Source: an optimization exercise on an open RTL-to-GDS flow (aim: small area). Production flows keep margins and buffers that such runs may drop. In this exercise RTL edits were held to simulation tests only and were not proved equivalent to the original. Not every run is shown, and edits may drop behaviour that the tests do not exercise. Power is estimated from default activity; no workload was simulated.

==> design/flow/design.v <==
`timescale 1ns / 1ps
module rampgen
  ( frequency,
    amplitude,
    M_AXIS_ACLK,
    M_AXIS_ARESETN,
    M_AXIS_TREADY,
    M_AXIS_TDATA,
    M_AXIS_TSTRB,
    M_AXIS_TLAST,
    M_AXIS_TVALID
  );
  parameter C_S_AXIS_TDATA_WIDTH = 256;
  input  [31:0] frequency;
  input  [31:0] amplitude;
  input wire  M_AXIS_ACLK;
  input wire  M_AXIS_ARESETN;
  input wire  M_AXIS_TREADY;
  output wire [C_S_AXIS_TDATA_WIDTH-1 : 0] M_AXIS_TDATA;
  output wire [(C_S_AXIS_TDATA_WIDTH/8)-1 : 0] M_AXIS_TSTRB;
  output wire  M_AXIS_TLAST;
  output reg  M_AXIS_TVALID;
  localparam SKIP = 3'd6;
  assign M_AXIS_TSTRB = {(C_S_AXIS_TDATA_WIDTH/8){1'b0}};
  assign M_AXIS_TLAST = 1'b0;
  wire clk = M_AXIS_ACLK;
  wire acc = M_AXIS_ARESETN & M_AXIS_TREADY;
  wire upd = M_AXIS_TVALID;           
  reg  [31:0] f_q;
  reg  [15:0] a_q;
  wire ev = !M_AXIS_ARESETN || (frequency != f_q) || (amplitude[15:0] != a_q);
  reg  [27:0] q;                       
  wire [27:0] q_step = q + frequency[27:0];
  reg  [5:0] cnt;
  reg  [2:0] skip;
  reg        xfer;
  wire [5:0] cnt_n = ev ? 6'd0 : (cnt == 6'd48) ? cnt : cnt + 6'd1;
  reg  mul, first, stag, run, rdy, snap, ld1, dbl_on, c17, c18;
  reg  [2:0] clr;                      
  reg  sel_r, sel_s16;                 
  wire [2:0] skip_n = ev ? 3'd0 : (cnt == 6'd31) ? SKIP :
                      (run && upd && skip != 3'd0) ? skip - 3'd1 : skip;
  wire xfer_n = ev ? 1'b0 : (cnt == 6'd31) ? 1'b1 : sel_r ? 1'b0 : xfer;
  always @(posedge clk) begin
    cnt  <= cnt_n;
    skip <= skip_n;
    xfer <= xfer_n;
    mul   <= (cnt_n < 6'd16) || (cnt_n >= 6'd32 && cnt_n < 6'd48);
    first <= (cnt_n == 6'd0) || (cnt_n == 6'd32);
    stag  <= (cnt_n >= 6'd17) && (cnt_n <= 6'd30);
    run   <= (cnt_n >= 6'd32);
    rdy   <= (cnt_n == 6'd48);
    snap  <= (cnt_n == 6'd31);
    ld1   <= (cnt_n == 6'd16);
    dbl_on <= (cnt_n >= 6'd17) && (cnt_n <= 6'd20);
    c17   <= (cnt_n == 6'd17);
    c18   <= (cnt_n == 6'd18);
    clr[0] <= (cnt_n == 6'd28);
    clr[1] <= (cnt_n == 6'd21);
    clr[2] <= (cnt_n == 6'd16);
    sel_r   <= acc && (cnt_n >= 6'd32) && (skip_n == 3'd0) && xfer_n && (cnt_n == 6'd48);
    sel_s16 <= acc && (cnt_n >= 6'd32) && (skip_n == 3'd0) && !(xfer_n && (cnt_n == 6'd48));
  end
  reg  [47:0] r;
  reg  [27:0] xs;
  wire [31:0] mx = (cnt < 6'd16) ? f_q : {xs, 4'b0000};
  wire        abit = a_q[~cnt[3:0]];
  wire [47:0] r_next = (first ? 48'd0 : {r[46:0], 1'b0}) + (abit ? {16'd0, mx} : 48'd0);
  reg  [31:0] d1;                      
  reg  [15:0] h1, h2, h4, hw;          
  reg  [15:0] p1, p2, p4;              
  wire [16:0] dbl_s = {hw, d1[{3'b111, ~(cnt[1:0] - 2'd1)}]};
  wire [17:0] dbl_t = {1'b0, dbl_s} - {2'b00, a_q};
  wire [15:0] dbl   = dbl_t[17] ? dbl_s[15:0] : dbl_t[15:0];
  wire [15:0] kin   = ld1 ? r[47:32] : dbl;
  wire [15:0] kout  = kin - a_q;
  wire [31:0] bus_l = sel_r ? r[31:0] : sel_s16 ? {d1[27:0], 4'b0000} : stag ? d1 : 32'd0;
  wire [15:0] bus_h = sel_r ? r[47:32] : sel_s16 ? hw : stag ? h1 : 16'd0;
  always @(posedge clk) begin
    M_AXIS_TVALID <= acc;
    f_q <= frequency;
    a_q <= amplitude[15:0];
    if (!M_AXIS_ARESETN)
      q <= 28'd0;
    else if (M_AXIS_TREADY)
      q <= q_step;
    if (mul)
      r <= r_next;
    if (snap)
      xs <= q_step;
    if (ld1) begin
      d1 <= r[31:0];
      h1 <= r[47:32];
      hw <= r[47:32];
    end
    if (dbl_on)
      hw <= dbl;
    if (c17)
      h2 <= dbl;
    if (c18)
      h4 <= dbl;
    if (ld1)
      p1 <= kout;
    if (c17)
      p2 <= kout;
    if (c18)
      p4 <= kout;
  end
  wire [15:0] sh [0:2];
  wire [31:0] sn [0:2];                
  genvar g;
  generate
    for (g = 0; g < 3; g = g + 1) begin : st
      localparam integer J = (g == 0) ? 2 : (g == 1) ? 9 : 14;
      reg  [15:0] h;
      reg  [31:0] l;
      wire [32:0] ls  = {1'b0, l} + {1'b0, bus_l};
      wire [16:0] u   = {1'b0, h} + {1'b0, bus_h} + {16'd0, ls[32]};
      wire [17:0] t   = {1'b0, u} - {2'b00, a_q};
      always @(posedge clk) begin
        l <= clr[g] ? 32'd0 : ls[31:0];
        h <= clr[g] ? 16'd0 : t[17] ? u[15:0] : t[15:0];
      end
      assign sh[g] = h;
      assign sn[g] = clr[g] ? 32'd0 : ls[31:0];
    end
  endgenerate
  wire [15:0] samp [0:15];
  assign samp[2]  = sh[0];
  assign samp[9]  = sh[1];
  assign samp[14] = sh[2];
  generate
    for (g = 0; g < 16; g = g + 1) begin : dl
      if (g != 2 && g != 9 && g != 14) begin : c
        localparam integer S = (g <= 4 || g == 6) ? 0 : (g <= 11 || g == 13) ? 1 : 2;
        localparam integer B = (S == 0) ? 2 : (S == 1) ? 9 : 14;
        localparam integer K = g - B;
        localparam integer KA = (K < 0) ? -K : K;
        wire [31:0] dk = (KA == 1) ? d1 : (KA == 2) ? {d1[30:0], 1'b0} : {d1[29:0], 2'b00};
        wire [15:0] hk = (KA == 1) ? h1 : (KA == 2) ? h2 : h4;
        wire [15:0] pk = (KA == 1) ? p1 : (KA == 2) ? p2 : p4;
        wire [15:0] hb = sh[S];
        wire [31:0] ln = sn[S];
        wire [32:0] cc;
        reg         cq;
        assign cc[0] = (K < 0);
        genvar i;
        for (i = 0; i < 32; i = i + 1) begin : cy
          wire dki = (K < 0) ? ~dk[i] : dk[i];
          assign cc[i+1] = (ln[i] & dki) | (cc[i] & (ln[i] | dki));
        end
        always @(posedge clk)
          cq <= cc[32];
        wire [15:0] xa = (K < 0) ? ~hk : hk;
        wire [15:0] xb = (K < 0) ? ~pk : pk;
        wire [16:0] ca, cb;
        wire [15:0] sa, sb;
        assign ca[0] = cq;
        assign cb[0] = cq;
        for (i = 0; i < 16; i = i + 1) begin : ad
          assign sa[i]   = hb[i] ^ xa[i] ^ ca[i];
          assign ca[i+1] = (hb[i] & xa[i]) | (ca[i] & (hb[i] ^ xa[i]));
          assign sb[i]   = hb[i] ^ xb[i] ^ cb[i];
          assign cb[i+1] = (hb[i] & xb[i]) | (cb[i] & (hb[i] ^ xb[i]));
        end
        if (K > 0) begin : p
          assign samp[g] = cb[16] ? sb : sa;
        end else begin : m
          assign samp[g] = ca[16] ? sa : sb;
        end
      end
    end
  endgenerate
  generate
    for (g = 0; g < 16; g = g + 1) begin : o
      assign M_AXIS_TDATA[16*g +: 16] = {~samp[g][15], samp[g][14:2], 2'b00};
    end
  endgenerate
endmodule
==> design/flow/run.sh <==
#!/bin/bash
# synth_recipe.tcl (not shown) runs the flow's synth.tcl, then flattens the netlist and writes it again
# the make line also repeats each setting of config.mk as NAME=value (left out here)
make -C /OpenROAD-flow-scripts/flow DESIGN_CONFIG=/design/flow/config.mk WORK_HOME=/design/flow/orfs CLKGATE_MAP_FILE= SYNTH_SCRIPT=/design/flow/synth_recipe.tcl finish
==> design/flow/config.mk <==
export PLATFORM = sky130hd
export DESIGN_NAME = rampgen
export DESIGN_NICKNAME = rampgen
export VERILOG_FILES = /design/flow/design.v
export SDC_FILE = /design/flow/constraint.sdc
export NUM_CORES = 4
export LEC_CHECK = 0
export CAP_MARGIN = 20
export CORE_MARGIN = 2
export CORE_UTILIZATION = 40
export SLEW_MARGIN = 20
==> design/flow/constraint.sdc <==
create_clock -name core_clock -period 10.0 [get_ports {M_AXIS_ACLK}]
set_input_delay 2.0000 -clock core_clock [delete_from_list [all_inputs] [get_ports {M_AXIS_ACLK}]]
set_output_delay 2.0000 -clock core_clock [all_outputs]
set_load 0.01 [all_outputs]
run_1/clk_routes.png
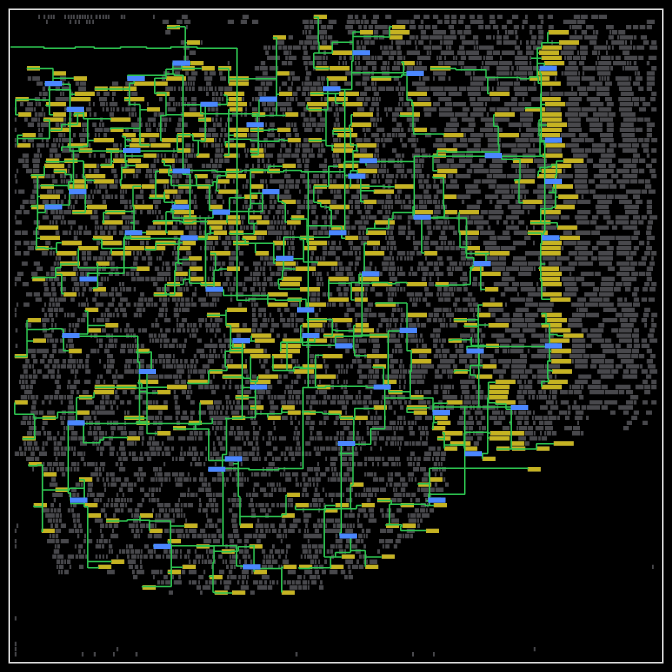
Yellow is flip-flops, count 477. Blue is clock drivers, count 56. Green is clock wires, length 7860 um.
There are 57 routed clock nets.
Clock Skews: 0.0492 ns
worst skew pair latency: 0.67 ns
Clk. pwr: 0.00219 W
Clk pwr share: 19.4%

run_1/io_fan.png
Scale bar: 100 um.
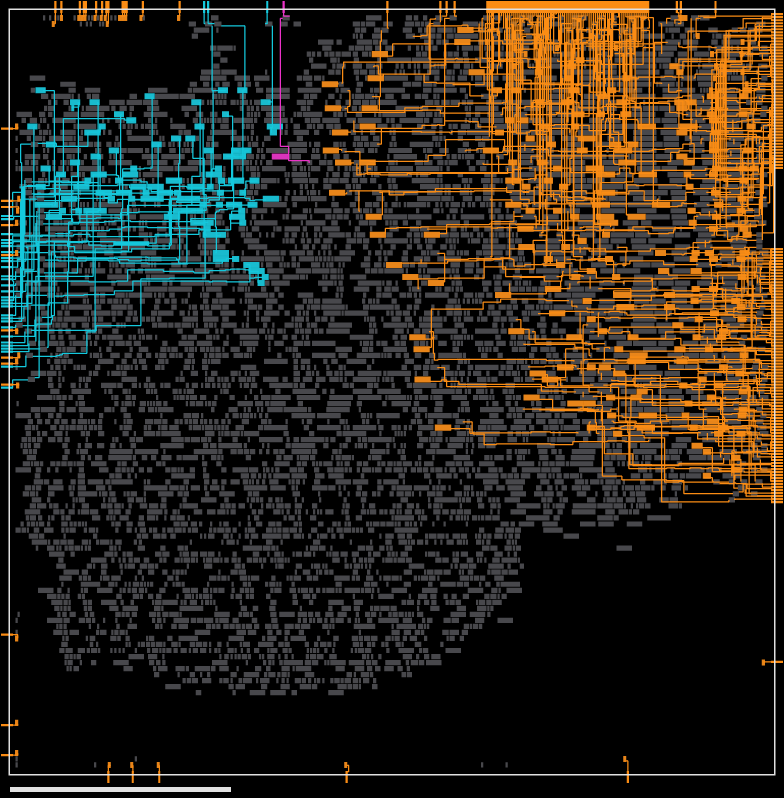
Orange is M_AXIS_TDATA, bits 256, direction output, edge 138 east, 101 north, 12 west, 5 south, end cells 256, wire 18700 um. Magenta is M_AXIS_TVALID, bits 1, direction output, edge north, end cells 1, wire 84.8 um. Cyan is frequency, bits 32, direction input, edge 29 west, 3 north, end cells 94, wire 4350 um.
count of input and output buffers: 275
# IOs: 357

==> results.py, run 1 <==
metrics = {
    "status": {
        "status": "complete, no violations",
    },
    "finish": {
        "fin_nets": 6029,
        "mostFrequentLayoutCells": "inv_1, ha_1, a21oi_1",
        "clkCellAreaFrac_pct": 3.57,
    },
    "synth": {
        "synth-main-ff-cell": "dfxtp_1",
        "synthArstFlopShare_pct": 0,
        "seq_area_frac_synth_pct": 25.3,
        "yosysWarnings": 1,
        "synth_fa_ha_area_share_pct": 27.6,
    },
    "timing": {
        "maxSlewViolCount": 0,
        "min_period_ns": 9.78,
        "hold_violations": 0,
    },
    "global_routing": {
        "antenna_found_initial": 2,
        "grt_pass1_wl_um": 220000,
        "grt_max_degree": 58,
    },
    "worst_setup_path": {
        "cp_max_fo": 15,
        "setup.worst_path.end_class": "output pin",
        "startpoint": "h1[0]",
        "crit_end": "M_AXIS_TDATA[133]",
        "r2r_start": "stag",
        "rr_endpoint": "st[2].h[5]",
    },
    "worst_hold_path": {
        "hold_path.class": "flip-flop to flip-flop",
        "holdPathEnd": "d1[5]",
        "holdCritStartpoint": "r[5]",
        "whs_path_depth": 0,
    },
    "route": {
        "drt-met1-wl_um": 65700,
        "wl_met3_um": 6850,
        "drt_wl_total_um": 143000,
    },
    "power": {
        "total_power_w": 0.0113,
        "pwr_density_cell_mw_per_mm2": 207,
        "pwr-share-seq_pct": 22.3,
        "p_sw_share_pct": 41.8,
        "power_switching_w": 0.00472,
        "p_comb_share_pct": 58.3,
        "ir_worst_vdd_mv": 0.133,
    },
    "floorplan": {
        "taps": 1524,
        "die_y_um": 345,
    },
    "clock_network": {
        "root_buffer": "clkbuf_16",
        "holdBufCountCts": 0,
        "cts_resized": 334,
    },
    "placed_design": {
        "routabilityCongestion": 0.946,
    },
}
run_1/logic_types.png
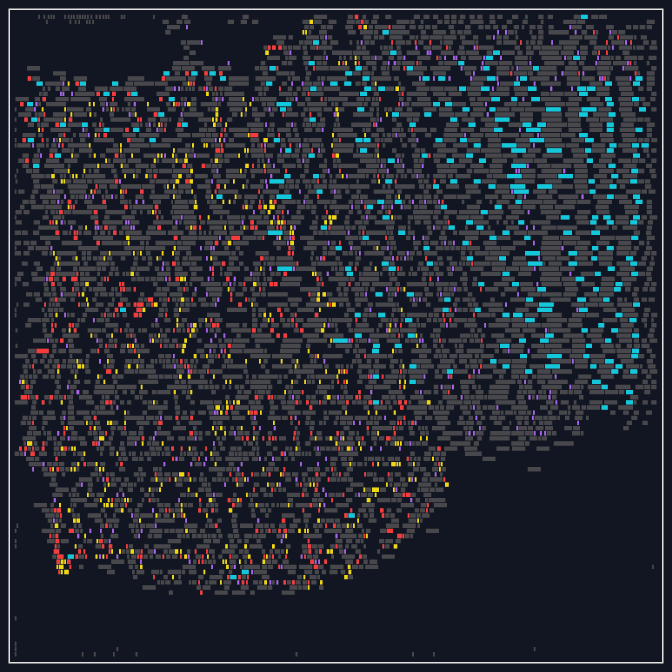
Cyan is mux cells, cells 270. Red is nor cells, cells 528. Purple is inv cells, cells 401, where spread over the die. Yellow is nand cells, cells 433.
multi-input combinational area share: 60.0%
most common cell after layout, fill and taps aside: inv_1
post-route insts no fill: 6823

[run 1: worst max-delay path: stages, from the launching register on]
cell,delay (ns)
edfxtp_1,0.37
inv_1,0.08
ha_1,0.30
a21o_1,0.11
a21oi_1,0.11
fa_2,0.37
fa_1,0.40
fa_1,0.41
fa_2,0.37
fa_1,0.39
fa_1,0.41
fa_1,0.40
fa_1,0.42
fa_1,0.41
fa_1,0.40
fa_1,0.40
fa_1,0.37
inv_1,0.08
fa_1,0.16
inv_1,0.05
fa_2,0.36
buf_12,0.18
mux2i_2,0.27
dlygate4sd2_1,0.31
[run 1: per-stage QoR]
| stage | cells | util, % | setup slack, ns | TNS [ns] | hold slack [ns] |
|---|---|---|---|---|---|
| final | 6823 | 47.2 | 0.219 | 0 | 0.477 |
| after CTS | 6818 | 46.8 | 0.00253 | 0 | 0.473 |
| after global placement | 6706 | 44.7 | -0.147 | -2.92 | 0.462 |
| after detailed placement | 6706 | 44.7 | -0.236 | -6.54 | 0.467 |
| after global routing | 6823 | 47.2 | -0.0450 | -0.301 | 0.488 |
| after floorplan | 4973 | - | 0.0581 | 0 | 0.441 |
==> run 1 -> run 2 <==
--- a/design/flow/config.mk
+++ b/design/flow/config.mk
@@ -7,5 +7,6 @@
 export LEC_CHECK = 0
 export CAP_MARGIN = 20
 export CORE_MARGIN = 2
-export CORE_UTILIZATION = 40
+export CORE_UTILIZATION = 60
+export CTS_BUF_LIST = sky130_fd_sc_hd__clkbuf_4 sky130_fd_sc_hd__clkbuf_8
 export SLEW_MARGIN = 20
run_2/clk_routes.png
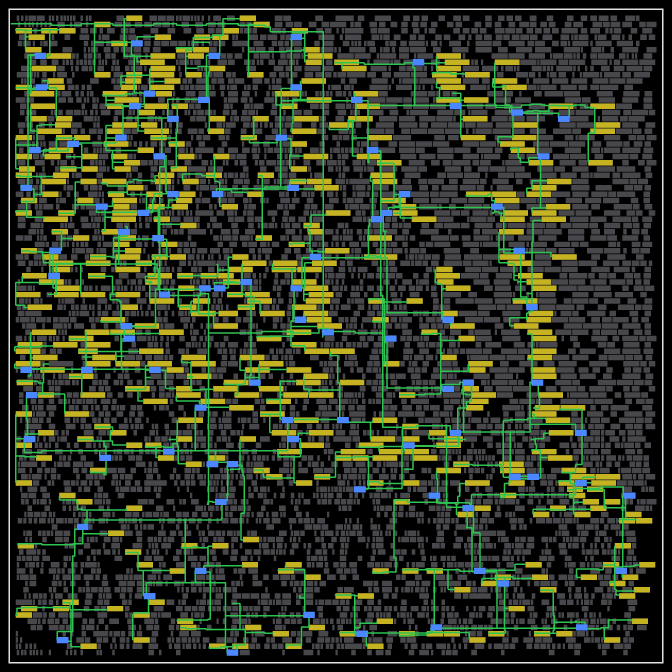
Blue is clock drivers, count 90. Yellow is flip-flops, count 477. Green is clock wires, length 8000 um.
Position of the flops: spread over the die.

==> results.py, run 2 <==
metrics = {
    "synth": {
        "synthArstFlopShare_pct": 0,
        "synth_fa_ha_area_share_pct": 27.6,
    },
    "worst_setup_path": {
        "cp_max_fo": 15,
        "r2r_start": "stag",
        "critPathMostFrequentCell": "fa_1",
        "setup.worst_path.end_class": "output pin",
        "startpoint": "h1[0]",
        "slowest_delay_ns": 0.43,
    },
    "power": {
        "clockPowerShare_pct": 18.5,
        "pwr_density_cell_mw_per_mm2": 206,
        "p_sw_share_pct": 42.2,
        "ir_worst_vdd_mv": 0.129,
        "total_power_w": 0.0111,
        "p_clk_w": 0.00205,
    },
    "global_routing": {
        "antenna_found_initial": 5,
    },
    "finish": {
        "final_common_cell": "inv_1",
        "fin_nets": 6031,
        "final_cells": 6369,
        "fin_util_pct": 69.6,
    },
    "worst_hold_path": {
        "holdCritStartpoint": "r[41]",
        "holdPathEnd": "h1[9]",
        "hold_path.class": "flip-flop to flip-flop",
    },
    "timing": {
        "skew_ns": 0.0590,
        "setup_ws_ns": 0.149,
        "hold_violations": 0,
        "setup-tns-final_ns": 0,
        "maxSlewViolCount": 0,
    },
    "status": {
        "status": "complete, no violations",
    },
    "placed_design": {
        "routabilityCongestion": 0.922,
    },
    "floorplan": {
        "io_pins": 357,
    },
}
run_2/clock_tree.png
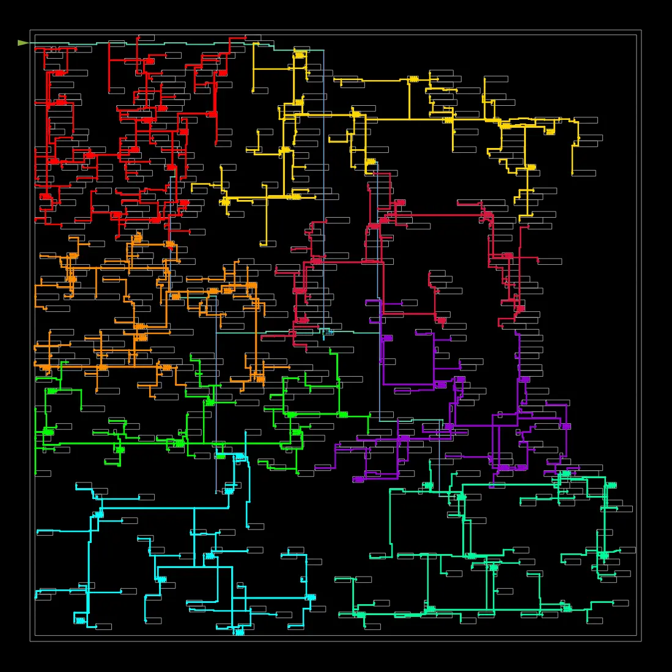
Clock Tree Root: clkbuf_8
H-tree Lvls: 3
Seq cells: 477
total CTS buffers: 90
CTS sink cnt: 477

## run 2: layer usage
layer	track usage, %	routed length [um]	vias to the layer above
li1	-	-	18200
met4	12.2	5010	2
met2	54.5	63400	1278
met5	0	20	-
met1	45.6	58800	18600
met3	5.23	9110	227
## run 2: worst max path at each step
stage	end	cells past startpoint	slack, ns
global placement	st[2].h[8]	49	-0.05
CTS	M_AXIS_TDATA[242]	23	-0.09
global route	M_AXIS_TDATA[203]	23	-0.07
finish	M_AXIS_TDATA[133]	23	0.15
floorplan	st[0].h[10]	52	0.06
detailed placement	st[2].h[14]	49	-0.19
## run 2: repair_timing
item	4_1_cts	5_1_grt
setup buffers	8	5
setup endpoints to repair	228	192
gates resized for setup	291	183
gates cloned	0	1
pin swaps	1	22
## run 2: area by class of cell
type | instances | area [sq um] | area share, %
multi-input combinational | 3778 | 32700 | 60.9
clock inverter | 41 | 330 | 0.615
antenna | 2 | 5.00 | 0.00932
tap | 1040 | 1300 | 2.42
timing repair buffer | 505 | 4560 | 8.49
clock buffer | 125 | 1530 | 2.86
inverter | 401 | 1510 | 2.81
sequential | 477 | 11800 | 21.9
--- run 3 (changed files replaced; the others as in run 2) ---
removed: design/flow/run.sh
==> design/flow/design.v <==
`timescale 1ns / 1ps
module rampgen
  ( frequency,
    amplitude,
    M_AXIS_ACLK,
    M_AXIS_ARESETN,
    M_AXIS_TREADY,
    M_AXIS_TDATA,
    M_AXIS_TSTRB,
    M_AXIS_TLAST,
    M_AXIS_TVALID
  );
  parameter C_S_AXIS_TDATA_WIDTH = 256;
  input  [31:0] frequency;
  input  [31:0] amplitude;
  input wire  M_AXIS_ACLK;
  input wire  M_AXIS_ARESETN;
  input wire  M_AXIS_TREADY;
  output wire [C_S_AXIS_TDATA_WIDTH-1 : 0] M_AXIS_TDATA;
  output wire [(C_S_AXIS_TDATA_WIDTH/8)-1 : 0] M_AXIS_TSTRB;
  output wire  M_AXIS_TLAST;
  output reg  M_AXIS_TVALID;
  localparam SKIP = 3'd6;
  assign M_AXIS_TSTRB = {(C_S_AXIS_TDATA_WIDTH/8){1'b0}};
  assign M_AXIS_TLAST = 1'b0;
  wire clk = M_AXIS_ACLK;
  wire acc = M_AXIS_ARESETN & M_AXIS_TREADY;
  wire upd = M_AXIS_TVALID;           
  reg  [31:0] f_q;
  reg  [15:0] a_q;
  wire ev = !M_AXIS_ARESETN || (frequency != f_q) || (amplitude[15:0] != a_q);
  wire [15:0] na = ~a_q;
  reg  [27:0] q;                       
  wire [27:0] q_step = q + frequency[27:0];
  reg  [5:0] cnt;
  reg  [2:0] skip;
  reg        xfer;
  wire [5:0] cnt_n = ev ? 6'd0 : (cnt == 6'd48) ? cnt : cnt + 6'd1;
  reg  mul, first, stag, run, rdy, snap, ld1, dbl_on, c17, c18;
  reg  [2:0] clr;                      
  reg  [2:0] clrh;                     
  reg  sel_r;                          
  wire [2:0] skip_n = ev ? 3'd0 : (cnt == 6'd31) ? SKIP :
                      (run && upd && skip != 3'd0) ? skip - 3'd1 : skip;
  wire xfer_n = ev ? 1'b0 : (cnt == 6'd31) ? 1'b1 : sel_r ? 1'b0 : xfer;
  wire live_n   = acc && (cnt_n >= 6'd32) && (skip_n == 3'd0);
  wire sel_r_n  = live_n && xfer_n && rdy;
  wire sel_s_n  = live_n && !(xfer_n && rdy);
  always @(posedge clk) begin
    cnt  <= cnt_n;
    skip <= skip_n;
    xfer <= xfer_n;
    mul   <= (cnt_n < 6'd16) || (cnt_n >= 6'd32 && cnt_n < 6'd48);
    first <= (cnt_n == 6'd0) || (cnt_n == 6'd32);
    stag  <= (cnt_n >= 6'd17) && (cnt_n <= 6'd30);
    run   <= (cnt_n >= 6'd32);
    rdy   <= (cnt_n == 6'd48);
    snap  <= (cnt_n == 6'd31);
    ld1   <= (cnt_n == 6'd16);
    dbl_on <= (cnt_n >= 6'd17) && (cnt_n <= 6'd20);
    c17   <= (cnt_n == 6'd17);
    c18   <= (cnt_n == 6'd18);
    clr[0] <= (cnt_n == 6'd28);
    clr[1] <= (cnt_n == 6'd21);
    clr[2] <= (cnt_n == 6'd16);
    clrh  <= clr;
    sel_r <= sel_r_n;
  end
  reg  [47:0] r;
  reg  [27:0] xs;
  wire [31:0] mx = (cnt < 6'd16) ? f_q : {xs, 4'b0000};
  wire        abit = a_q[~cnt[3:0]];
  wire [47:0] r_next = (first ? 48'd0 : {r[46:0], 1'b0}) + (abit ? {16'd0, mx} : 48'd0);
  reg  [31:0] d1;                      
  reg  [15:0] h1, h2, h4, hw;          
  reg  [15:0] p1, p2, p4;              
  wire [16:0] dbl_s = {hw, d1[{3'b111, ~(cnt[1:0] - 2'd1)}]};
  wire [17:0] dbl_t = {1'b0, dbl_s} - {2'b00, a_q};
  wire [15:0] dbl   = dbl_t[17] ? dbl_s[15:0] : dbl_t[15:0];
  wire [15:0] kin   = ld1 ? r[47:32] : dbl;
  wire [15:0] kout  = kin - a_q;
  wire [31:0] bus_l = sel_r_n ? r[31:0] : sel_s_n ? {d1[27:0], 4'b0000} : stag ? d1 : 32'd0;
  wire [15:0] bus_h = sel_r_n ? r[47:32] : sel_s_n ? hw : stag ? h1 : 16'd0;
  reg  [15:0] bh;
  always @(posedge clk) begin
    M_AXIS_TVALID <= acc;
    f_q <= frequency;
    a_q <= amplitude[15:0];
    bh  <= bus_h;
    if (!M_AXIS_ARESETN)
      q <= 28'd0;
    else if (M_AXIS_TREADY)
      q <= q_step;
    if (mul)
      r <= r_next;
    if (snap)
      xs <= q_step;
    if (ld1) begin
      d1 <= r[31:0];
      h1 <= r[47:32];
      hw <= r[47:32];
    end
    if (dbl_on)
      hw <= dbl;
    if (c17)
      h2 <= dbl;
    if (c18)
      h4 <= dbl;
    if (ld1)
      p1 <= kout;
    if (c17)
      p2 <= kout;
    if (c18)
      p4 <= kout;
  end
  wire [15:0] sh [0:2];
  wire [31:0] sl [0:2];
  genvar g, i;
  generate
    for (g = 0; g < 3; g = g + 1) begin : st
      reg  [15:0] h;
      reg  [31:0] l;
      reg         pc;                  
      wire [32:0] ls = {1'b0, l} + {1'b0, bus_l};
      always @(posedge clk) begin
        l  <= clr[g] ? 32'd0 : ls[31:0];
        pc <= ls[32];
      end
      wire [16:0] cu, ct;
      wire [15:0] u, t;
      assign cu[0] = pc;
      assign ct[0] = 1'b1;
      for (i = 0; i < 16; i = i + 1) begin : ad
        assign u[i]    = h[i] ^ bh[i] ^ cu[i];
        assign cu[i+1] = (h[i] & bh[i]) | (cu[i] & (h[i] ^ bh[i]));
        assign t[i]    = u[i] ^ na[i] ^ ct[i];
        assign ct[i+1] = (u[i] & na[i]) | (ct[i] & (u[i] ^ na[i]));
      end
      always @(posedge clk)
        h <= clrh[g] ? 16'd0 : (cu[16] | ct[16]) ? t : u;
      assign sh[g] = h;
      assign sl[g] = l;
    end
  endgenerate
  wire [15:0] samp [0:15];
  assign samp[2]  = sh[0];
  assign samp[9]  = sh[1];
  assign samp[14] = sh[2];
  generate
    for (g = 0; g < 16; g = g + 1) begin : dl
      if (g != 2 && g != 9 && g != 14) begin : c
        localparam integer S = (g <= 4 || g == 6) ? 0 : (g <= 11 || g == 13) ? 1 : 2;
        localparam integer B = (S == 0) ? 2 : (S == 1) ? 9 : 14;
        localparam integer K = g - B;
        localparam integer KA = (K < 0) ? -K : K;
        wire [31:0] dk = (KA == 1) ? d1 : (KA == 2) ? {d1[30:0], 1'b0} : {d1[29:0], 2'b00};
        wire [15:0] hk = (KA == 1) ? h1 : (KA == 2) ? h2 : h4;
        wire [15:0] pk = (KA == 1) ? p1 : (KA == 2) ? p2 : p4;
        wire [15:0] hb = sh[S];
        wire [31:0] lb = sl[S];
        wire [32:0] cc;
        reg         cq;
        assign cc[0] = (K < 0);
        for (i = 0; i < 32; i = i + 1) begin : cy
          wire dki = (K < 0) ? ~dk[i] : dk[i];
          assign cc[i+1] = (lb[i] & dki) | (cc[i] & (lb[i] | dki));
        end
        always @(posedge clk)
          cq <= cc[32];
        wire [15:0] xa = (K < 0) ? ~hk : hk;
        wire [15:0] xb = (K < 0) ? ~pk : pk;
        wire [16:0] ca, cb;
        wire [15:0] sa, sb;
        assign ca[0] = cq;
        assign cb[0] = cq;
        for (i = 0; i < 16; i = i + 1) begin : ad
          assign sa[i]   = hb[i] ^ xa[i] ^ ca[i];
          assign ca[i+1] = (hb[i] & xa[i]) | (ca[i] & (hb[i] ^ xa[i]));
          assign sb[i]   = hb[i] ^ xb[i] ^ cb[i];
          assign cb[i+1] = (hb[i] & xb[i]) | (cb[i] & (hb[i] ^ xb[i]));
        end
        if (K > 0) begin : p
          assign samp[g] = cb[16] ? sb : sa;
        end else begin : m
          assign samp[g] = ca[16] ? sa : sb;
        end
      end
    end
  endgenerate
  generate
    for (g = 0; g < 16; g = g + 1) begin : o
      assign M_AXIS_TDATA[16*g +: 16] = {~samp[g][15], samp[g][14:2], 2'b00};
    end
  endgenerate
endmodule
==> design/flow/flow/run.sh <==
#!/bin/bash
# Own layout flow: the standard flow (standard synthesis unchanged), with
# plain minimum-size buffers on the ports and a clock tree without dummy loads.
set -euo pipefail
export BUFFER_PORTS_ARGS="-buffer_cell sky130_fd_sc_hd__buf_1"
export CTS_ARGS="-sink_clustering_enable -repair_clock_nets -dont_use_dummy_load"
bash standard.sh > standard_flow.log 2>&1
==> design/flow/standard.sh <==
#!/bin/bash
# synth_recipe.tcl (not shown) runs the flow's synth.tcl, then flattens the netlist and writes it again
# the make line also repeats each setting of config.mk as NAME=value (left out here)
make -C /OpenROAD-flow-scripts/flow DESIGN_CONFIG=/design/flow/config.mk WORK_HOME=/design/flow/orfs CLKGATE_MAP_FILE= SYNTH_SCRIPT=/design/flow/synth_recipe.tcl "${@:-finish}"
==> design/flow/config.mk <==
export PLATFORM = sky130hd
export DESIGN_NAME = rampgen
export DESIGN_NICKNAME = rampgen
export VERILOG_FILES = /design/flow/design.v
export SDC_FILE = /design/flow/constraint.sdc
export NUM_CORES = 4
export LEC_CHECK = 0
export CAP_MARGIN = 20
export CORE_MARGIN = 2
export CORE_UTILIZATION = 40
export SLEW_MARGIN = 20
run_3/flops_by_reg.png
Other sequential cells in the stronger gray, the rest of the logic in the fainter gray.
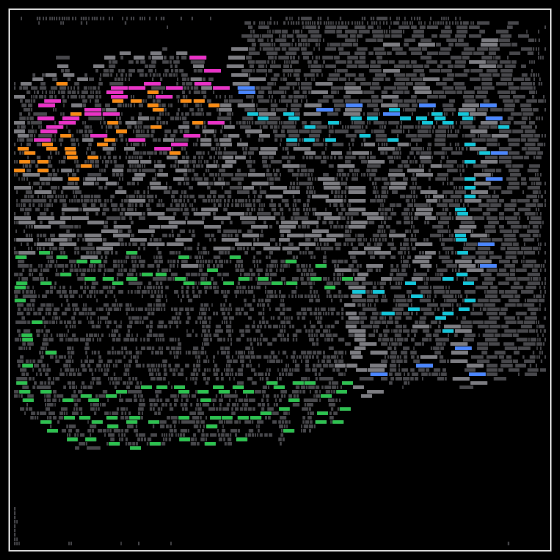
Blue is p4, placed flops 16. Cyan is st.h, placed flops 48. Green is st.l, placed flops 96. Magenta is xs, placed flops 28, where north-west. Orange is f_q, placed flops 32, where north-west.
Another 278 sequential cells are not colored.

==> results.py, run 3 <==
metrics = {
    "status": {
        "status": "complete, no violations",
    },
    "worst_setup_path": {
        "slowest_delay_ns": 0.42,
        "cp_max_fo": 16,
        "crit_end": "M_AXIS_TDATA[55]",
        "setup.worst_path.end_class": "output pin",
        "path_depth": 24,
        "r2r_start": "cnt[1]",
    },
    "global_routing": {
        "antenna_found_initial": 7,
        "grtUsageMet1_pct": 30.2,
        "use_met3_pct": 3.28,
        "grt_util_met2_pct": 35.9,
    },
    "worst_hold_path": {
        "hold_path.class": "flip-flop to flip-flop",
        "holdPathEnd": "d1[9]",
    },
    "timing": {
        "maxSlewViolCount": 0,
        "setup-tns-final_ns": 0,
        "hold_violations": 0,
        "skew_ns": 0.0688,
        "setup_ws_ns": 0.153,
    },
    "finish": {
        "largestClassByArea": "multi-input gates",
        "clkCellAreaFrac_pct": 2.92,
        "fin_util_pct": 44.1,
        "fin_nets": 5487,
        "nClkBuffers": 57,
        "final_cells": 6203,
        "final_common_cell": "fa_1",
        "buf_share_pct": 3.43,
        "nNonClkBuffers": 349,
        "seq_share_pct": 24.9,
        "seq_area_sq_mm": 0.0122,
        "diodes": 2,
        "multi_input_area_sq_mm": 0.0303,
    },
    "placed_design": {
        "routabilityCongestion": 0.879,
    },
    "route": {
        "wl_met3_um": 7200,
        "wl_met2_um": 59700,
    },
    "clock_network": {
        "htree_levels": 2,
        "cts_sinks": 498,
        "cts_buffers": 57,
        "cts_resized": 61,
    },
    "floorplan": {
        "taps": 1488,
        "io_pins": 357,
    },
    "power": {
        "pwr_density_cell_mw_per_mm2": 213,
    },
}
run_3/clk_routes.png
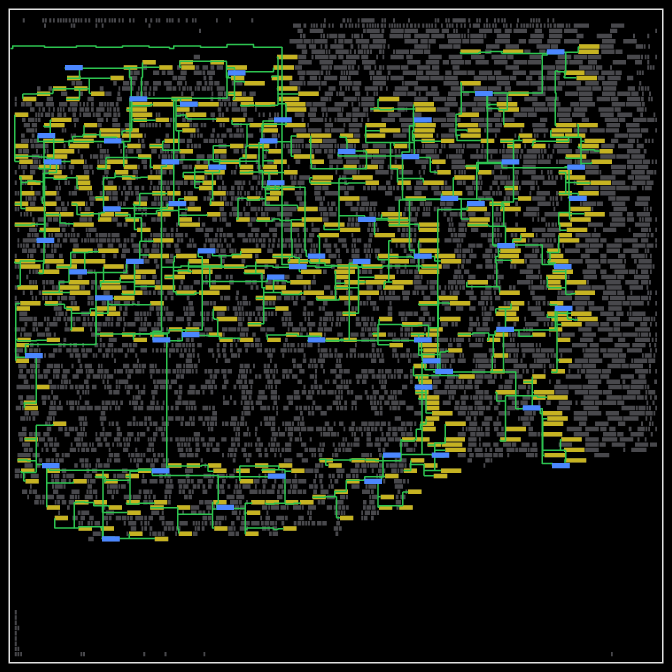
Green is clock wires, length 7290 um. Blue is clock drivers, count 57. Yellow is flip-flops, count 498.
There are 58 routed clock nets.
Clk pwr share: 17.2%
worst skew pair latency: 0.64 ns
Clk. pwr: 0.00179 W

==> run 3: cell count changes in the layout (fill, tap and decap cells not counted), moves of 50 or more <==
cell	delta
a21o_1	-50
a21oi_1	-65
buf_1	+252
buf_4	-150
clkbuf_16	+56
clkbuf_8	-95
clkdlybuf4s50_1	-93
dlygate4sd2_1	-127
fa_1	+105
ha_1	-91
nand2_1	-64
nand3_1	+60
nor2_1	+70
==> run 3: worst reg2reg max path: cells and delay by family, from the launching register on <==
family,cells,cell delay [ns]
xor+xnor,2,0.37
buf+inv,1,0.17
flops,1,0.44
compound gates,26,5.08
fa+ha+maj,3,0.93
simple gates,6,0.82
mux,3,1.04
==> run 3: power by group <==
group          leakage [nW]  internal, W  switching, W
combinational          14.4      0.00249       0.00347
clock                 0.702     0.000988      0.000802
sequential             4.37      0.00230      0.000388
==> run 3: logic make-up (layout without fill, tap and decap cells) <==
logic type | Yosys count | count (layout)
DFF | 498 | 498
muxes | 291 | 291
AOI/OAI and AO/OA | 998 | 998
buffers and inverters | 688 | 774
and+or+nand+nor | 1070 | 1070
adders and majority gates | 811 | 811
other | 1 | 67
xor gates and xnor gates | 206 | 206
==> run 3 -> run 4 <==
==> design/flow/run.sh (new file) <==
#!/bin/bash
# synth_recipe.tcl (not shown) runs the flow's synth.tcl, then flattens the netlist and writes it again
# the make line also repeats each setting of config.mk as NAME=value (left out here)
make -C /OpenROAD-flow-scripts/flow DESIGN_CONFIG=/design/flow/config.mk WORK_HOME=/design/flow/orfs CLKGATE_MAP_FILE= SYNTH_SCRIPT=/design/flow/synth_recipe.tcl finish
removed: design/flow/flow/run.sh
removed: design/flow/standard.sh
run_4/flops_by_reg.png
Other sequential cells in the stronger gray, the rest of the logic in the fainter gray.
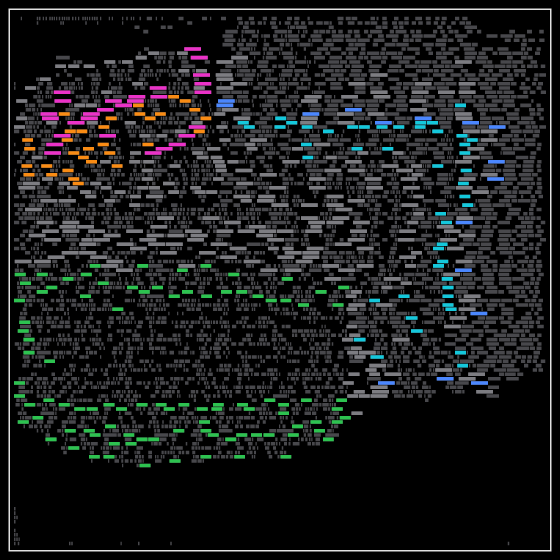
Green is st.l, placed flops 96. Blue is p4, placed flops 16. Magenta is xs, placed flops 28, where north-west. Cyan is st.h, placed flops 48. Orange is f_q, placed flops 32, where north-west.
utilization after layout: 46.2%
storage element area: 0.0122 sq mm
sequential cell power: 0.00268 W

==> results.py, run 4 <==
metrics = {
    "timing": {
        "hold_violations": 0,
        "setup-tns-final_ns": 0,
        "maxSlewViolCount": 0,
        "setup_ws_ns": 0.135,
        "skew_ns": 0.0255,
    },
    "global_routing": {
        "antenna_found_initial": 2,
        "use_met3_pct": 2.87,
        "grt_util_met2_pct": 36.5,
    },
    "power": {
        "p_clk_w": 0.00212,
        "pwr_density_cell_mw_per_mm2": 225,
        "comb_cell_power_w": 0.00675,
        "p_int_w": 0.00674,
        "power_leader": "combinational cells",
        "clockPowerShare_pct": 18.3,
    },
    "finish": {
        "nClkBuffers": 75,
        "largestClassByArea": "multi-input gates",
        "nNonClkBuffers": 359,
        "clkCellAreaFrac_pct": 3.72,
        "fin_nets": 5496,
    },
    "clock_network": {
        "cts_resized": 323,
        "cts_sinks": 498,
        "htree_levels": 2,
        "insertion_delay_ns": 0.64,
    },
    "worst_setup_path": {
        "r2r_start": "cnt[1]",
        "slowest_delay_ns": 0.45,
        "setup.worst_path.end_class": "output pin",
    },
    "worst_hold_path": {
        "hold_path.class": "flip-flop to flip-flop",
    },
    "status": {
        "status": "complete, no violations",
    },
    "route": {
        "wl_met3_um": 6910,
    },
}
run_4/logic_types.png
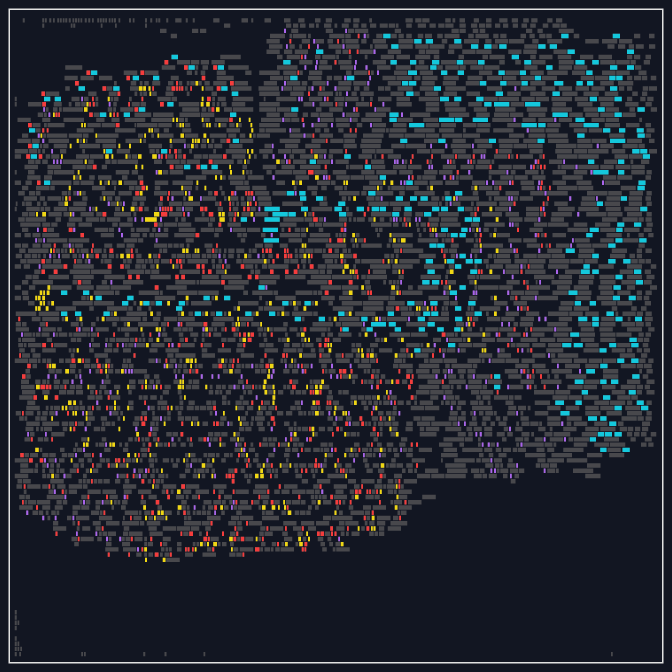
multi-input combinational area share: 59.5%
most common cell after layout, fill and taps aside: nor2_1
post-route insts no fill: 6260

-- run 4: cell count changes in the layout (fill, tap and decap cells not counted), moves of 18 or more --
cell | before | now
fa_1 | 387 | 315
clkdlybuf4s50_1 | 0 | 108
buf_1 | 252 | 0
clkinv_2 | 0 | 18
fa_2 | 64 | 136
dlymetal6s2s_1 | 0 | 20
dlygate4sd2_1 | 0 | 115
-- run 4: path summary, 6_finish.rpt --
kind / end / slack [ns] / cells after the start
setup / recovery: M_AXIS_TDATA[175] / 0.13 / 22
hold / removal: d1[13] / 0.47 / 0
hold reg to reg: d1[13] / 0.47 / 0
setup reg to reg: p1[15] / 0.83 / 41
-- run 4: cell families (layout without fill, tap and decap cells) --
| kind of cell | after synthesis | in the layout | share of synthesized area, % |
|---|---|---|---|
| compound gates | 998 | 998 | 14.5 |
| xor+xnor | 206 | 206 | 4.03 |
| fa+ha+maj | 811 | 811 | 29.7 |
| buf+inv | 688 | 832 | 6.65 |
| flops | 498 | 498 | 27.2 |
| mux | 291 | 291 | 7.05 |
| other cells | 1 | 66 | 0.00837 |
| simple gates | 1070 | 1070 | 10.9 |
==> run 4 -> run 5 <==
--- a/design/flow/design.v
+++ b/design/flow/design.v
@@ -36,10 +36,12 @@
   reg  [2:0] skip;
   reg        xfer;
   wire [5:0] cnt_n = ev ? 6'd0 : (cnt == 6'd48) ? cnt : cnt + 6'd1;
-  reg  mul, first, stag, run, rdy, snap, ld1, dbl_on, c17, c18;
+  reg  mul, first, stag, run, rdy, snap, ld1, dbl_on, c17, c18, c19;
   reg  [2:0] clr;                      
   reg  [2:0] clrh;                     
   reg  sel_r;                          
+  reg  sel_s;                          
+  reg  stag_h;                         
   wire [2:0] skip_n = ev ? 3'd0 : (cnt == 6'd31) ? SKIP :
                       (run && upd && skip != 3'd0) ? skip - 3'd1 : skip;
   wire xfer_n = ev ? 1'b0 : (cnt == 6'd31) ? 1'b1 : sel_r ? 1'b0 : xfer;
@@ -60,11 +62,14 @@
     dbl_on <= (cnt_n >= 6'd17) && (cnt_n <= 6'd20);
     c17   <= (cnt_n == 6'd17);
     c18   <= (cnt_n == 6'd18);
+    c19   <= (cnt_n == 6'd19);
     clr[0] <= (cnt_n == 6'd28);
     clr[1] <= (cnt_n == 6'd21);
     clr[2] <= (cnt_n == 6'd16);
     clrh  <= clr;
     sel_r <= sel_r_n;
+    sel_s <= sel_s_n;
+    stag_h <= stag;
   end
   reg  [47:0] r;
   reg  [27:0] xs;
@@ -75,18 +80,30 @@
   reg  [15:0] h1, h2, h4, hw;          
   reg  [15:0] p1, p2, p4;              
   wire [16:0] dbl_s = {hw, d1[{3'b111, ~(cnt[1:0] - 2'd1)}]};
-  wire [17:0] dbl_t = {1'b0, dbl_s} - {2'b00, a_q};
-  wire [15:0] dbl   = dbl_t[17] ? dbl_s[15:0] : dbl_t[15:0];
-  wire [15:0] kin   = ld1 ? r[47:32] : dbl;
-  wire [15:0] kout  = kin - a_q;
+  wire [17:0] cdb, ckm;
+  wire [16:0] dbl_t;
+  wire [15:0] kout;
+  assign cdb[0] = 1'b1;
+  assign ckm[0] = 1'b1;
+  genvar i;
+  generate
+    for (i = 0; i < 17; i = i + 1) begin : db
+      wire nai = (i < 16) ? na[i] : 1'b1;
+      assign dbl_t[i] = dbl_s[i] ^ nai ^ cdb[i];
+      assign cdb[i+1] = (dbl_s[i] & nai) | (cdb[i] & (dbl_s[i] ^ nai));
+    end
+    for (i = 0; i < 16; i = i + 1) begin : km
+      assign kout[i]  = hw[i] ^ na[i] ^ ckm[i];
+      assign ckm[i+1] = (hw[i] & na[i]) | (ckm[i] & (hw[i] ^ na[i]));
+    end
+  endgenerate
+  wire [15:0] dbl   = cdb[17] ? dbl_t[15:0] : dbl_s[15:0];
   wire [31:0] bus_l = sel_r_n ? r[31:0] : sel_s_n ? {d1[27:0], 4'b0000} : stag ? d1 : 32'd0;
-  wire [15:0] bus_h = sel_r_n ? r[47:32] : sel_s_n ? hw : stag ? h1 : 16'd0;
-  reg  [15:0] bh;
+  wire [15:0] bh    = sel_r ? r[47:32] : sel_s ? hw : stag_h ? h1 : 16'd0;
   always @(posedge clk) begin
     M_AXIS_TVALID <= acc;
     f_q <= frequency;
     a_q <= amplitude[15:0];
-    bh  <= bus_h;
     if (!M_AXIS_ARESETN)
       q <= 28'd0;
     else if (M_AXIS_TREADY)
@@ -106,16 +123,16 @@
       h2 <= dbl;
     if (c18)
       h4 <= dbl;
-    if (ld1)
+    if (c17)
       p1 <= kout;
-    if (c17)
+    if (c18)
       p2 <= kout;
-    if (c18)
+    if (c19)
       p4 <= kout;
   end
   wire [15:0] sh [0:2];
   wire [31:0] sl [0:2];
-  genvar g, i;
+  genvar g;
   generate
     for (g = 0; g < 3; g = g + 1) begin : st
       reg  [15:0] h;
==> design/flow/flow/run.sh (new file) <==
#!/bin/bash
# Own layout flow: the standard flow (standard synthesis unchanged), with
# plain minimum-size buffers on the ports and a clock tree without dummy loads.
set -euo pipefail
export BUFFER_PORTS_ARGS="-buffer_cell sky130_fd_sc_hd__buf_1"
export CTS_ARGS="-sink_clustering_enable -repair_clock_nets -dont_use_dummy_load"
bash standard.sh > standard_flow.log 2>&1
==> design/flow/standard.sh (new file) <==
#!/bin/bash
# synth_recipe.tcl (not shown) runs the flow's synth.tcl, then flattens the netlist and writes it again
# the make line also repeats each setting of config.mk as NAME=value (left out here)
make -C /OpenROAD-flow-scripts/flow DESIGN_CONFIG=/design/flow/config.mk WORK_HOME=/design/flow/orfs CLKGATE_MAP_FILE= SYNTH_SCRIPT=/design/flow/synth_recipe.tcl "${@:-finish}"
removed: design/flow/run.sh
run_5/clock_tree.png
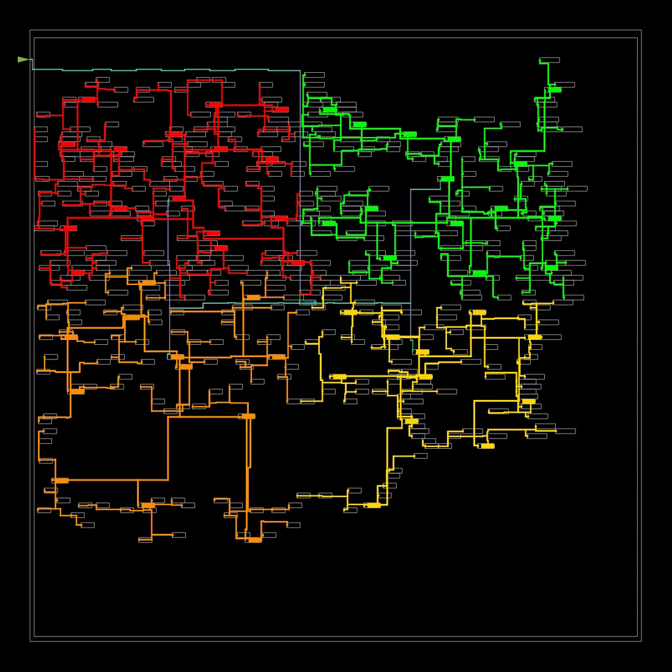
Clock Tree Root: clkbuf_16
total CTS buffers: 56
CTS sink cnt: 485

==> results.py, run 5 <==
metrics = {
    "timing": {
        "max_freq_ghz": 0.102,
        "skew_ns": 0.0783,
        "whs_ns": 0.440,
        "finalSetupViolCount": 0,
        "hold_violations": 0,
        "setup_ws_ns": 0.174,
        "relSlewSlack_pct": 17.4,
        "maxSlewViolCount": 0,
        "setup-tns-final_ns": 0,
    },
    "power": {
        "pwr_density_cell_mw_per_mm2": 212,
        "p_leak_nw": 19.3,
    },
    "clock_network": {
        "htree_levels": 2,
        "insertion_delay_ns": 0.65,
        "path_clk_slew_ns": 0.06,
    },
    "worst_hold_path": {
        "hold_path.class": "flip-flop to flip-flop",
    },
    "floorplan": {
        "die_w_um": 336,
        "io_pins": 357,
        "die_y_um": 336,
        "core_area_sq_mm": 0.109,
        "initial_core_util_pct": 40.4,
    },
    "placed_design": {
        "post-place-ws_ns": 0.314,
    },
    "worst_setup_path": {
        "crit_chain": "inv_1 -> ha_1 -> inv_1 -> a21oi_1 -> o21bai_2 -> fa_1 -> fa_2 -> fa_1 -> fa_2 -> fa_1 -> fa_2 -> fa_1 -> fa_1 -> fa_2 -> fa_1 -> fa_2 -> fa_1 -> inv_1 -> fa_1 -> inv_1 -> fa_1 -> buf_6 -> mux2_2 -> buf_1",
        "critPathRequiredTime_ns": 8.00,
        "cp_max_fo": 16,
        "arrival_ns": 7.83,
        "crit_family": "adder cells",
        "path_buf_inv": 6,
        "slowest_delay_ns": 0.42,
        "setup.worst_path.end_class": "output pin",
        "worstSetupPathType": "flip-flop to output pin",
    },
    "global_routing": {
        "use_met3_pct": 3.01,
        "antenna_found_initial": 3,
        "grt_util_met2_pct": 36.8,
        "grtUsageMet1_pct": 32.3,
        "grt_max_degree": 69,
    },
    "finish": {
        "mostFrequentLayoutCells": "fa_1, nor2_1, inv_1, a21oi_1, nand2_1",
        "final_common_cell": "fa_1",
        "seq_area_sq_mm": 0.0119,
        "fin_nets": 5405,
        "largest_reg_flops": 96,
        "final_cells": 6110,
    },
    "route": {
        "vias": 33600,
        "wire_per_inst_um": 21.3,
        "antenna_left": 0,
        "drt_iter0_markers": 2795,
        "wl_met3_um": 7810,
        "top_layer": "met5",
    },
    "status": {
        "status": "complete, no violations",
    },
    "synth": {
        "synth_top_family_by_area": "adder cells",
        "synth_compound_area_share_pct": 15.3,
        "synthMuxAreaShare_pct": 5.77,
        "synth_top_area_cell": "fa_1",
        "synthSimpleGateAreaFrac_pct": 11.3,
        "synth-xor-area-share_pct": 4.15,
        "synth_fa_ha_area_share_pct": 29.9,
        "netlist_instances": 4478,
        "synth_edf_count": 220,
        "synth.most_common_cell": "fa_1",
    },
}
run_5/flops_by_reg.png
Other sequential cells in the stronger gray, the rest of the logic in the fainter gray.
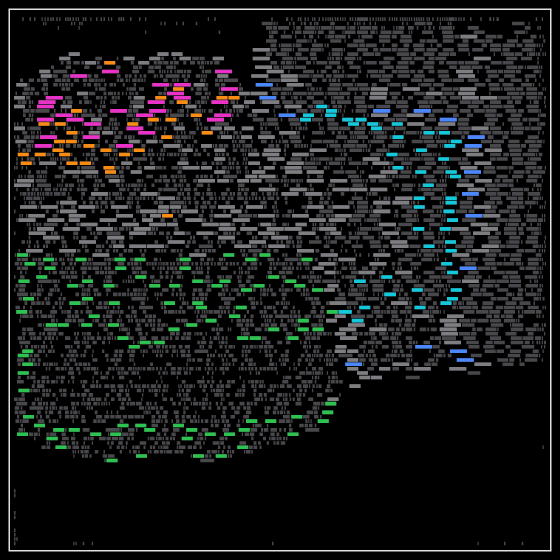
sequential cell power: 0.00266 W
utilization after layout: 44.0%
Seq area share: 24.8%

[run 5: area by class of cell]
class | instances | area share (%)
inverters | 328 | 2.57
diodes | 1 | 0.00521
flip-flops and latches | 485 | 24.8
well taps | 1476 | 3.84
repair buffers | 361 | 3.66
clock buffers | 56 | 2.92
multi-input cells | 3403 | 62.2
[run 5: where the power goes]
part / leakage [nW] / switching [W] / total [W] / internal, W
clock network: 0.690 / 0.000805 / 0.00178 / 0.000972
registers: 4.28 / 0.000425 / 0.00266 / 0.00224
logic: 14.3 / 0.00336 / 0.00575 / 0.00240
total: 19.3 / 0.00459 / 0.0102 / 0.00561
[run 5: timing repair]
action | in CTS | in global routing
setup endpoints to repair | 160 | 182
buffers inserted | 3 | 2
gates resized for setup | 47 | 73
pin swaps | 1 | 0
[run 5: worst paths after layout]
path | startpoint | to | slack, ns | cells after the start
worst max-delay path | p2[0] | M_AXIS_TDATA[71] | 0.17 | 24
worst min-delay path | r[13] | d1[13] | 0.44 | 0
worst max register to register | sel_s | st[1].h[0] | 0.57 | 24
worst min register to register | r[13] | d1[13] | 0.44 | 0
==> run 5 -> run 6 <==
==> design/flow/flow/run.sh (replaced) <==
#!/bin/bash
# Own layout flow: the standard flow (standard synthesis unchanged), with
# plain minimum-size buffers on the ports and a clock tree without dummy loads.
set -euo pipefail
export BUFFER_PORTS_ARGS="-buffer_cell sky130_fd_sc_hd__buf_1"
export CTS_ARGS="-sink_clustering_enable -repair_clock_nets -dont_use_dummy_load -buf_list {sky130_fd_sc_hd__clkbuf_4 sky130_fd_sc_hd__clkbuf_8}"
bash standard.sh > standard_flow.log 2>&1
--- a/design/flow/config.mk
+++ b/design/flow/config.mk
@@ -7,5 +7,6 @@
 export LEC_CHECK = 0
 export CAP_MARGIN = 20
 export CORE_MARGIN = 2
-export CORE_UTILIZATION = 40
+export CORE_UTILIZATION = 60
+export CTS_BUF_LIST = sky130_fd_sc_hd__clkbuf_4 sky130_fd_sc_hd__clkbuf_8
 export SLEW_MARGIN = 20
run_6/clk_routes.png
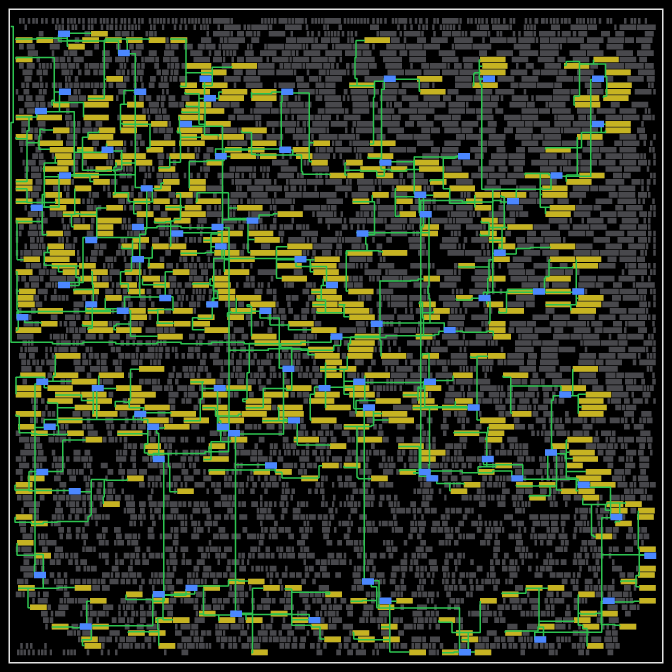
Clk. pwr: 0.00156 W
worst skew pair latency: 0.76 ns
Clk pwr share: 15.8%
Clock Skews: 0.128 ns

==> results.py, run 6 <==
metrics = {
    "synth": {
        "synth.most_common_cell": "fa_1",
        "netlist_instances": 4478,
        "synth_edf_count": 220,
        "synthSimpleGateAreaFrac_pct": 11.3,
        "synth-xor-area-share_pct": 4.15,
        "synthMuxAreaShare_pct": 5.77,
        "synth_top_area_cell": "fa_1",
        "synth_compound_area_share_pct": 15.3,
    },
    "route": {
        "drt_iter0_markers": 3196,
        "wire_per_inst_um": 22.6,
        "vias": 33900,
    },
    "global_routing": {
        "grtUsageMet1_pct": 48.1,
        "grt_util_met2_pct": 51.9,
        "grt_max_degree": 83,
        "antenna_found_initial": 1,
        "use_met3_pct": 6.22,
    },
    "worst_setup_path": {
        "path_buf_inv": 5,
        "critPathRequiredTime_ns": 8.00,
        "r2r_slack_ns": 0.59,
        "setup.worst_path.end_class": "output pin",
        "slowest_delay_ns": 0.43,
        "worstSetupPathType": "flip-flop to output pin",
        "crit_family": "adder cells",
    },
    "finish": {
        "mostFrequentLayoutCells": "fa_1, a21oi_1, nor2_1",
        "clkCellAreaFrac_pct": 2.57,
        "multi_input_area_share_pct": 63.3,
        "largest_reg_flops": 96,
        "largestClassByArea": "multi-input gates",
        "final_cells": 5612,
        "seq_area_sq_mm": 0.0119,
        "fin_util_pct": 64.7,
        "buf_share_pct": 3.61,
        "nNonClkInverters": 328,
        "fin_nets": 5423,
        "diodes": 2,
        "num-multi-input-gates": 3403,
        "seq_share_pct": 25.3,
    },
    "status": {
        "status": "complete, no violations",
    },
    "floorplan": {
        "core_area_sq_mm": 0.0728,
        "die_y_um": 275,
        "initial_core_util_pct": 60.6,
    },
    "power": {
        "power_switching_w": 0.00446,
        "p_leak_nw": 19.1,
        "p_comb_share_pct": 57.2,
        "pwr-share-seq_pct": 27.0,
        "p_sw_share_pct": 45.2,
    },
    "worst_hold_path": {
        "hold_path.class": "flip-flop to flip-flop",
    },
    "timing": {
        "max_freq_ghz": 0.101,
        "setup_ws_ns": 0.138,
        "hold_violations": 0,
        "setup-tns-final_ns": 0,
    },
    "placed_design": {
        "post-place-ws_ns": 0.405,
    },
    "clock_network": {
        "cts_sinks": 485,
        "path_clk_slew_ns": 0.05,
    },
}
run_6/clock_tree.png
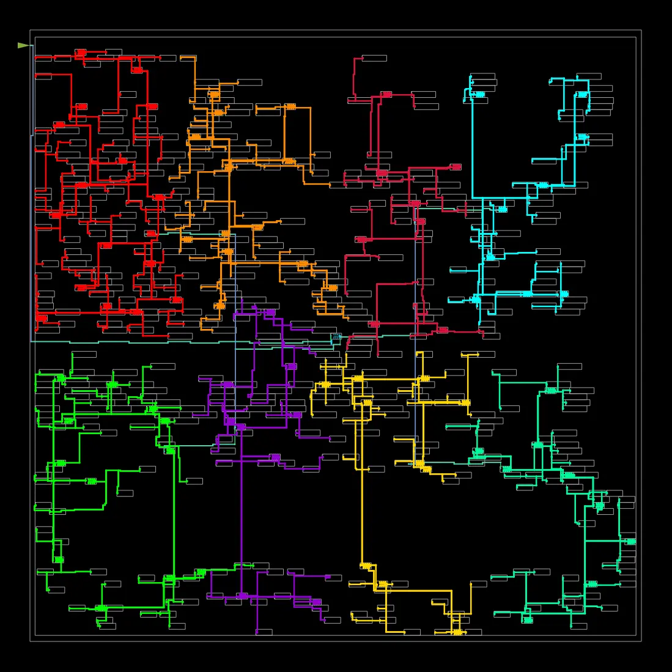
Clock Tree Root: clkbuf_8
Seq cells: 485
total CTS buffers: 88

## run 6: cell counts after synthesis
No cell type changed its count.
## run 6: final timing paths
path / start / to / cells after the start
hold reg to reg: r[3] / d1[3] / 0
setup / recovery: st[2].h[0] / M_AXIS_TDATA[199] / 23
setup reg to reg: stag_h / st[0].h[0] / 26
hold / removal: r[3] / d1[3] / 0
## run 6: power by group through the flow
stage                     clock [W]  combinational, W  sequential, W
final                       0.00156           0.00564        0.00266
after detailed placement          0           0.00538        0.00270
after CTS                   0.00159           0.00542        0.00266
after global routing        0.00166           0.00633        0.00271
after global placement            0           0.00520        0.00270
after floorplan                   0           0.00362        0.00260
## run 6: timing repair
| action | CTS | global route |
|---|---|---|
| gates resized for setup | 23 | 91 |
| cloned | 0 | 0 |
| setup endpoints to repair | 145 | 181 |
| buffers inserted | 0 | 6 |
## run 6: logic make-up after synthesis
| family | after synthesis |
|---|---|
| DFF | 485 |
| xor gates and xnor gates | 209 |
| other | 1 |
| buffers and inverters | 654 |
| muxes | 234 |
| and+or+nand+nor | 1061 |
| adders and majority gates | 781 |
| AOI/OAI and AO/OA | 1053 |
==> run 6 -> run 7 <==
--- a/design/flow/design.v
+++ b/design/flow/design.v
@@ -36,7 +36,7 @@
   reg  [2:0] skip;
   reg        xfer;
   wire [5:0] cnt_n = ev ? 6'd0 : (cnt == 6'd48) ? cnt : cnt + 6'd1;
-  reg  mul, first, stag, run, rdy, snap, ld1, dbl_on, c17, c18, c19;
+  reg  mul, stag, run, rdy, snap, ld1, dbl_on, c17, c18, c19;
   reg  [2:0] clr;                      
   reg  [2:0] clrh;                     
   reg  sel_r;                          
@@ -53,7 +53,6 @@
     skip <= skip_n;
     xfer <= xfer_n;
     mul   <= (cnt_n < 6'd16) || (cnt_n >= 6'd32 && cnt_n < 6'd48);
-    first <= (cnt_n == 6'd0) || (cnt_n == 6'd32);
     stag  <= (cnt_n >= 6'd17) && (cnt_n <= 6'd30);
     run   <= (cnt_n >= 6'd32);
     rdy   <= (cnt_n == 6'd48);
@@ -72,10 +71,12 @@
     stag_h <= stag;
   end
   reg  [47:0] r;
-  reg  [27:0] xs;
-  wire [31:0] mx = (cnt < 6'd16) ? f_q : {xs, 4'b0000};
-  wire        abit = a_q[~cnt[3:0]];
-  wire [47:0] r_next = (first ? 48'd0 : {r[46:0], 1'b0}) + (abit ? {16'd0, mx} : 48'd0);
+  reg  [17:0] a3;                      
+  wire [1:0]  m  = r[1:0];
+  wire [17:0] ma = (m == 2'd0) ? 18'd0 : (m == 2'd1) ? {2'b00, a_q} :
+                   (m == 2'd2) ? {1'b0, a_q, 1'b0} : a3;
+  wire [17:0] rs = {2'b00, r[47:32]} + ma;
+  wire [47:0] r_next = {2'b00, rs[17:2], rs[1:0], r[31:2]};
   reg  [31:0] d1;                      
   reg  [15:0] h1, h2, h4, hw;          
   reg  [15:0] p1, p2, p4;              
@@ -108,10 +109,13 @@
       q <= 28'd0;
     else if (M_AXIS_TREADY)
       q <= q_step;
-    if (mul)
+    a3 <= {1'b0, amplitude[15:0], 1'b0} + {2'b00, amplitude[15:0]};
+    if (ev)
+      r <= {16'd0, frequency};
+    else if (snap)
+      r <= {16'd0, q_step, 4'b0000};
+    else if (mul)
       r <= r_next;
-    if (snap)
-      xs <= q_step;
     if (ld1) begin
       d1 <= r[31:0];
       h1 <= r[47:32];
run_7/clock_tree.png
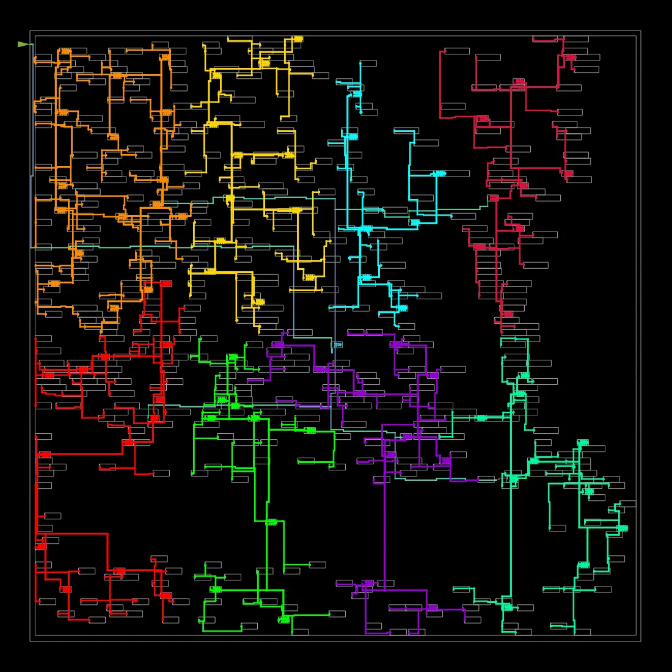
CTS sink cnt: 473
Seq cells: 473
total CTS buffers: 87

==> results.py, run 7 <==
metrics = {
    "route": {
        "vias": 33500,
        "drt_iter0_markers": 3059,
        "wire_per_inst_um": 22.6,
    },
    "timing": {
        "max_freq_ghz": 0.102,
        "skew_ns": 0.131,
        "hold_violations": 0,
        "setup-tns-final_ns": 0,
        "relSlewSlack_pct": 28.4,
    },
    "floorplan": {
        "core_area_sq_mm": 0.0712,
        "die_y_um": 272,
        "rows": 98,
        "initial_core_util_pct": 60.3,
    },
    "synth": {
        "synthMuxAreaShare_pct": 6.44,
        "synth-xor-area-share_pct": 3.89,
        "synth_seq_cells": 473,
        "synth_compound_area_share_pct": 15.9,
        "synth.most_common_cell": "fa_1",
        "synth_edf_count": 176,
        "synthSimpleGateAreaFrac_pct": 9.85,
        "synth_top_area_cell": "fa_1",
    },
    "finish": {
        "num-multi-input-gates": 3332,
        "nNonClkInverters": 341,
        "clkCellAreaFrac_pct": 2.60,
        "fin_nets": 5371,
        "largestClassByArea": "multi-input gates",
        "nClkBuffers": 87,
        "mostFrequentLayoutCells": "fa_1, nor2_1, inv_1",
        "largest_reg_flops": 96,
        "seq_share_pct": 24.4,
        "buf_share_pct": 3.96,
        "diodes": 2,
    },
    "worst_setup_path": {
        "worstSetupPathType": "flip-flop to output pin",
        "crit_family": "adder cells",
        "path_buf_inv": 4,
        "slowest_delay_ns": 0.46,
        "crit_chain": "ha_1 -> a21o_1 -> a21o_1 -> fa_1 -> fa_1 -> fa_1 -> fa_2 -> fa_1 -> fa_2 -> fa_1 -> fa_1 -> fa_1 -> fa_1 -> fa_2 -> fa_1 -> inv_1 -> fa_1 -> inv_1 -> fa_2 -> buf_12 -> mux2_2 -> buf_1",
        "reg2regPathDepth": 27,
        "path_depth": 22,
        "critPathRequiredTime_ns": 8.00,
        "setup.worst_path.end_class": "output pin",
    },
    "global_routing": {
        "grtUsageMet1_pct": 49.1,
        "grt_util_met2_pct": 51.7,
        "antenna_found_initial": 4,
        "use_met3_pct": 6.69,
    },
    "clock_network": {
        "path_clk_slew_ns": 0.05,
        "clockBufferDepth": 3,
        "root_buffer": "clkbuf_8",
        "insertion_delay_ns": 0.74,
        "cts_tree": "built",
    },
    "power": {
        "p_leak_nw": 19.0,
    },
    "status": {
        "status": "complete, no violations",
    },
    "worst_hold_path": {
        "whs_path_depth": 0,
        "hold_path.class": "flip-flop to flip-flop",
    },
    "placed_design": {
        "numPortBuffers": 275,
    },
}
run_7/logic_types.png
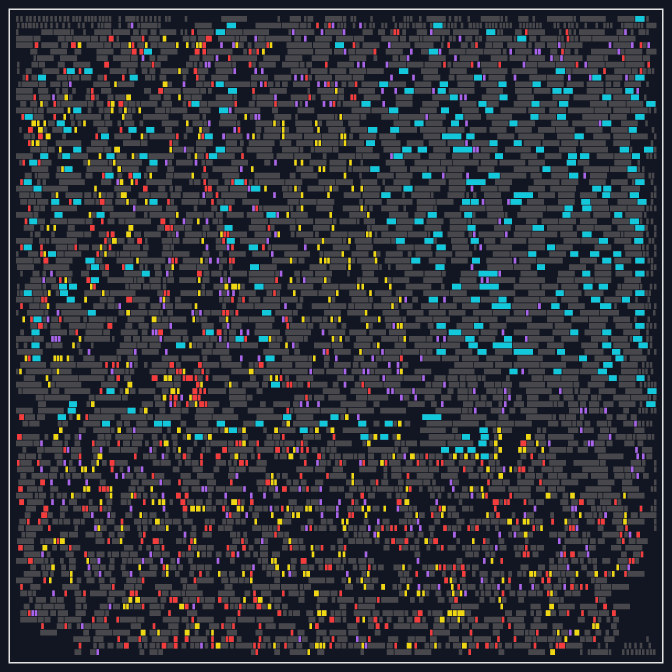
Red is nor cells, cells 479, where spread over the die. Cyan is mux cells, cells 262. Purple is inv cells, cells 341, where spread over the die. Yellow is nand cells, cells 414, where spread over the die.
post-route insts no fill: 5548
multi-input combinational area share: 63.6%

[run 7: final timing paths]
path	startpoint	end	slack, ns
worst max-delay path	p1[0]	M_AXIS_TDATA[244]	0.21
worst min-delay path	stag	stag_h	0.32
worst max register to register	stag_h	st[1].h[13]	0.60
worst min register to register	stag	stag_h	0.32
[run 7: power breakdown]
part	leakage [nW]	switching [W]	internal, W	total (W)
Combinational	14.4	0.00342	0.00237	0.00579
Sequential	4.01	0.000398	0.00216	0.00256
Clock	0.626	0.000782	0.000761	0.00154
Total	19.0	0.00460	0.00529	0.00990
[run 7: metrics by stage]
| stage | instance area (sq um) | setup WS (ns) | cells | util [%] |
|---|---|---|---|---|
| floorplan | 43200 | 1.04 | 4470 | - |
| global placement | 44300 | 0.388 | 5438 | 62.2 |
| detailed placement | 44300 | 0.317 | 5438 | 62.2 |
| CTS | 45600 | 0.00525 | 5526 | 64.0 |
| global route | 46100 | -0.0423 | 5547 | 64.7 |
| finish | 46100 | 0.207 | 5548 | 64.7 |
[run 7: timing repair]
item	4_1_cts	5_1_grt
hold buffers	0	0
hold endpoints to repair	0	0
pin swaps	0	6
gates resized for setup	18	66
buffers inserted	1	19
setup endpoints to repair	173	166
==> run 7 -> run 8 <==
==> design/flow/flow/run.sh (replaced) <==
#!/bin/bash
# Own layout flow: the standard flow (standard synthesis unchanged), with
# plain minimum-size buffers on the ports and a clock tree without dummy loads.
set -euo pipefail
export BUFFER_PORTS_ARGS="-buffer_cell sky130_fd_sc_hd__buf_1"
export CTS_ARGS="-sink_clustering_enable -repair_clock_nets -dont_use_dummy_load -buf_list {sky130_fd_sc_hd__clkbuf_2 sky130_fd_sc_hd__clkbuf_4}"
bash standard.sh > standard_flow.log 2>&1
--- a/design/flow/config.mk
+++ b/design/flow/config.mk
@@ -7,6 +7,6 @@
 export LEC_CHECK = 0
 export CAP_MARGIN = 20
 export CORE_MARGIN = 2
-export CORE_UTILIZATION = 60
-export CTS_BUF_LIST = sky130_fd_sc_hd__clkbuf_4 sky130_fd_sc_hd__clkbuf_8
+export CORE_UTILIZATION = 75
+export CTS_BUF_LIST = sky130_fd_sc_hd__clkbuf_2 sky130_fd_sc_hd__clkbuf_4
 export SLEW_MARGIN = 20
run_8/io_fan.png
Scale bar: 50 um.
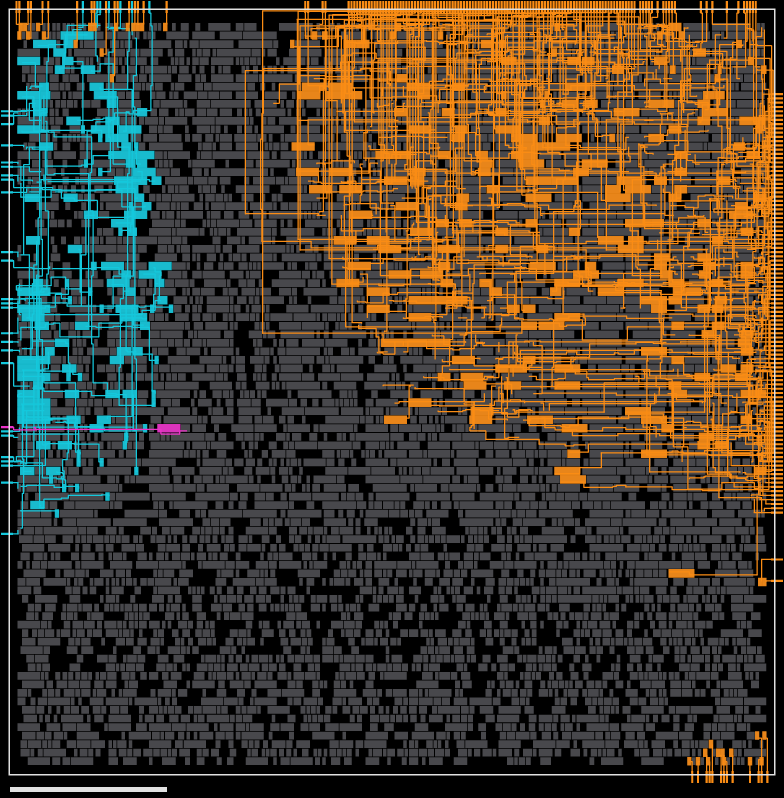

==> results.py, run 8 <==
metrics = {
    "power": {
        "p_sw_share_pct": 49.4,
        "comb_cell_power_w": 0.00731,
        "p_clk_w": 0.00141,
        "pwr-share-seq_pct": 23.1,
        "p_leak_nw": 19.1,
    },
    "timing": {
        "skew_ns": 0.135,
        "finalSetupViolCount": 55,
        "relSlewSlack_pct": 18.6,
        "max_freq_ghz": 0.0961,
        "setup_ws_ns": -0.402,
        "setup-tns-final_ns": -9.02,
    },
    "status": {
        "status": "failed layout checks",
        "failed_checks": "setup timing",
    },
    "worst_setup_path": {
        "worstSetupPathType": "flip-flop to output pin",
        "crit_end": "M_AXIS_TDATA[186]",
        "slowest_delay_ns": 0.42,
        "rr_endpoint": "st[1].h[6]",
        "crit_chain": "inv_1 -> ha_1 -> inv_1 -> a21oi_1 -> o21bai_1 -> fa_2 -> fa_2 -> fa_1 -> fa_2 -> fa_2 -> fa_2 -> fa_2 -> fa_2 -> fa_1 -> fa_2 -> fa_1 -> fa_1 -> inv_1 -> fa_1 -> inv_1 -> fa_2 -> buf_4 -> mux2_2 -> buf_1",
        "r2r_start": "sel_s",
    },
    "synth": {
        "synth_seq_cells": 473,
        "synth.most_common_cell": "fa_1",
        "synth_edf_count": 176,
    },
    "finish": {
        "largest_reg_flops": 96,
        "fin_nets": 5413,
    },
    "clock_network": {
        "insertion_delay_ns": 1.05,
        "cts_sinks": 473,
        "holdBufCountCts": 0,
        "path_clk_slew_ns": 0.07,
        "clockBufferDepth": 3,
    },
    "global_routing": {
        "antenna_found_initial": 10,
    },
    "placed_design": {
        "post-place-ws_ns": 0.394,
        "dpl.cell_count": 5232,
    },
}
run_8/flops_by_reg.png
Other sequential cells in the stronger gray, the rest of the logic in the fainter gray.
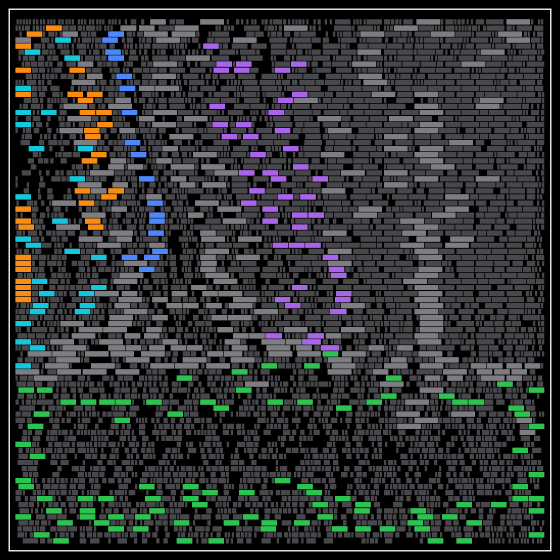
Green is st.l, placed flops 96. Purple is st.h, placed flops 48. Blue is a3, placed flops 18. Cyan is q, placed flops 28. Orange is f_q, placed flops 32.
sequential cell power: 0.00261 W
Seq area share: 24.2%
utilization after layout: 82.1%
storage element area: 0.0112 sq mm

run 8: changes by cell type in the layout (fill, tap and decap cells not counted), sizes merged:
cell,previous run,this run
buf,351,327
clkbuf,99,165
diode,2,18
run 8: layout make-up:
cell class                 instances  area share [%]
antenna                           18          0.0971
clock buffer                     135            2.18
inverter                         341            2.76
multi-input combinational       3332            64.5
sequential                       473            24.2
tap                              756            2.04
timing repair buffer             357            4.13
run 8: repair_timing:
item	CTS	global route
pin swaps	7	5
resized for setup	133	172
setup buffers	25	2
setup endpoints to repair	182	182
run 8: cell families (layout without fill, tap and decap cells):
logic type | Yosys count | in the layout
AO/OA/AOI/OAI | 1064 | 1064
XOR/XNOR | 191 | 191
adder cells (fa/ha/maj) | 795 | 795
buffers and inverters | 665 | 833
flip-flops | 473 | 473
multiplexers | 262 | 262
other | 1 | 83
AND/OR/NAND/NOR | 955 | 955
run 8: metal layers:
layer / routed length (um) / vias to the layer above
met2: 58600 / 2731
li1: - / 15800
met4: 9200 / 6
met3: 19400 / 688
met1: 50000 / 17500
met5: 198 / -
==> run 8 -> run 9 <==
--- a/design/flow/design.v
+++ b/design/flow/design.v
@@ -36,7 +36,8 @@
   reg  [2:0] skip;
   reg        xfer;
   wire [5:0] cnt_n = ev ? 6'd0 : (cnt == 6'd48) ? cnt : cnt + 6'd1;
-  reg  mul, stag, run, rdy, snap, ld1, dbl_on, c17, c18, c19;
+  reg  mul, stag, run, rdy, snap, ld1, dbl_on, c17, c18;
+  reg  pl1, pl2, pl3;                  
   reg  [2:0] clr;                      
   reg  [2:0] clrh;                     
   reg  sel_r;                          
@@ -61,7 +62,9 @@
     dbl_on <= (cnt_n >= 6'd17) && (cnt_n <= 6'd20);
     c17   <= (cnt_n == 6'd17);
     c18   <= (cnt_n == 6'd18);
-    c19   <= (cnt_n == 6'd19);
+    pl1   <= sel_r_n;
+    pl2   <= pl1 && !ev;
+    pl3   <= pl2 && !ev;
     clr[0] <= (cnt_n == 6'd28);
     clr[1] <= (cnt_n == 6'd21);
     clr[2] <= (cnt_n == 6'd16);
@@ -79,7 +82,10 @@
   wire [47:0] r_next = {2'b00, rs[17:2], rs[1:0], r[31:2]};
   reg  [31:0] d1;                      
   reg  [15:0] h1, h2, h4, hw;          
-  reg  [15:0] p1, p2, p4;              
+  wire [15:0] p1 = r[15:0];
+  wire [15:0] p2 = r[31:16];
+  wire [15:0] p4 = r[47:32];
+  wire [15:0] ks = pl1 ? h1 : pl2 ? h2 : h4;
   wire [16:0] dbl_s = {hw, d1[{3'b111, ~(cnt[1:0] - 2'd1)}]};
   wire [17:0] cdb, ckm;
   wire [16:0] dbl_t;
@@ -94,8 +100,8 @@
       assign cdb[i+1] = (dbl_s[i] & nai) | (cdb[i] & (dbl_s[i] ^ nai));
     end
     for (i = 0; i < 16; i = i + 1) begin : km
-      assign kout[i]  = hw[i] ^ na[i] ^ ckm[i];
-      assign ckm[i+1] = (hw[i] & na[i]) | (ckm[i] & (hw[i] ^ na[i]));
+      assign kout[i]  = ks[i] ^ na[i] ^ ckm[i];
+      assign ckm[i+1] = (ks[i] & na[i]) | (ckm[i] & (ks[i] ^ na[i]));
     end
   endgenerate
   wire [15:0] dbl   = cdb[17] ? dbl_t[15:0] : dbl_s[15:0];
@@ -116,6 +122,12 @@
       r <= {16'd0, q_step, 4'b0000};
     else if (mul)
       r <= r_next;
+    else if (pl1)
+      r[15:0] <= kout;
+    else if (pl2)
+      r[31:16] <= kout;
+    else if (pl3)
+      r[47:32] <= kout;
     if (ld1) begin
       d1 <= r[31:0];
       h1 <= r[47:32];
@@ -127,12 +139,6 @@
       h2 <= dbl;
     if (c18)
       h4 <= dbl;
-    if (c17)
-      p1 <= kout;
-    if (c18)
-      p2 <= kout;
-    if (c19)
-      p4 <= kout;
   end
   wire [15:0] sh [0:2];
   wire [31:0] sl [0:2];
==> design/flow/flow/run.sh (replaced) <==
#!/bin/bash
# Own layout flow: the standard flow (standard synthesis unchanged), with
# plain minimum-size buffers on the ports and a clock tree without dummy loads.
set -euo pipefail
export BUFFER_PORTS_ARGS="-buffer_cell sky130_fd_sc_hd__buf_1"
export CTS_ARGS="-sink_clustering_enable -repair_clock_nets -dont_use_dummy_load -buf_list {sky130_fd_sc_hd__clkbuf_4 sky130_fd_sc_hd__clkbuf_8} -sink_clustering_size 30"
bash standard.sh > standard_flow.log 2>&1
--- a/design/flow/config.mk
+++ b/design/flow/config.mk
@@ -7,6 +7,6 @@
 export LEC_CHECK = 0
 export CAP_MARGIN = 20
 export CORE_MARGIN = 2
-export CORE_UTILIZATION = 75
-export CTS_BUF_LIST = sky130_fd_sc_hd__clkbuf_2 sky130_fd_sc_hd__clkbuf_4
+export CORE_UTILIZATION = 60
+export CTS_BUF_LIST = sky130_fd_sc_hd__clkbuf_4 sky130_fd_sc_hd__clkbuf_8
 export SLEW_MARGIN = 20
run_9/clock_tree.png
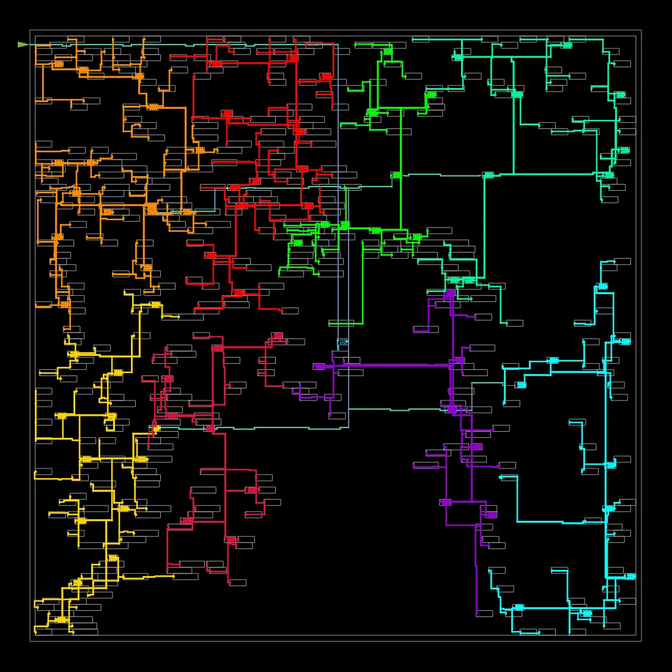
total CTS buffers: 83
Seq cells: 426
CTS sink cnt: 426

==> results.py, run 9 <==
metrics = {
    "status": {
        "status": "complete, no violations",
    },
    "power": {
        "pwr-share-seq_pct": 22.0,
        "comb_cell_power_w": 0.00662,
        "p_leak_nw": 19.1,
        "p_sw_share_pct": 49.2,
        "p_clk_w": 0.00145,
        "powerSeq_w": 0.00228,
    },
    "global_routing": {
        "antenna_found_initial": 3,
    },
    "timing": {
        "setup_ws_ns": 0.117,
        "skew_ns": 0.104,
        "setup-tns-final_ns": 0,
        "finalSetupViolCount": 0,
        "max_freq_ghz": 0.101,
        "relSlewSlack_pct": 19.9,
    },
    "clock_network": {
        "post_cts_buffers": 16,
        "insertion_delay_ns": 0.71,
        "clockBufferDepth": 3,
        "cts_resized": 33,
        "holdBufCountCts": 0,
    },
    "finish": {
        "nNonClkBuffers": 421,
        "largest_reg_flops": 96,
        "nNonClkInverters": 325,
        "multi_input_area_share_pct": 65.9,
        "fin_util_pct": 65.8,
        "seq_area_sq_mm": 0.00982,
        "seq_share_pct": 21.4,
        "diodes": 2,
        "largestClassByArea": "multi-input gates",
        "buf_share_pct": 5.01,
        "fin_nets": 5519,
        "clkCellAreaFrac_pct": 2.49,
        "num-multi-input-gates": 3489,
        "nClkBuffers": 83,
    },
    "floorplan": {
        "taps": 940,
        "die_w_um": 269,
    },
    "synth": {
        "synth.most_common_cell": "fa_1",
        "ys_top_cells_by_area": "fa_1, dfxtp_1, edfxtp_1",
        "synth_edf_count": 128,
        "synth_seq_cells": 426,
    },
    "placed_design": {
        "dpl.cell_count": 5571,
        "post-place-ws_ns": 0.304,
    },
    "worst_setup_path": {
        "r2r_start": "sel_s",
        "worstSetupPathType": "flip-flop to output pin",
        "slowest_delay_ns": 0.41,
        "crit_chain": "buf_4 -> ha_1 -> a21o_1 -> a21oi_1 -> fa_1 -> fa_1 -> fa_1 -> fa_1 -> fa_1 -> fa_1 -> fa_1 -> fa_1 -> fa_1 -> fa_1 -> fa_1 -> fa_1 -> inv_1 -> fa_1 -> inv_1 -> fa_2 -> buf_12 -> mux2i_2 -> buf_1",
    },
}
run_9/logic_types.png
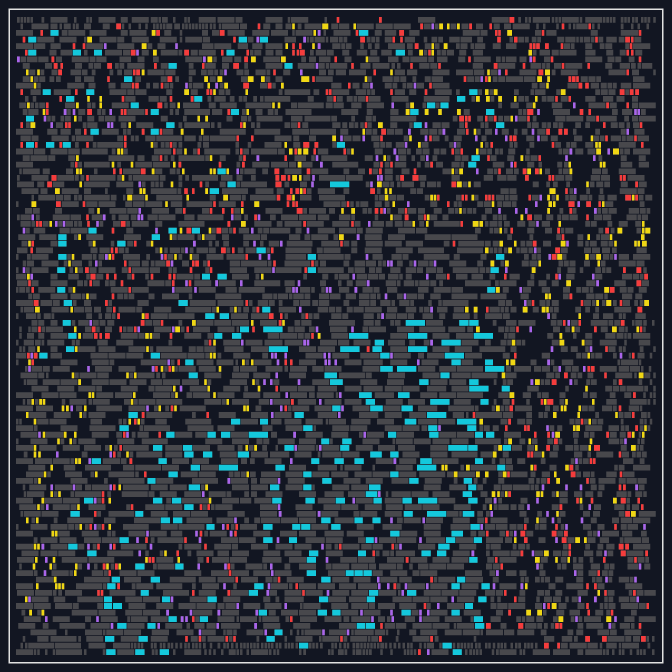
Cyan is mux cells, cells 263. Purple is inv cells, cells 325, where spread over the die. Red is nor cells, cells 543, where spread over the die. Yellow is nand cells, cells 429, where spread over the die.

## run 9: changes by cell type after synthesis, sizes merged, moves of 15 or more
cell	delta
nor2	+61
a21oi	+54
edfxtp	-48
inv	-24
clkbuf	+20
o21ai	+19
a22oi	-18
nand2	+15
## run 9: critical path: cells and delay by family (launching register included)
| family | cells | cell delay, ns |
|---|---|---|
| AO/OA/AOI/OAI | 2 | 0.20 |
| adder cells (fa/ha/maj) | 15 | 5.60 |
| buffers and inverters | 5 | 0.69 |
| flip-flops | 1 | 0.37 |
| multiplexers | 1 | 0.38 |
## run 9: worst max-delay path by stage
stage / endpoint / slack, ns / depth (start not counted)
2_1_floorplan: M_AXIS_TDATA[168] / 0.80 / 25
3_3_place_gp: M_AXIS_TDATA[53] / 0.38 / 23
3_5_place_dp: M_AXIS_TDATA[165] / 0.30 / 23
4_1_cts: M_AXIS_TDATA[83] / -0.008 / 23
5_1_grt: M_AXIS_TDATA[122] / -0.06 / 24
6_report: M_AXIS_TDATA[132] / 0.12 / 23
## run 9: metal layers
metal	routed length (um)	GRT usage [%]	up-vias
met5	0	0	-
met4	9000	21.0	0
met3	13900	7.78	353
met2	66000	61.1	1798
met1	57000	52.9	17500
li1	-	-	16000
==> run 9 -> run 10 <==
==> design/flow/flow/run.sh (replaced) <==
#!/bin/bash
# Own layout flow: the standard flow (standard synthesis unchanged), with
# plain minimum-size buffers on the ports and a clock tree without dummy loads.
set -euo pipefail
export BUFFER_PORTS_ARGS="-buffer_cell sky130_fd_sc_hd__buf_1"
export CTS_ARGS="-sink_clustering_enable -repair_clock_nets -dont_use_dummy_load -buf_list {sky130_fd_sc_hd__clkbuf_8 sky130_fd_sc_hd__clkbuf_16} -sink_clustering_size 30 -sink_clustering_max_diameter 60"
bash standard.sh > standard_flow.log 2>&1
run_10/logic_types.png
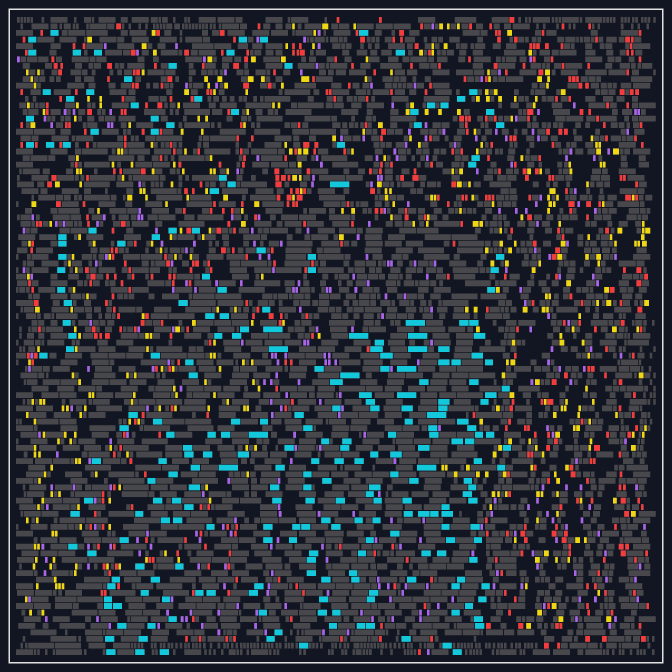
Red is nor cells, cells 543, where spread over the die. Cyan is mux cells, cells 263. Yellow is nand cells, cells 429, where spread over the die. Purple is inv cells, cells 325, where spread over the die.

==> results.py, run 10 <==
metrics = {
    "global_routing": {
        "antenna_found_initial": 2,
    },
    "finish": {
        "multi_input_area_sq_mm": 0.0301,
        "seq_area_sq_mm": 0.00982,
        "n_fill_cell": 5859,
        "largest_reg_flops": 96,
    },
    "placed_design": {
        "dpl.cell_count": 5571,
        "hpwl_um": 116000,
        "post-place-ws_ns": 0.304,
    },
    "synth": {
        "synth_edf_count": 128,
        "synth_seq_cells": 426,
        "synth_top_area_share_pct": 22.7,
        "ys_top_cells_by_area": "fa_1, dfxtp_1, edfxtp_1",
    },
    "route": {
        "drt_wl_total_um": 146000,
    },
    "clock_network": {
        "clockBufferDepth": 3,
        "cts_buffers": 47,
        "holdBufCountCts": 0,
        "insertion_delay_ns": 0.65,
        "cts_sinks": 426,
    },
    "worst_setup_path": {
        "critPathMostFrequentCell": "fa_1",
        "worstSetupPathType": "flip-flop to output pin",
        "slowest_delay_ns": 0.51,
        "path_depth": 22,
        "crit_chain": "ha_1 -> a21o_1 -> a21o_1 -> fa_2 -> fa_1 -> fa_1 -> fa_1 -> fa_1 -> fa_1 -> fa_2 -> fa_1 -> fa_1 -> fa_1 -> fa_1 -> fa_1 -> inv_1 -> fa_1 -> inv_1 -> fa_2 -> clkbuf_4 -> a21oi_1 -> buf_1",
    },
    "floorplan": {
        "core_area_sq_mm": 0.0698,
    },
    "worst_hold_path": {
        "holdPathEnd": "q[22]",
    },
    "timing": {
        "finalSetupViolCount": 0,
        "setup_ws_ns": 0.118,
        "maxSlewViolCount": 0,
        "max_freq_ghz": 0.101,
        "min_period_ns": 9.88,
        "relSlewSlack_pct": 13.4,
        "setup-tns-final_ns": 0,
    },
    "power": {
        "ir_worst_vdd_mv": 0.274,
        "p_leak_nw": 19.1,
    },
    "status": {
        "status": "complete, no violations",
    },
}
run_10/clk_routes.png
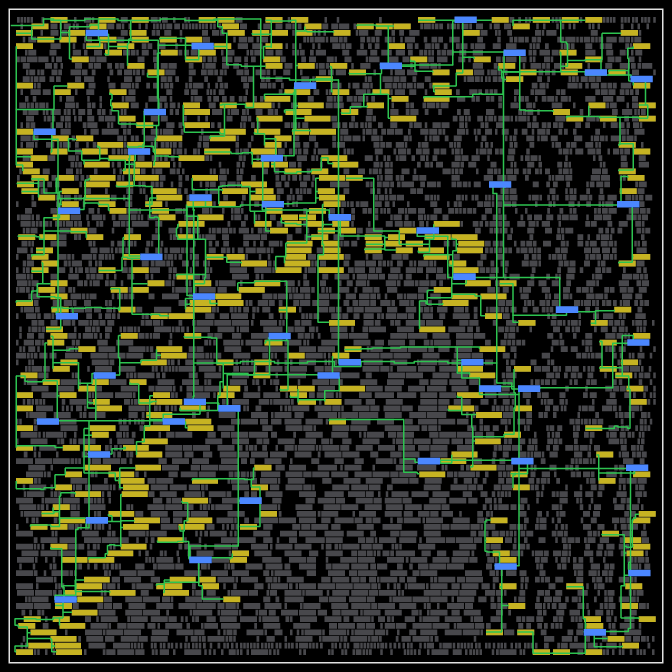
Blue is clock drivers, count 47. Yellow is flip-flops, count 426. Green is clock wires, length 6470 um.
Position of the flops: spread over the die. There are 48 routed clock nets.
Clk pwr share: 14.8%
Clock Skews: 0.104 ns
Clk. pwr: 0.00153 W

[run 10: cell counts after synthesis]
Identical to the previous run, type by type.
[run 10: repair_timing]
| item | in CTS | in global routing |
|---|---|---|
| cloned | 0 | 0 |
| setup buffers | 11 | 29 |
| resized for setup | 21 | 69 |
| pin swaps | 0 | 2 |
| setup endpoints to repair | 155 | 168 |
[run 10: report_power, final]
| part | total, W | switching (W) | internal [W] | leakage, nW |
|---|---|---|---|---|
| logic | 0.00652 | 0.00399 | 0.00252 | 14.9 |
| registers | 0.00227 | 0.000334 | 0.00194 | 3.59 |
| clock network | 0.00153 | 0.000708 | 0.000819 | 0.579 |
[run 10: final cells by class]
cell class	instances	area share (%)
flip-flops and latches	426	21.4
repair buffers	431	5.19
diodes	1	0.00546
clock buffers	47	2.56
multi-input cells	3489	65.6
inverters	325	2.66
well taps	940	2.56
[run 10: per-layer routing]
metal	global-route usage (%)	routed length, um	up-vias
met2	60.7	65700	1650
met1	52.6	57300	17400
met3	7.77	13400	352
met5	0	0	-
met4	21.5	9270	0
li1	-	-	16000
==> run 10 -> run 11 <==
==> design/flow/flow/run.sh (replaced) <==
#!/bin/bash
# Own layout flow: the standard flow (standard synthesis unchanged), with
# plain minimum-size buffers on the ports and a clock tree without dummy loads.
set -euo pipefail
export BUFFER_PORTS_ARGS="-buffer_cell sky130_fd_sc_hd__buf_1"
export CTS_ARGS="-sink_clustering_enable -repair_clock_nets -dont_use_dummy_load -buf_list {sky130_fd_sc_hd__clkbuf_16} -sink_clustering_size 40 -sink_clustering_max_diameter 60"
bash standard.sh > standard_flow.log 2>&1
run_11/io_fan.png
Scale bar: 100 um.
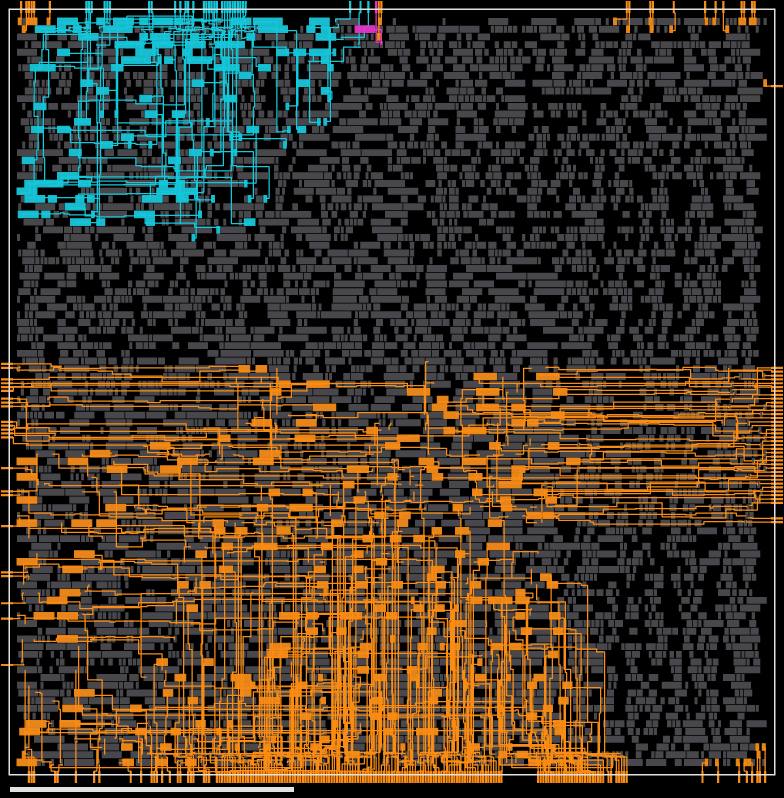

==> results.py, run 11 <==
metrics = {
    "synth": {
        "synth_seq_cells": 426,
        "synth_top_area_share_pct": 22.7,
    },
    "global_routing": {
        "antenna_found_initial": 1,
        "gr-max-usage-layer": "met2",
        "grt_util_met2_pct": 60.6,
        "use_met3_pct": 7.85,
        "grtUsageMet1_pct": 52.5,
    },
    "power": {
        "p_leak_nw": 19.1,
        "ir_worst_vdd_mv": 0.274,
    },
    "finish": {
        "largest_reg_flops": 96,
        "fin_util_pct": 65.7,
        "n_fill_cell": 5859,
    },
    "timing": {
        "maxSlewViolCount": 0,
        "finalSetupViolCount": 0,
        "skew_ns": 0.106,
        "max_freq_ghz": 0.101,
        "setup_ws_ns": 0.106,
        "setup-tns-final_ns": 0,
        "relSlewSlack_pct": 18.3,
        "min_period_ns": 9.89,
    },
    "route": {
        "wl_met2_um": 65200,
        "top_layer": "met4",
        "drt-met1-wl_um": 56900,
        "wl_met3_um": 13700,
    },
    "clock_network": {
        "cts_sinks": 426,
        "holdBufCountCts": 0,
        "cts_resized": 21,
        "post_cts_buffers": 11,
        "insertion_delay_ns": 0.65,
    },
    "worst_setup_path": {
        "arrival_ns": 7.89,
        "worstSetupPathType": "flip-flop to output pin",
        "crit_chain": "ha_1 -> a21oi_1 -> fa_1 -> fa_1 -> fa_1 -> fa_1 -> fa_1 -> fa_1 -> fa_1 -> fa_1 -> fa_1 -> fa_1 -> fa_1 -> fa_1 -> inv_1 -> fa_1 -> inv_1 -> fa_2 -> buf_6 -> mux2i_2 -> buf_1",
        "crit_end": "M_AXIS_TDATA[86]",
        "slowest_delay_ns": 0.68,
        "critPathMostFrequentCell": "fa_1",
    },
    "run": {
        "drv_cap": 0,
    },
    "status": {
        "status": "complete, no violations",
    },
    "placed_design": {
        "post-place-ws_ns": 0.304,
        "dpl.cell_count": 5571,
        "hpwl_um": 116000,
    },
    "floorplan": {
        "core_area_sq_mm": 0.0698,
    },
}
run_11/clock_tree.png
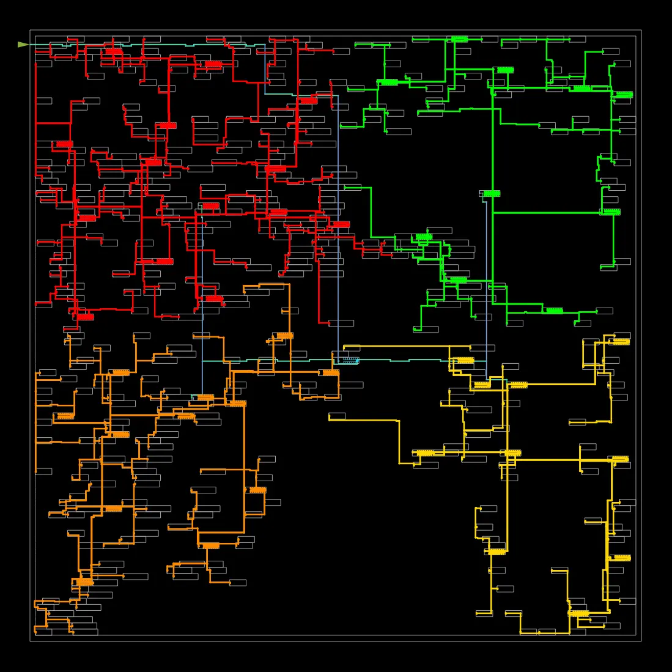
total CTS buffers: 47
H-tree Lvls: 2
Clock Tree Root: clkbuf_16

==> run 11: cell counts after synthesis <==
Identical to the previous run, type by type.
==> run 11: layout make-up <==
type	instances	area (sq um)	share of cell area [%]
multi-input cells	3489	30100	65.6
flip-flops and latches	426	9820	21.4
repair buffers	431	2380	5.19
inverters	325	1220	2.66
clock buffers	47	1180	2.56
well taps	940	1180	2.56
diodes	1	2.50	0.00546
==> run 11: report_power, final <==
group          switching (W)  internal [W]  leakage (nW)
Sequential          0.000335       0.00194          3.59
Combinational        0.00398       0.00252          14.9
Clock               0.000708      0.000819         0.579
==> run 11: worst min path at each step <==
stage / from / end / cells after the start
3_5_place_dp: clr[1] / clrh[1] / 0
2_1_floorplan: clr[0] / clrh[0] / 0
6_report: q[22] / q[22] / 2
3_3_place_gp: clr[1] / clrh[1] / 0
4_1_cts: q[22] / q[22] / 2
5_1_grt: clr[1] / clrh[1] / 0
==> run 11: worst max-delay path, delay by kind of cell, from the launching register on <==
kind,cells,cell delay [ns]
buf+inv,4,0.54
flops,1,0.68
mux,1,0.34
fa+ha+maj,15,5.64
compound gates,1,0.10
==> run 11 -> run 12 <==
==> design/flow/flow/run.sh (replaced) <==
#!/bin/bash
# Own layout flow: the standard flow (standard synthesis unchanged), with
# plain minimum-size buffers on the ports and a clock tree without dummy loads.
set -euo pipefail
export BUFFER_PORTS_ARGS="-buffer_cell sky130_fd_sc_hd__buf_1"
export CTS_ARGS="-sink_clustering_enable -repair_clock_nets -dont_use_dummy_load -buf_list {sky130_fd_sc_hd__clkbuf_4 sky130_fd_sc_hd__clkbuf_8}"
bash standard.sh > standard_flow.log 2>&1
run_12/io_fan.png
Scale bar: 100 um.
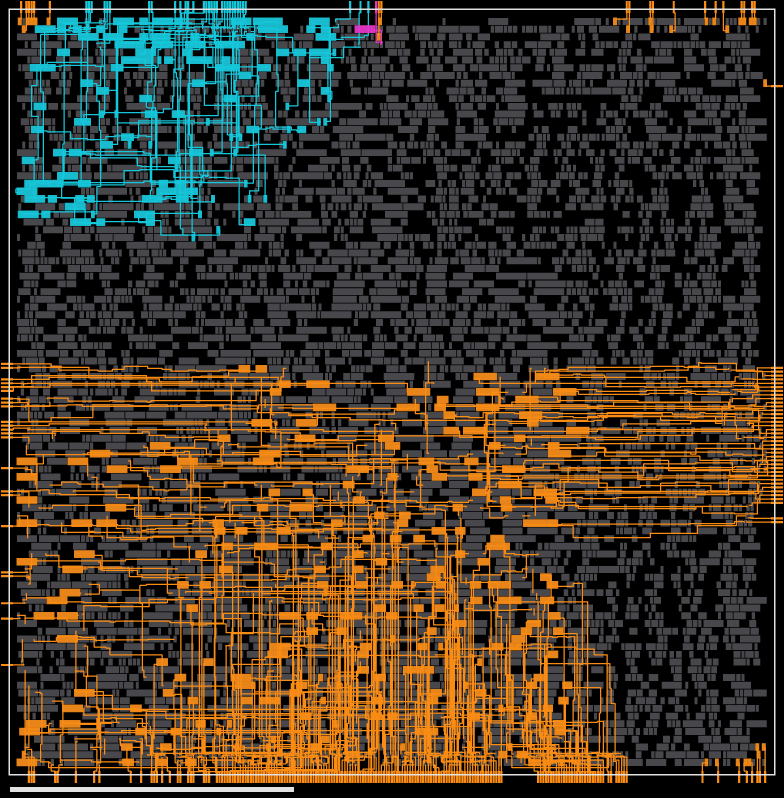
Orange is M_AXIS_TDATA, bits 256, direction output, edge 174 south, 39 east, 23 west, 20 north, end cells 256, wire 22.2 mm. Magenta is M_AXIS_TVALID, bits 1, direction output, edge north, end cells 1, wire 21.5 um. Cyan is frequency, bits 32, direction input, edge north, end cells 127, wire 3490 um.

==> results.py, run 12 <==
metrics = {
    "power": {
        "powerSeq_w": 0.00228,
        "pwr-share-seq_pct": 22.0,
        "power_leader": "combinational cells",
        "ir_worst_vdd_mv": 0.279,
        "p_comb_share_pct": 64.0,
        "power_switching_w": 0.00509,
    },
    "worst_setup_path": {
        "critPathMostFrequentCell": "fa_1",
        "slowest_delay_ns": 0.41,
        "path_buf_inv": 5,
        "crit_family": "adder cells",
        "arrival_ns": 7.88,
        "worstSetupPathType": "flip-flop to output pin",
    },
    "worst_hold_path": {
        "holdCritStartpoint": "clr[1]",
        "holdPathEnd": "clrh[1]",
        "whs_path_depth": 0,
    },
    "timing": {
        "finalSetupViolCount": 0,
        "max_freq_ghz": 0.101,
    },
    "placed_design": {
        "post-place-ws_ns": 0.304,
        "hpwl_um": 116000,
        "dpl.cell_count": 5571,
    },
    "status": {
        "status": "complete, no violations",
    },
    "global_routing": {
        "grt_util_met2_pct": 61.1,
        "antenna_found_initial": 3,
        "grtUsageMet1_pct": 52.9,
        "use_met3_pct": 7.78,
    },
    "finish": {
        "seq_area_sq_mm": 0.00982,
    },
    "synth": {
        "synth_seq_cells": 426,
    },
    "clock_network": {
        "htree_levels": 3,
        "holdBufCountCts": 0,
        "cts_buffers": 83,
        "cts_sinks": 426,
        "cts_resized": 33,
    },
    "route": {
        "drt-met1-wl_um": 57000,
    },
    "floorplan": {
        "core_area_sq_mm": 0.0698,
    },
}
run_12/clk_routes.png
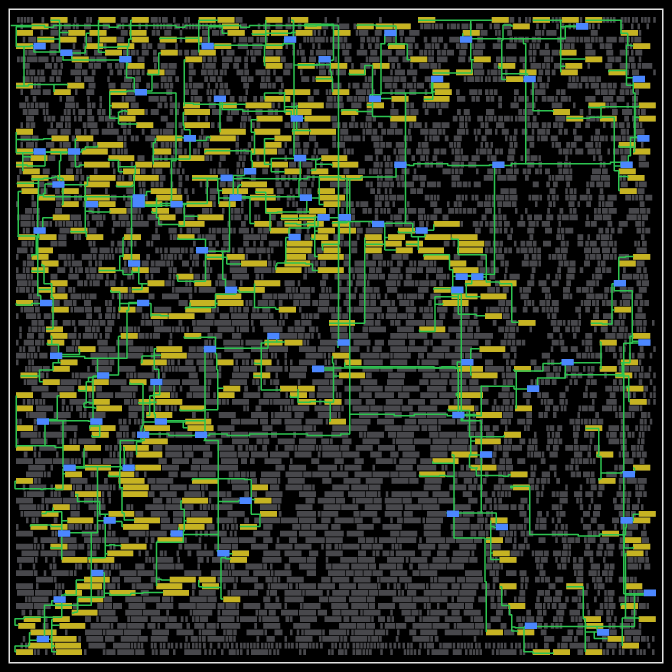
Clk. pwr: 0.00145 W
Clock Skews: 0.104 ns
worst skew pair latency: 0.71 ns

run 12: cell types whose count changed in the layout (fill, tap and decap cells not counted), moves of 3 or more:
cell       before  now
buf_1         273  270
buf_2           1    4
buf_4         138  127
clkbuf_16      47    0
clkbuf_8        0   83
fa_1          449  438
fa_2           30   41
mux2i_1       126  121
mux2i_2        16   12
mux2i_4        13   22
run 12: final cells by class:
| type | instances | area share, % |
|---|---|---|
| Timing Repair Buffer | 421 | 5.01 |
| Sequential cell | 426 | 21.4 |
| Antenna cell | 2 | 0.0109 |
| Tap cell | 940 | 2.56 |
| Clock buffer | 83 | 2.49 |
| Multi-Input combinational cell | 3489 | 65.9 |
| Inverter | 325 | 2.66 |
run 12: metrics by stage:
step | util [%] | hold WS, ns
final | 65.8 | 0.462
after global routing | 65.8 | 0.478
after CTS | 64.9 | 0.469
after detailed placement | 62.9 | 0.404
after global placement | 62.9 | 0.403
after floorplan | - | 0.360
run 12: cell families after synthesis:
| family | after synthesis |
|---|---|
| AOI/OAI and AO/OA | 1143 |
| and+or+nand+nor | 1042 |
| adders and majority gates | 787 |
| buffers and inverters | 667 |
| DFF | 426 |
| muxes | 263 |
| xor gates and xnor gates | 189 |
| other | 1 |
==> run 12 -> run 13 <==
--- a/design/flow/config.mk
+++ b/design/flow/config.mk
@@ -5,6 +5,7 @@
 export SDC_FILE = /design/flow/constraint.sdc
 export NUM_CORES = 4
 export LEC_CHECK = 0
+export ABC_AREA = 1
 export CAP_MARGIN = 20
 export CORE_MARGIN = 2
 export CORE_UTILIZATION = 60
run_13/logic_types.png
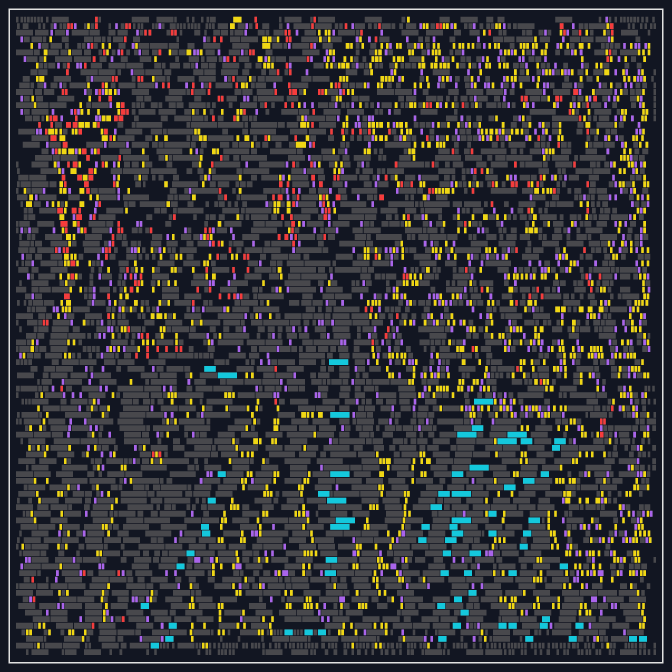
Purple is inv cells, cells 777, where spread over the die. Cyan is mux cells, cells 72. Red is nor cells, cells 315. Yellow is nand cells, cells 1357, where spread over the die.

==> results.py, run 13 <==
metrics = {
    "finish": {
        "seq_area_sq_mm": 0.00982,
        "regMostFlops": "st.l",
        "fin_util_pct": 65.9,
        "top_regs": "st.l (96), r (48), st.h (48)",
    },
    "floorplan": {
        "core_area_sq_mm": 0.0698,
    },
    "clock_network": {
        "insertion_delay_ns": 0.71,
        "cts_sinks": 426,
        "holdBufCountCts": 0,
        "htree_levels": 3,
        "cts_buffers": 79,
        "cts_resized": 27,
    },
    "synth": {
        "synth_seq_cells": 426,
    },
    "worst_setup_path": {
        "slowest_delay_ns": 0.42,
        "arrival_ns": 7.88,
        "critPathMostFrequentCell": "fa_1",
        "crit_family": "adder cells",
        "cp_max_fo": 7,
        "r2r_start": "sel_s",
        "worstSetupPathType": "flip-flop to output pin",
    },
    "worst_hold_path": {
        "holdPathEnd": "q[26]",
        "holdCritStartpoint": "q[26]",
        "whs_path_depth": 2,
    },
    "power": {
        "p_leak_nw": 21.3,
        "power_switching_w": 0.00508,
        "p_clk_w": 0.00142,
        "powerSeq_w": 0.00224,
    },
    "placed_design": {
        "dpl.cell_count": 6355,
        "hpwl_um": 124000,
        "post-place-ws_ns": 0.358,
    },
    "timing": {
        "whs_ns": 0.485,
        "skew_ns": 0.0916,
        "setup-tns-final_ns": 0,
        "max_freq_ghz": 0.101,
    },
    "global_routing": {
        "gr-total-overflow": 0,
        "antenna_found_initial": 6,
    },
    "status": {
        "status": "complete, no violations",
    },
}
run_13/flops_by_reg.png
Other sequential cells in the stronger gray, the rest of the logic in the fainter gray.
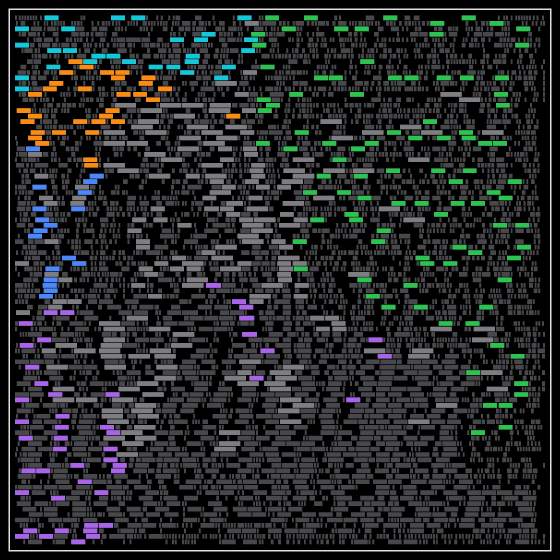
Blue is a3, placed flops 18, where west. Cyan is q, placed flops 28. Green is st.l, placed flops 96. Orange is f_q, placed flops 32, where north-west. Purple is st.h, placed flops 48.
Another 204 sequential cells are not colored.

## run 13: cell count changes in the layout (fill, tap and decap cells not counted), sizes merged, moves of 83 or more
cell   before   now
mux2i     155    72
nand2     306  1263
nor2      417   271
mux2      107     0
inv       307   733
o22ai      71   238
## run 13: worst max path at each step
stage	from	to	slack (ns)
2_1_floorplan	r[0]	M_AXIS_TDATA[164]	0.74
3_5_place_dp	st[1].h[0]	M_AXIS_TDATA[84]	0.36
3_3_place_gp	st[1].h[0]	M_AXIS_TDATA[82]	0.44
5_1_grt	r[0]	M_AXIS_TDATA[173]	-0.02
4_1_cts	h4[0]	M_AXIS_TDATA[84]	-0.0006
6_report	h2[0]	M_AXIS_TDATA[115]	0.12
## run 13: layer usage
| metal | routed length (um) | global-route usage (%) |
|---|---|---|
| met2 | 67000 | 61.9 |
| met5 | 0 | 0 |
| met3 | 19300 | 12.8 |
| met4 | 10500 | 23.8 |
| met1 | 60500 | 56.7 |
## run 13: final cells by class
type	count	share of cell area (%)
inverter	771	6.35
tap	940	2.56
multi-input combinational	3835	62.2
timing repair buffer	427	5.07
sequential	426	21.4
timing repair inverter	6	0.0708
clock buffer	79	2.37
antenna	6	0.0327

## Gallery

Gate-type map.
Plate I
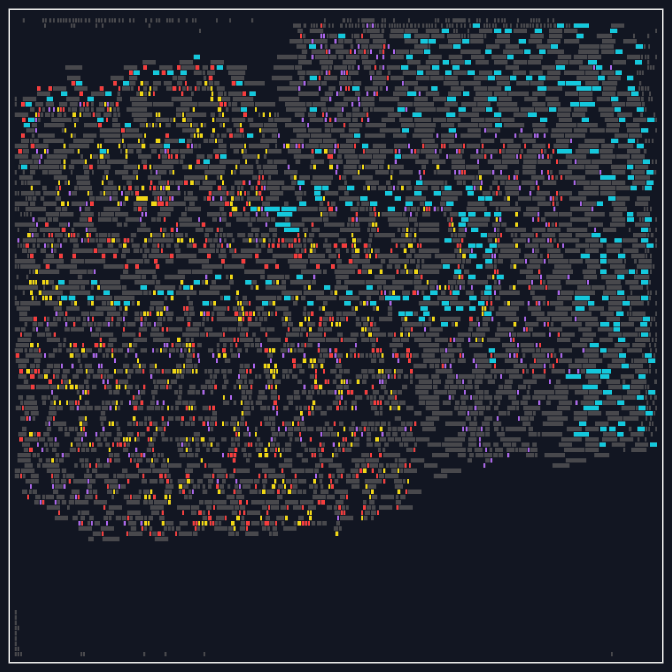
Plate II
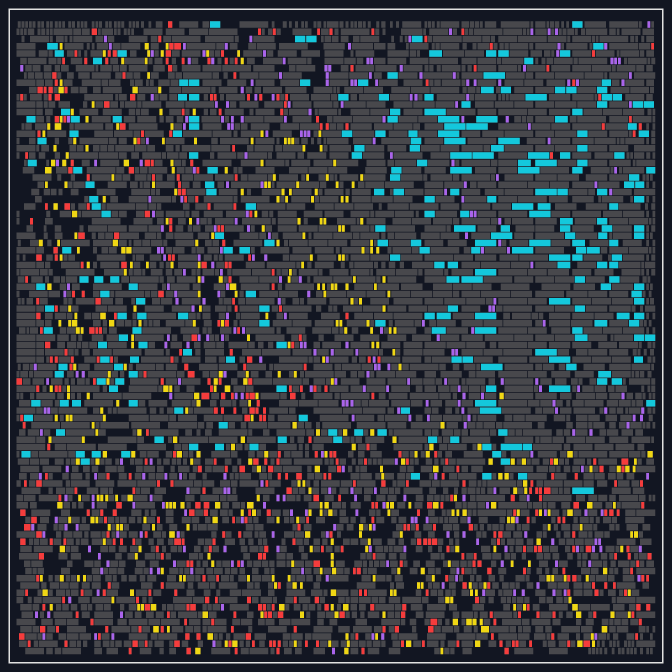
Plate III
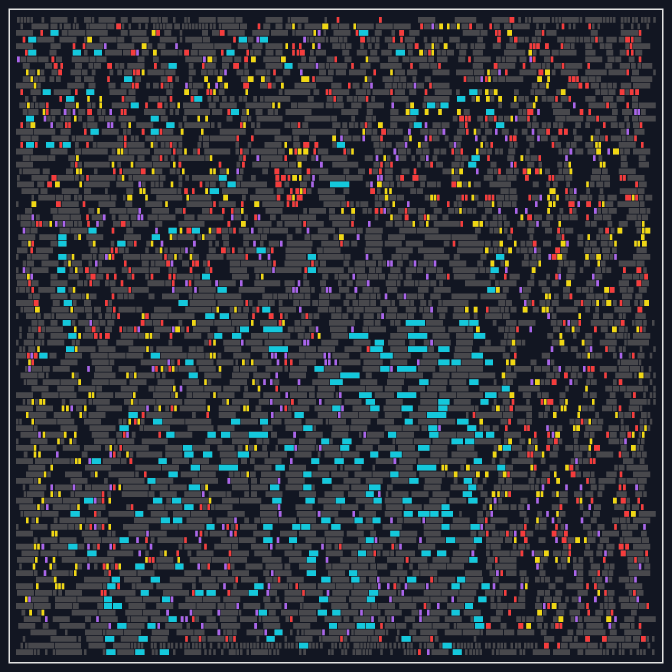
Plate IV
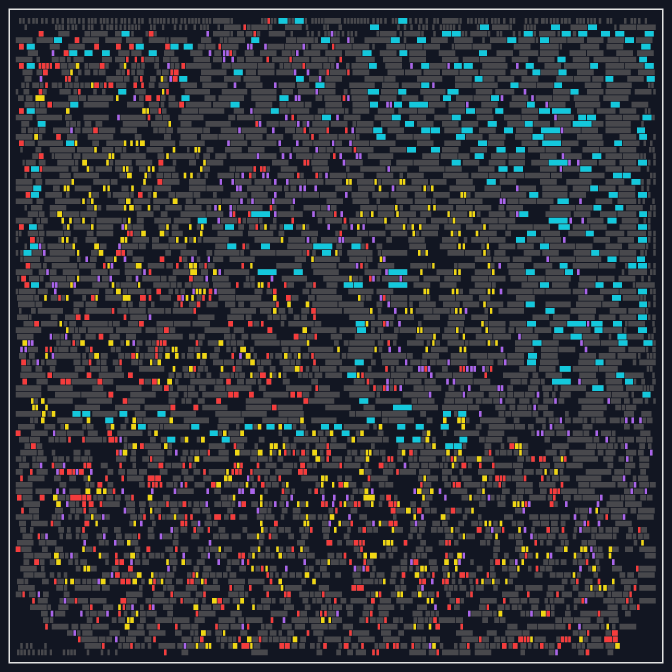
Plate V
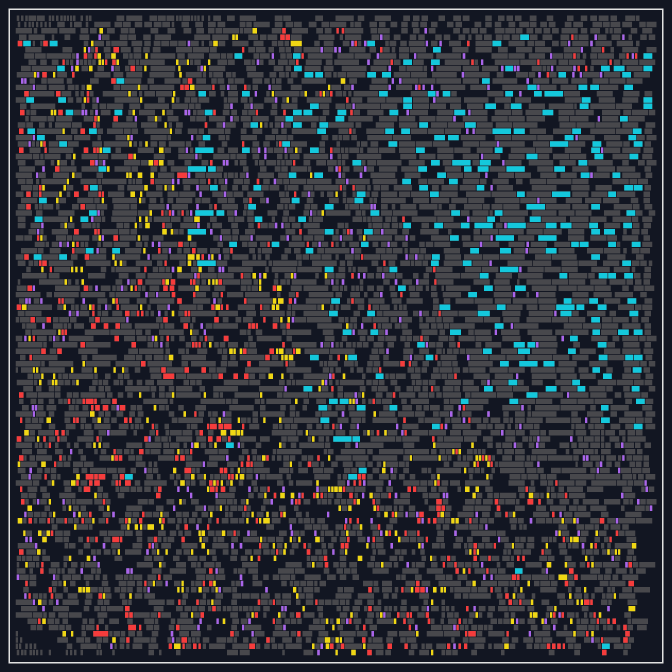
Plate IV comes from run 6.
Plate II comes from run 8.
Plate V comes from run 2.
Plate III comes from run 11.
Plate I comes from run 3.

Key to Plate V:
Red is nor cells, cells 528, where spread over the die. Purple is inv cells, cells 401, where spread over the die. Yellow is nand cells, cells 433, where spread over the die. Cyan is mux cells, cells 270.


==> gallery <==
Nets reached from selected ports.
Scale bar: 100 um.
(a)
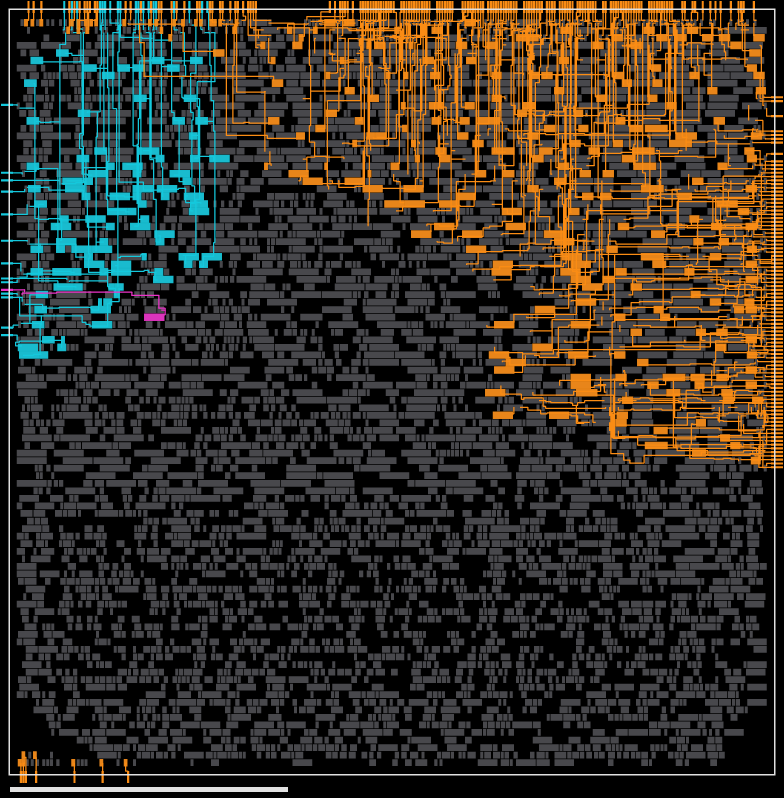
(b)
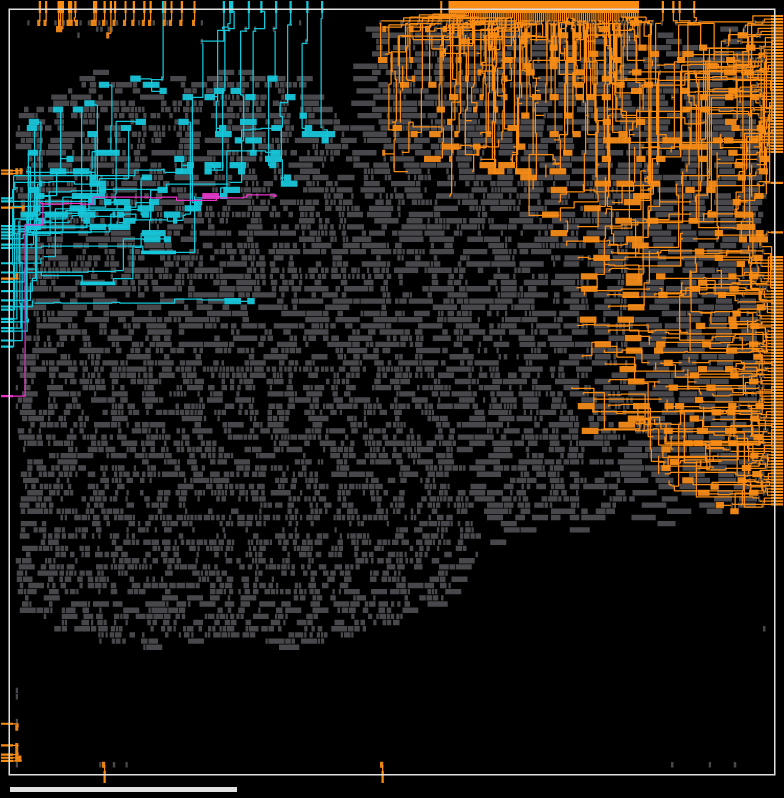
(c)
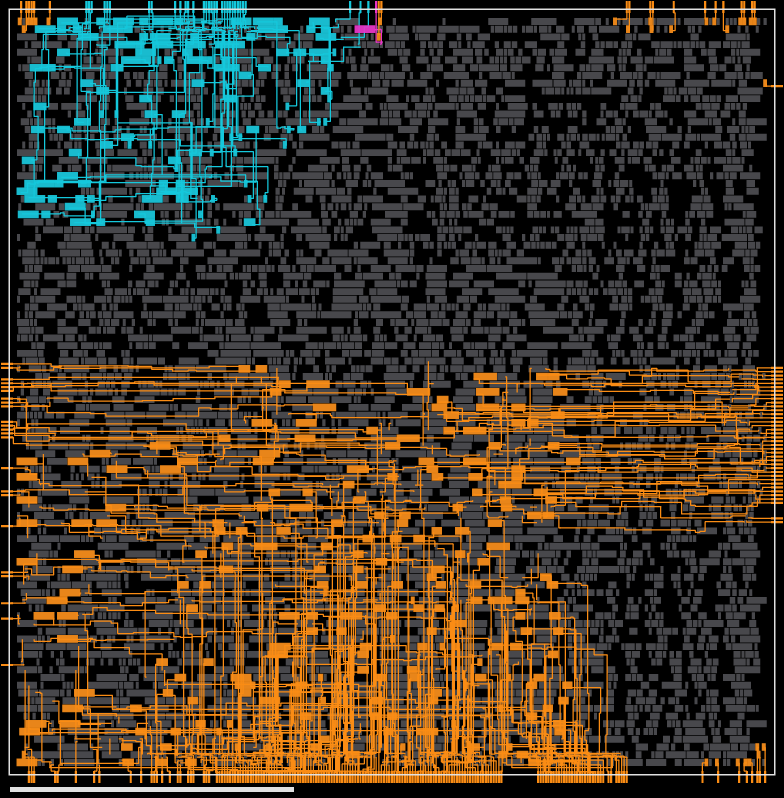
(d)
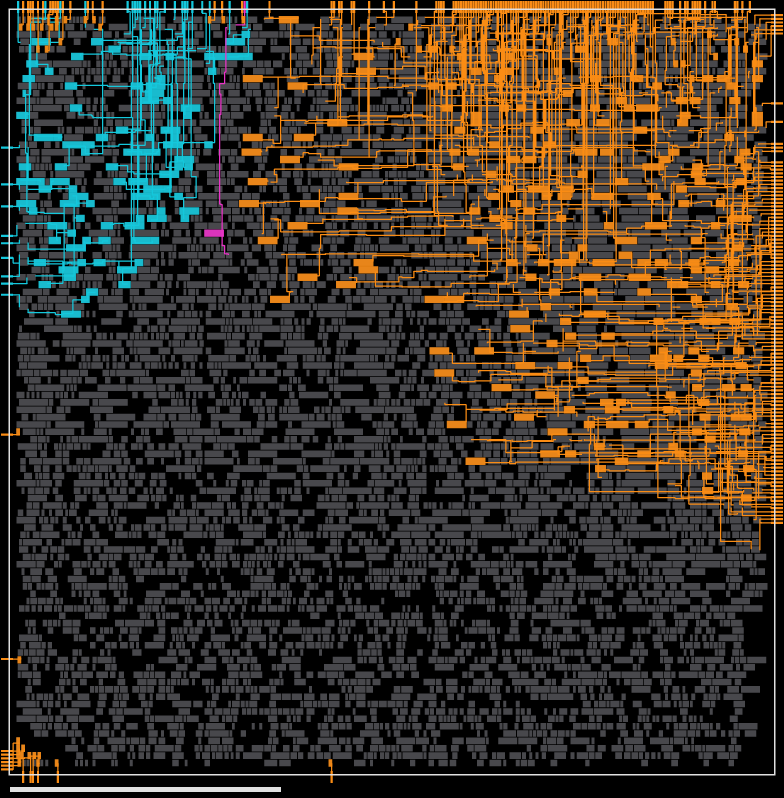
(e)
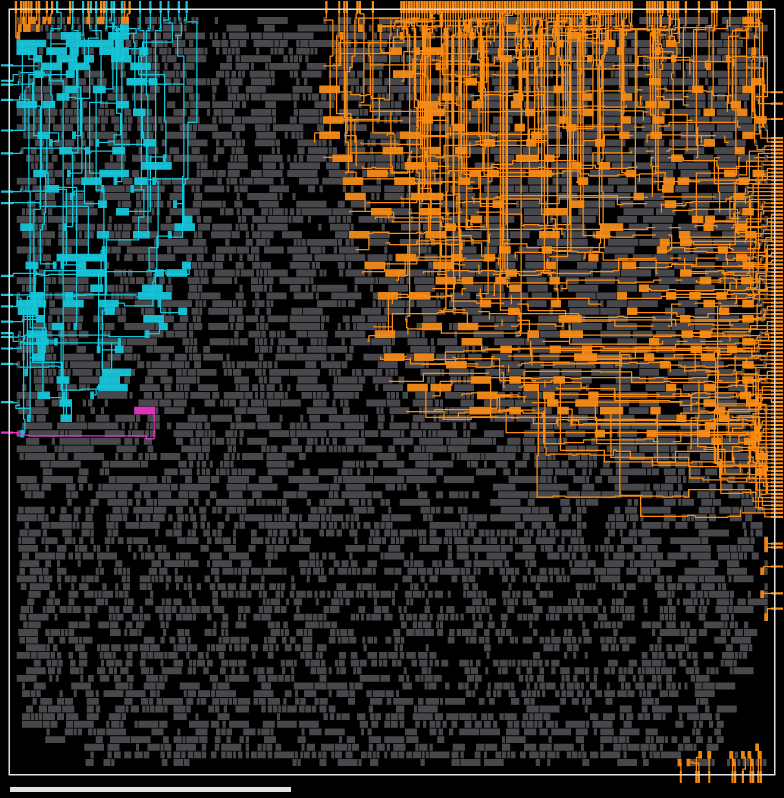
| from | picture |
|---|---|
| run 5 | (b) |
| run 7 | (e) |
| run 6 | (a) |
| run 2 | (d) |
| run 10 | (c) |
Of these, largest die: (b)

[separate check: timing with driven ports]
Ports are ideal in the flow. The routed layouts listed here were re-timed in OpenROAD.
Step 1 sets driving cells, clkbuf_16 on the clock port and buf_2 on the other inputs (assumed; they add their load-dependent delay and slew).
Step 2 times the ports against the registers' clock, not the clock port: input delays grow and output delays shrink by t, the midpoint of the rising clock arrivals with the driver on.
Three values: ideal ports, drivers, drivers and shift; two values: the first two.
run	t, ns	slack for setup (ns)	worst slew at a driven data input, ns
run 1	0.712	0.219 / 0.153 / 0.570	0.09
run 2	0.775	0.149 / 0.083 / 0.489	0.04
run 3	0.674	0.153 / 0.089 / 0.352	0.12
run 4	0.691	0.135 / 0.068 / 0.494	0.08
run 5	0.673	0.174 / 0.112 / 0.573	0.11
run 6	0.753	0.138 / 0.078 / 0.595	0.06
run 7	0.740	0.207 / 0.144 / 0.598	0.07
run 8	1.043	-0.402 / -0.464 / 0.579	0.07
run 9	0.730	0.117 / 0.049 / 0.580	0.08
run 10	0.670	0.118 / 0.047 / 0.717	0.09
run 11	0.672	0.106 / 0.035 / 0.707	0.09
run 12	0.730	0.117 / 0.049 / 0.580	0.08
run 13	0.734	0.120 / 0.053 / 0.555	0.08
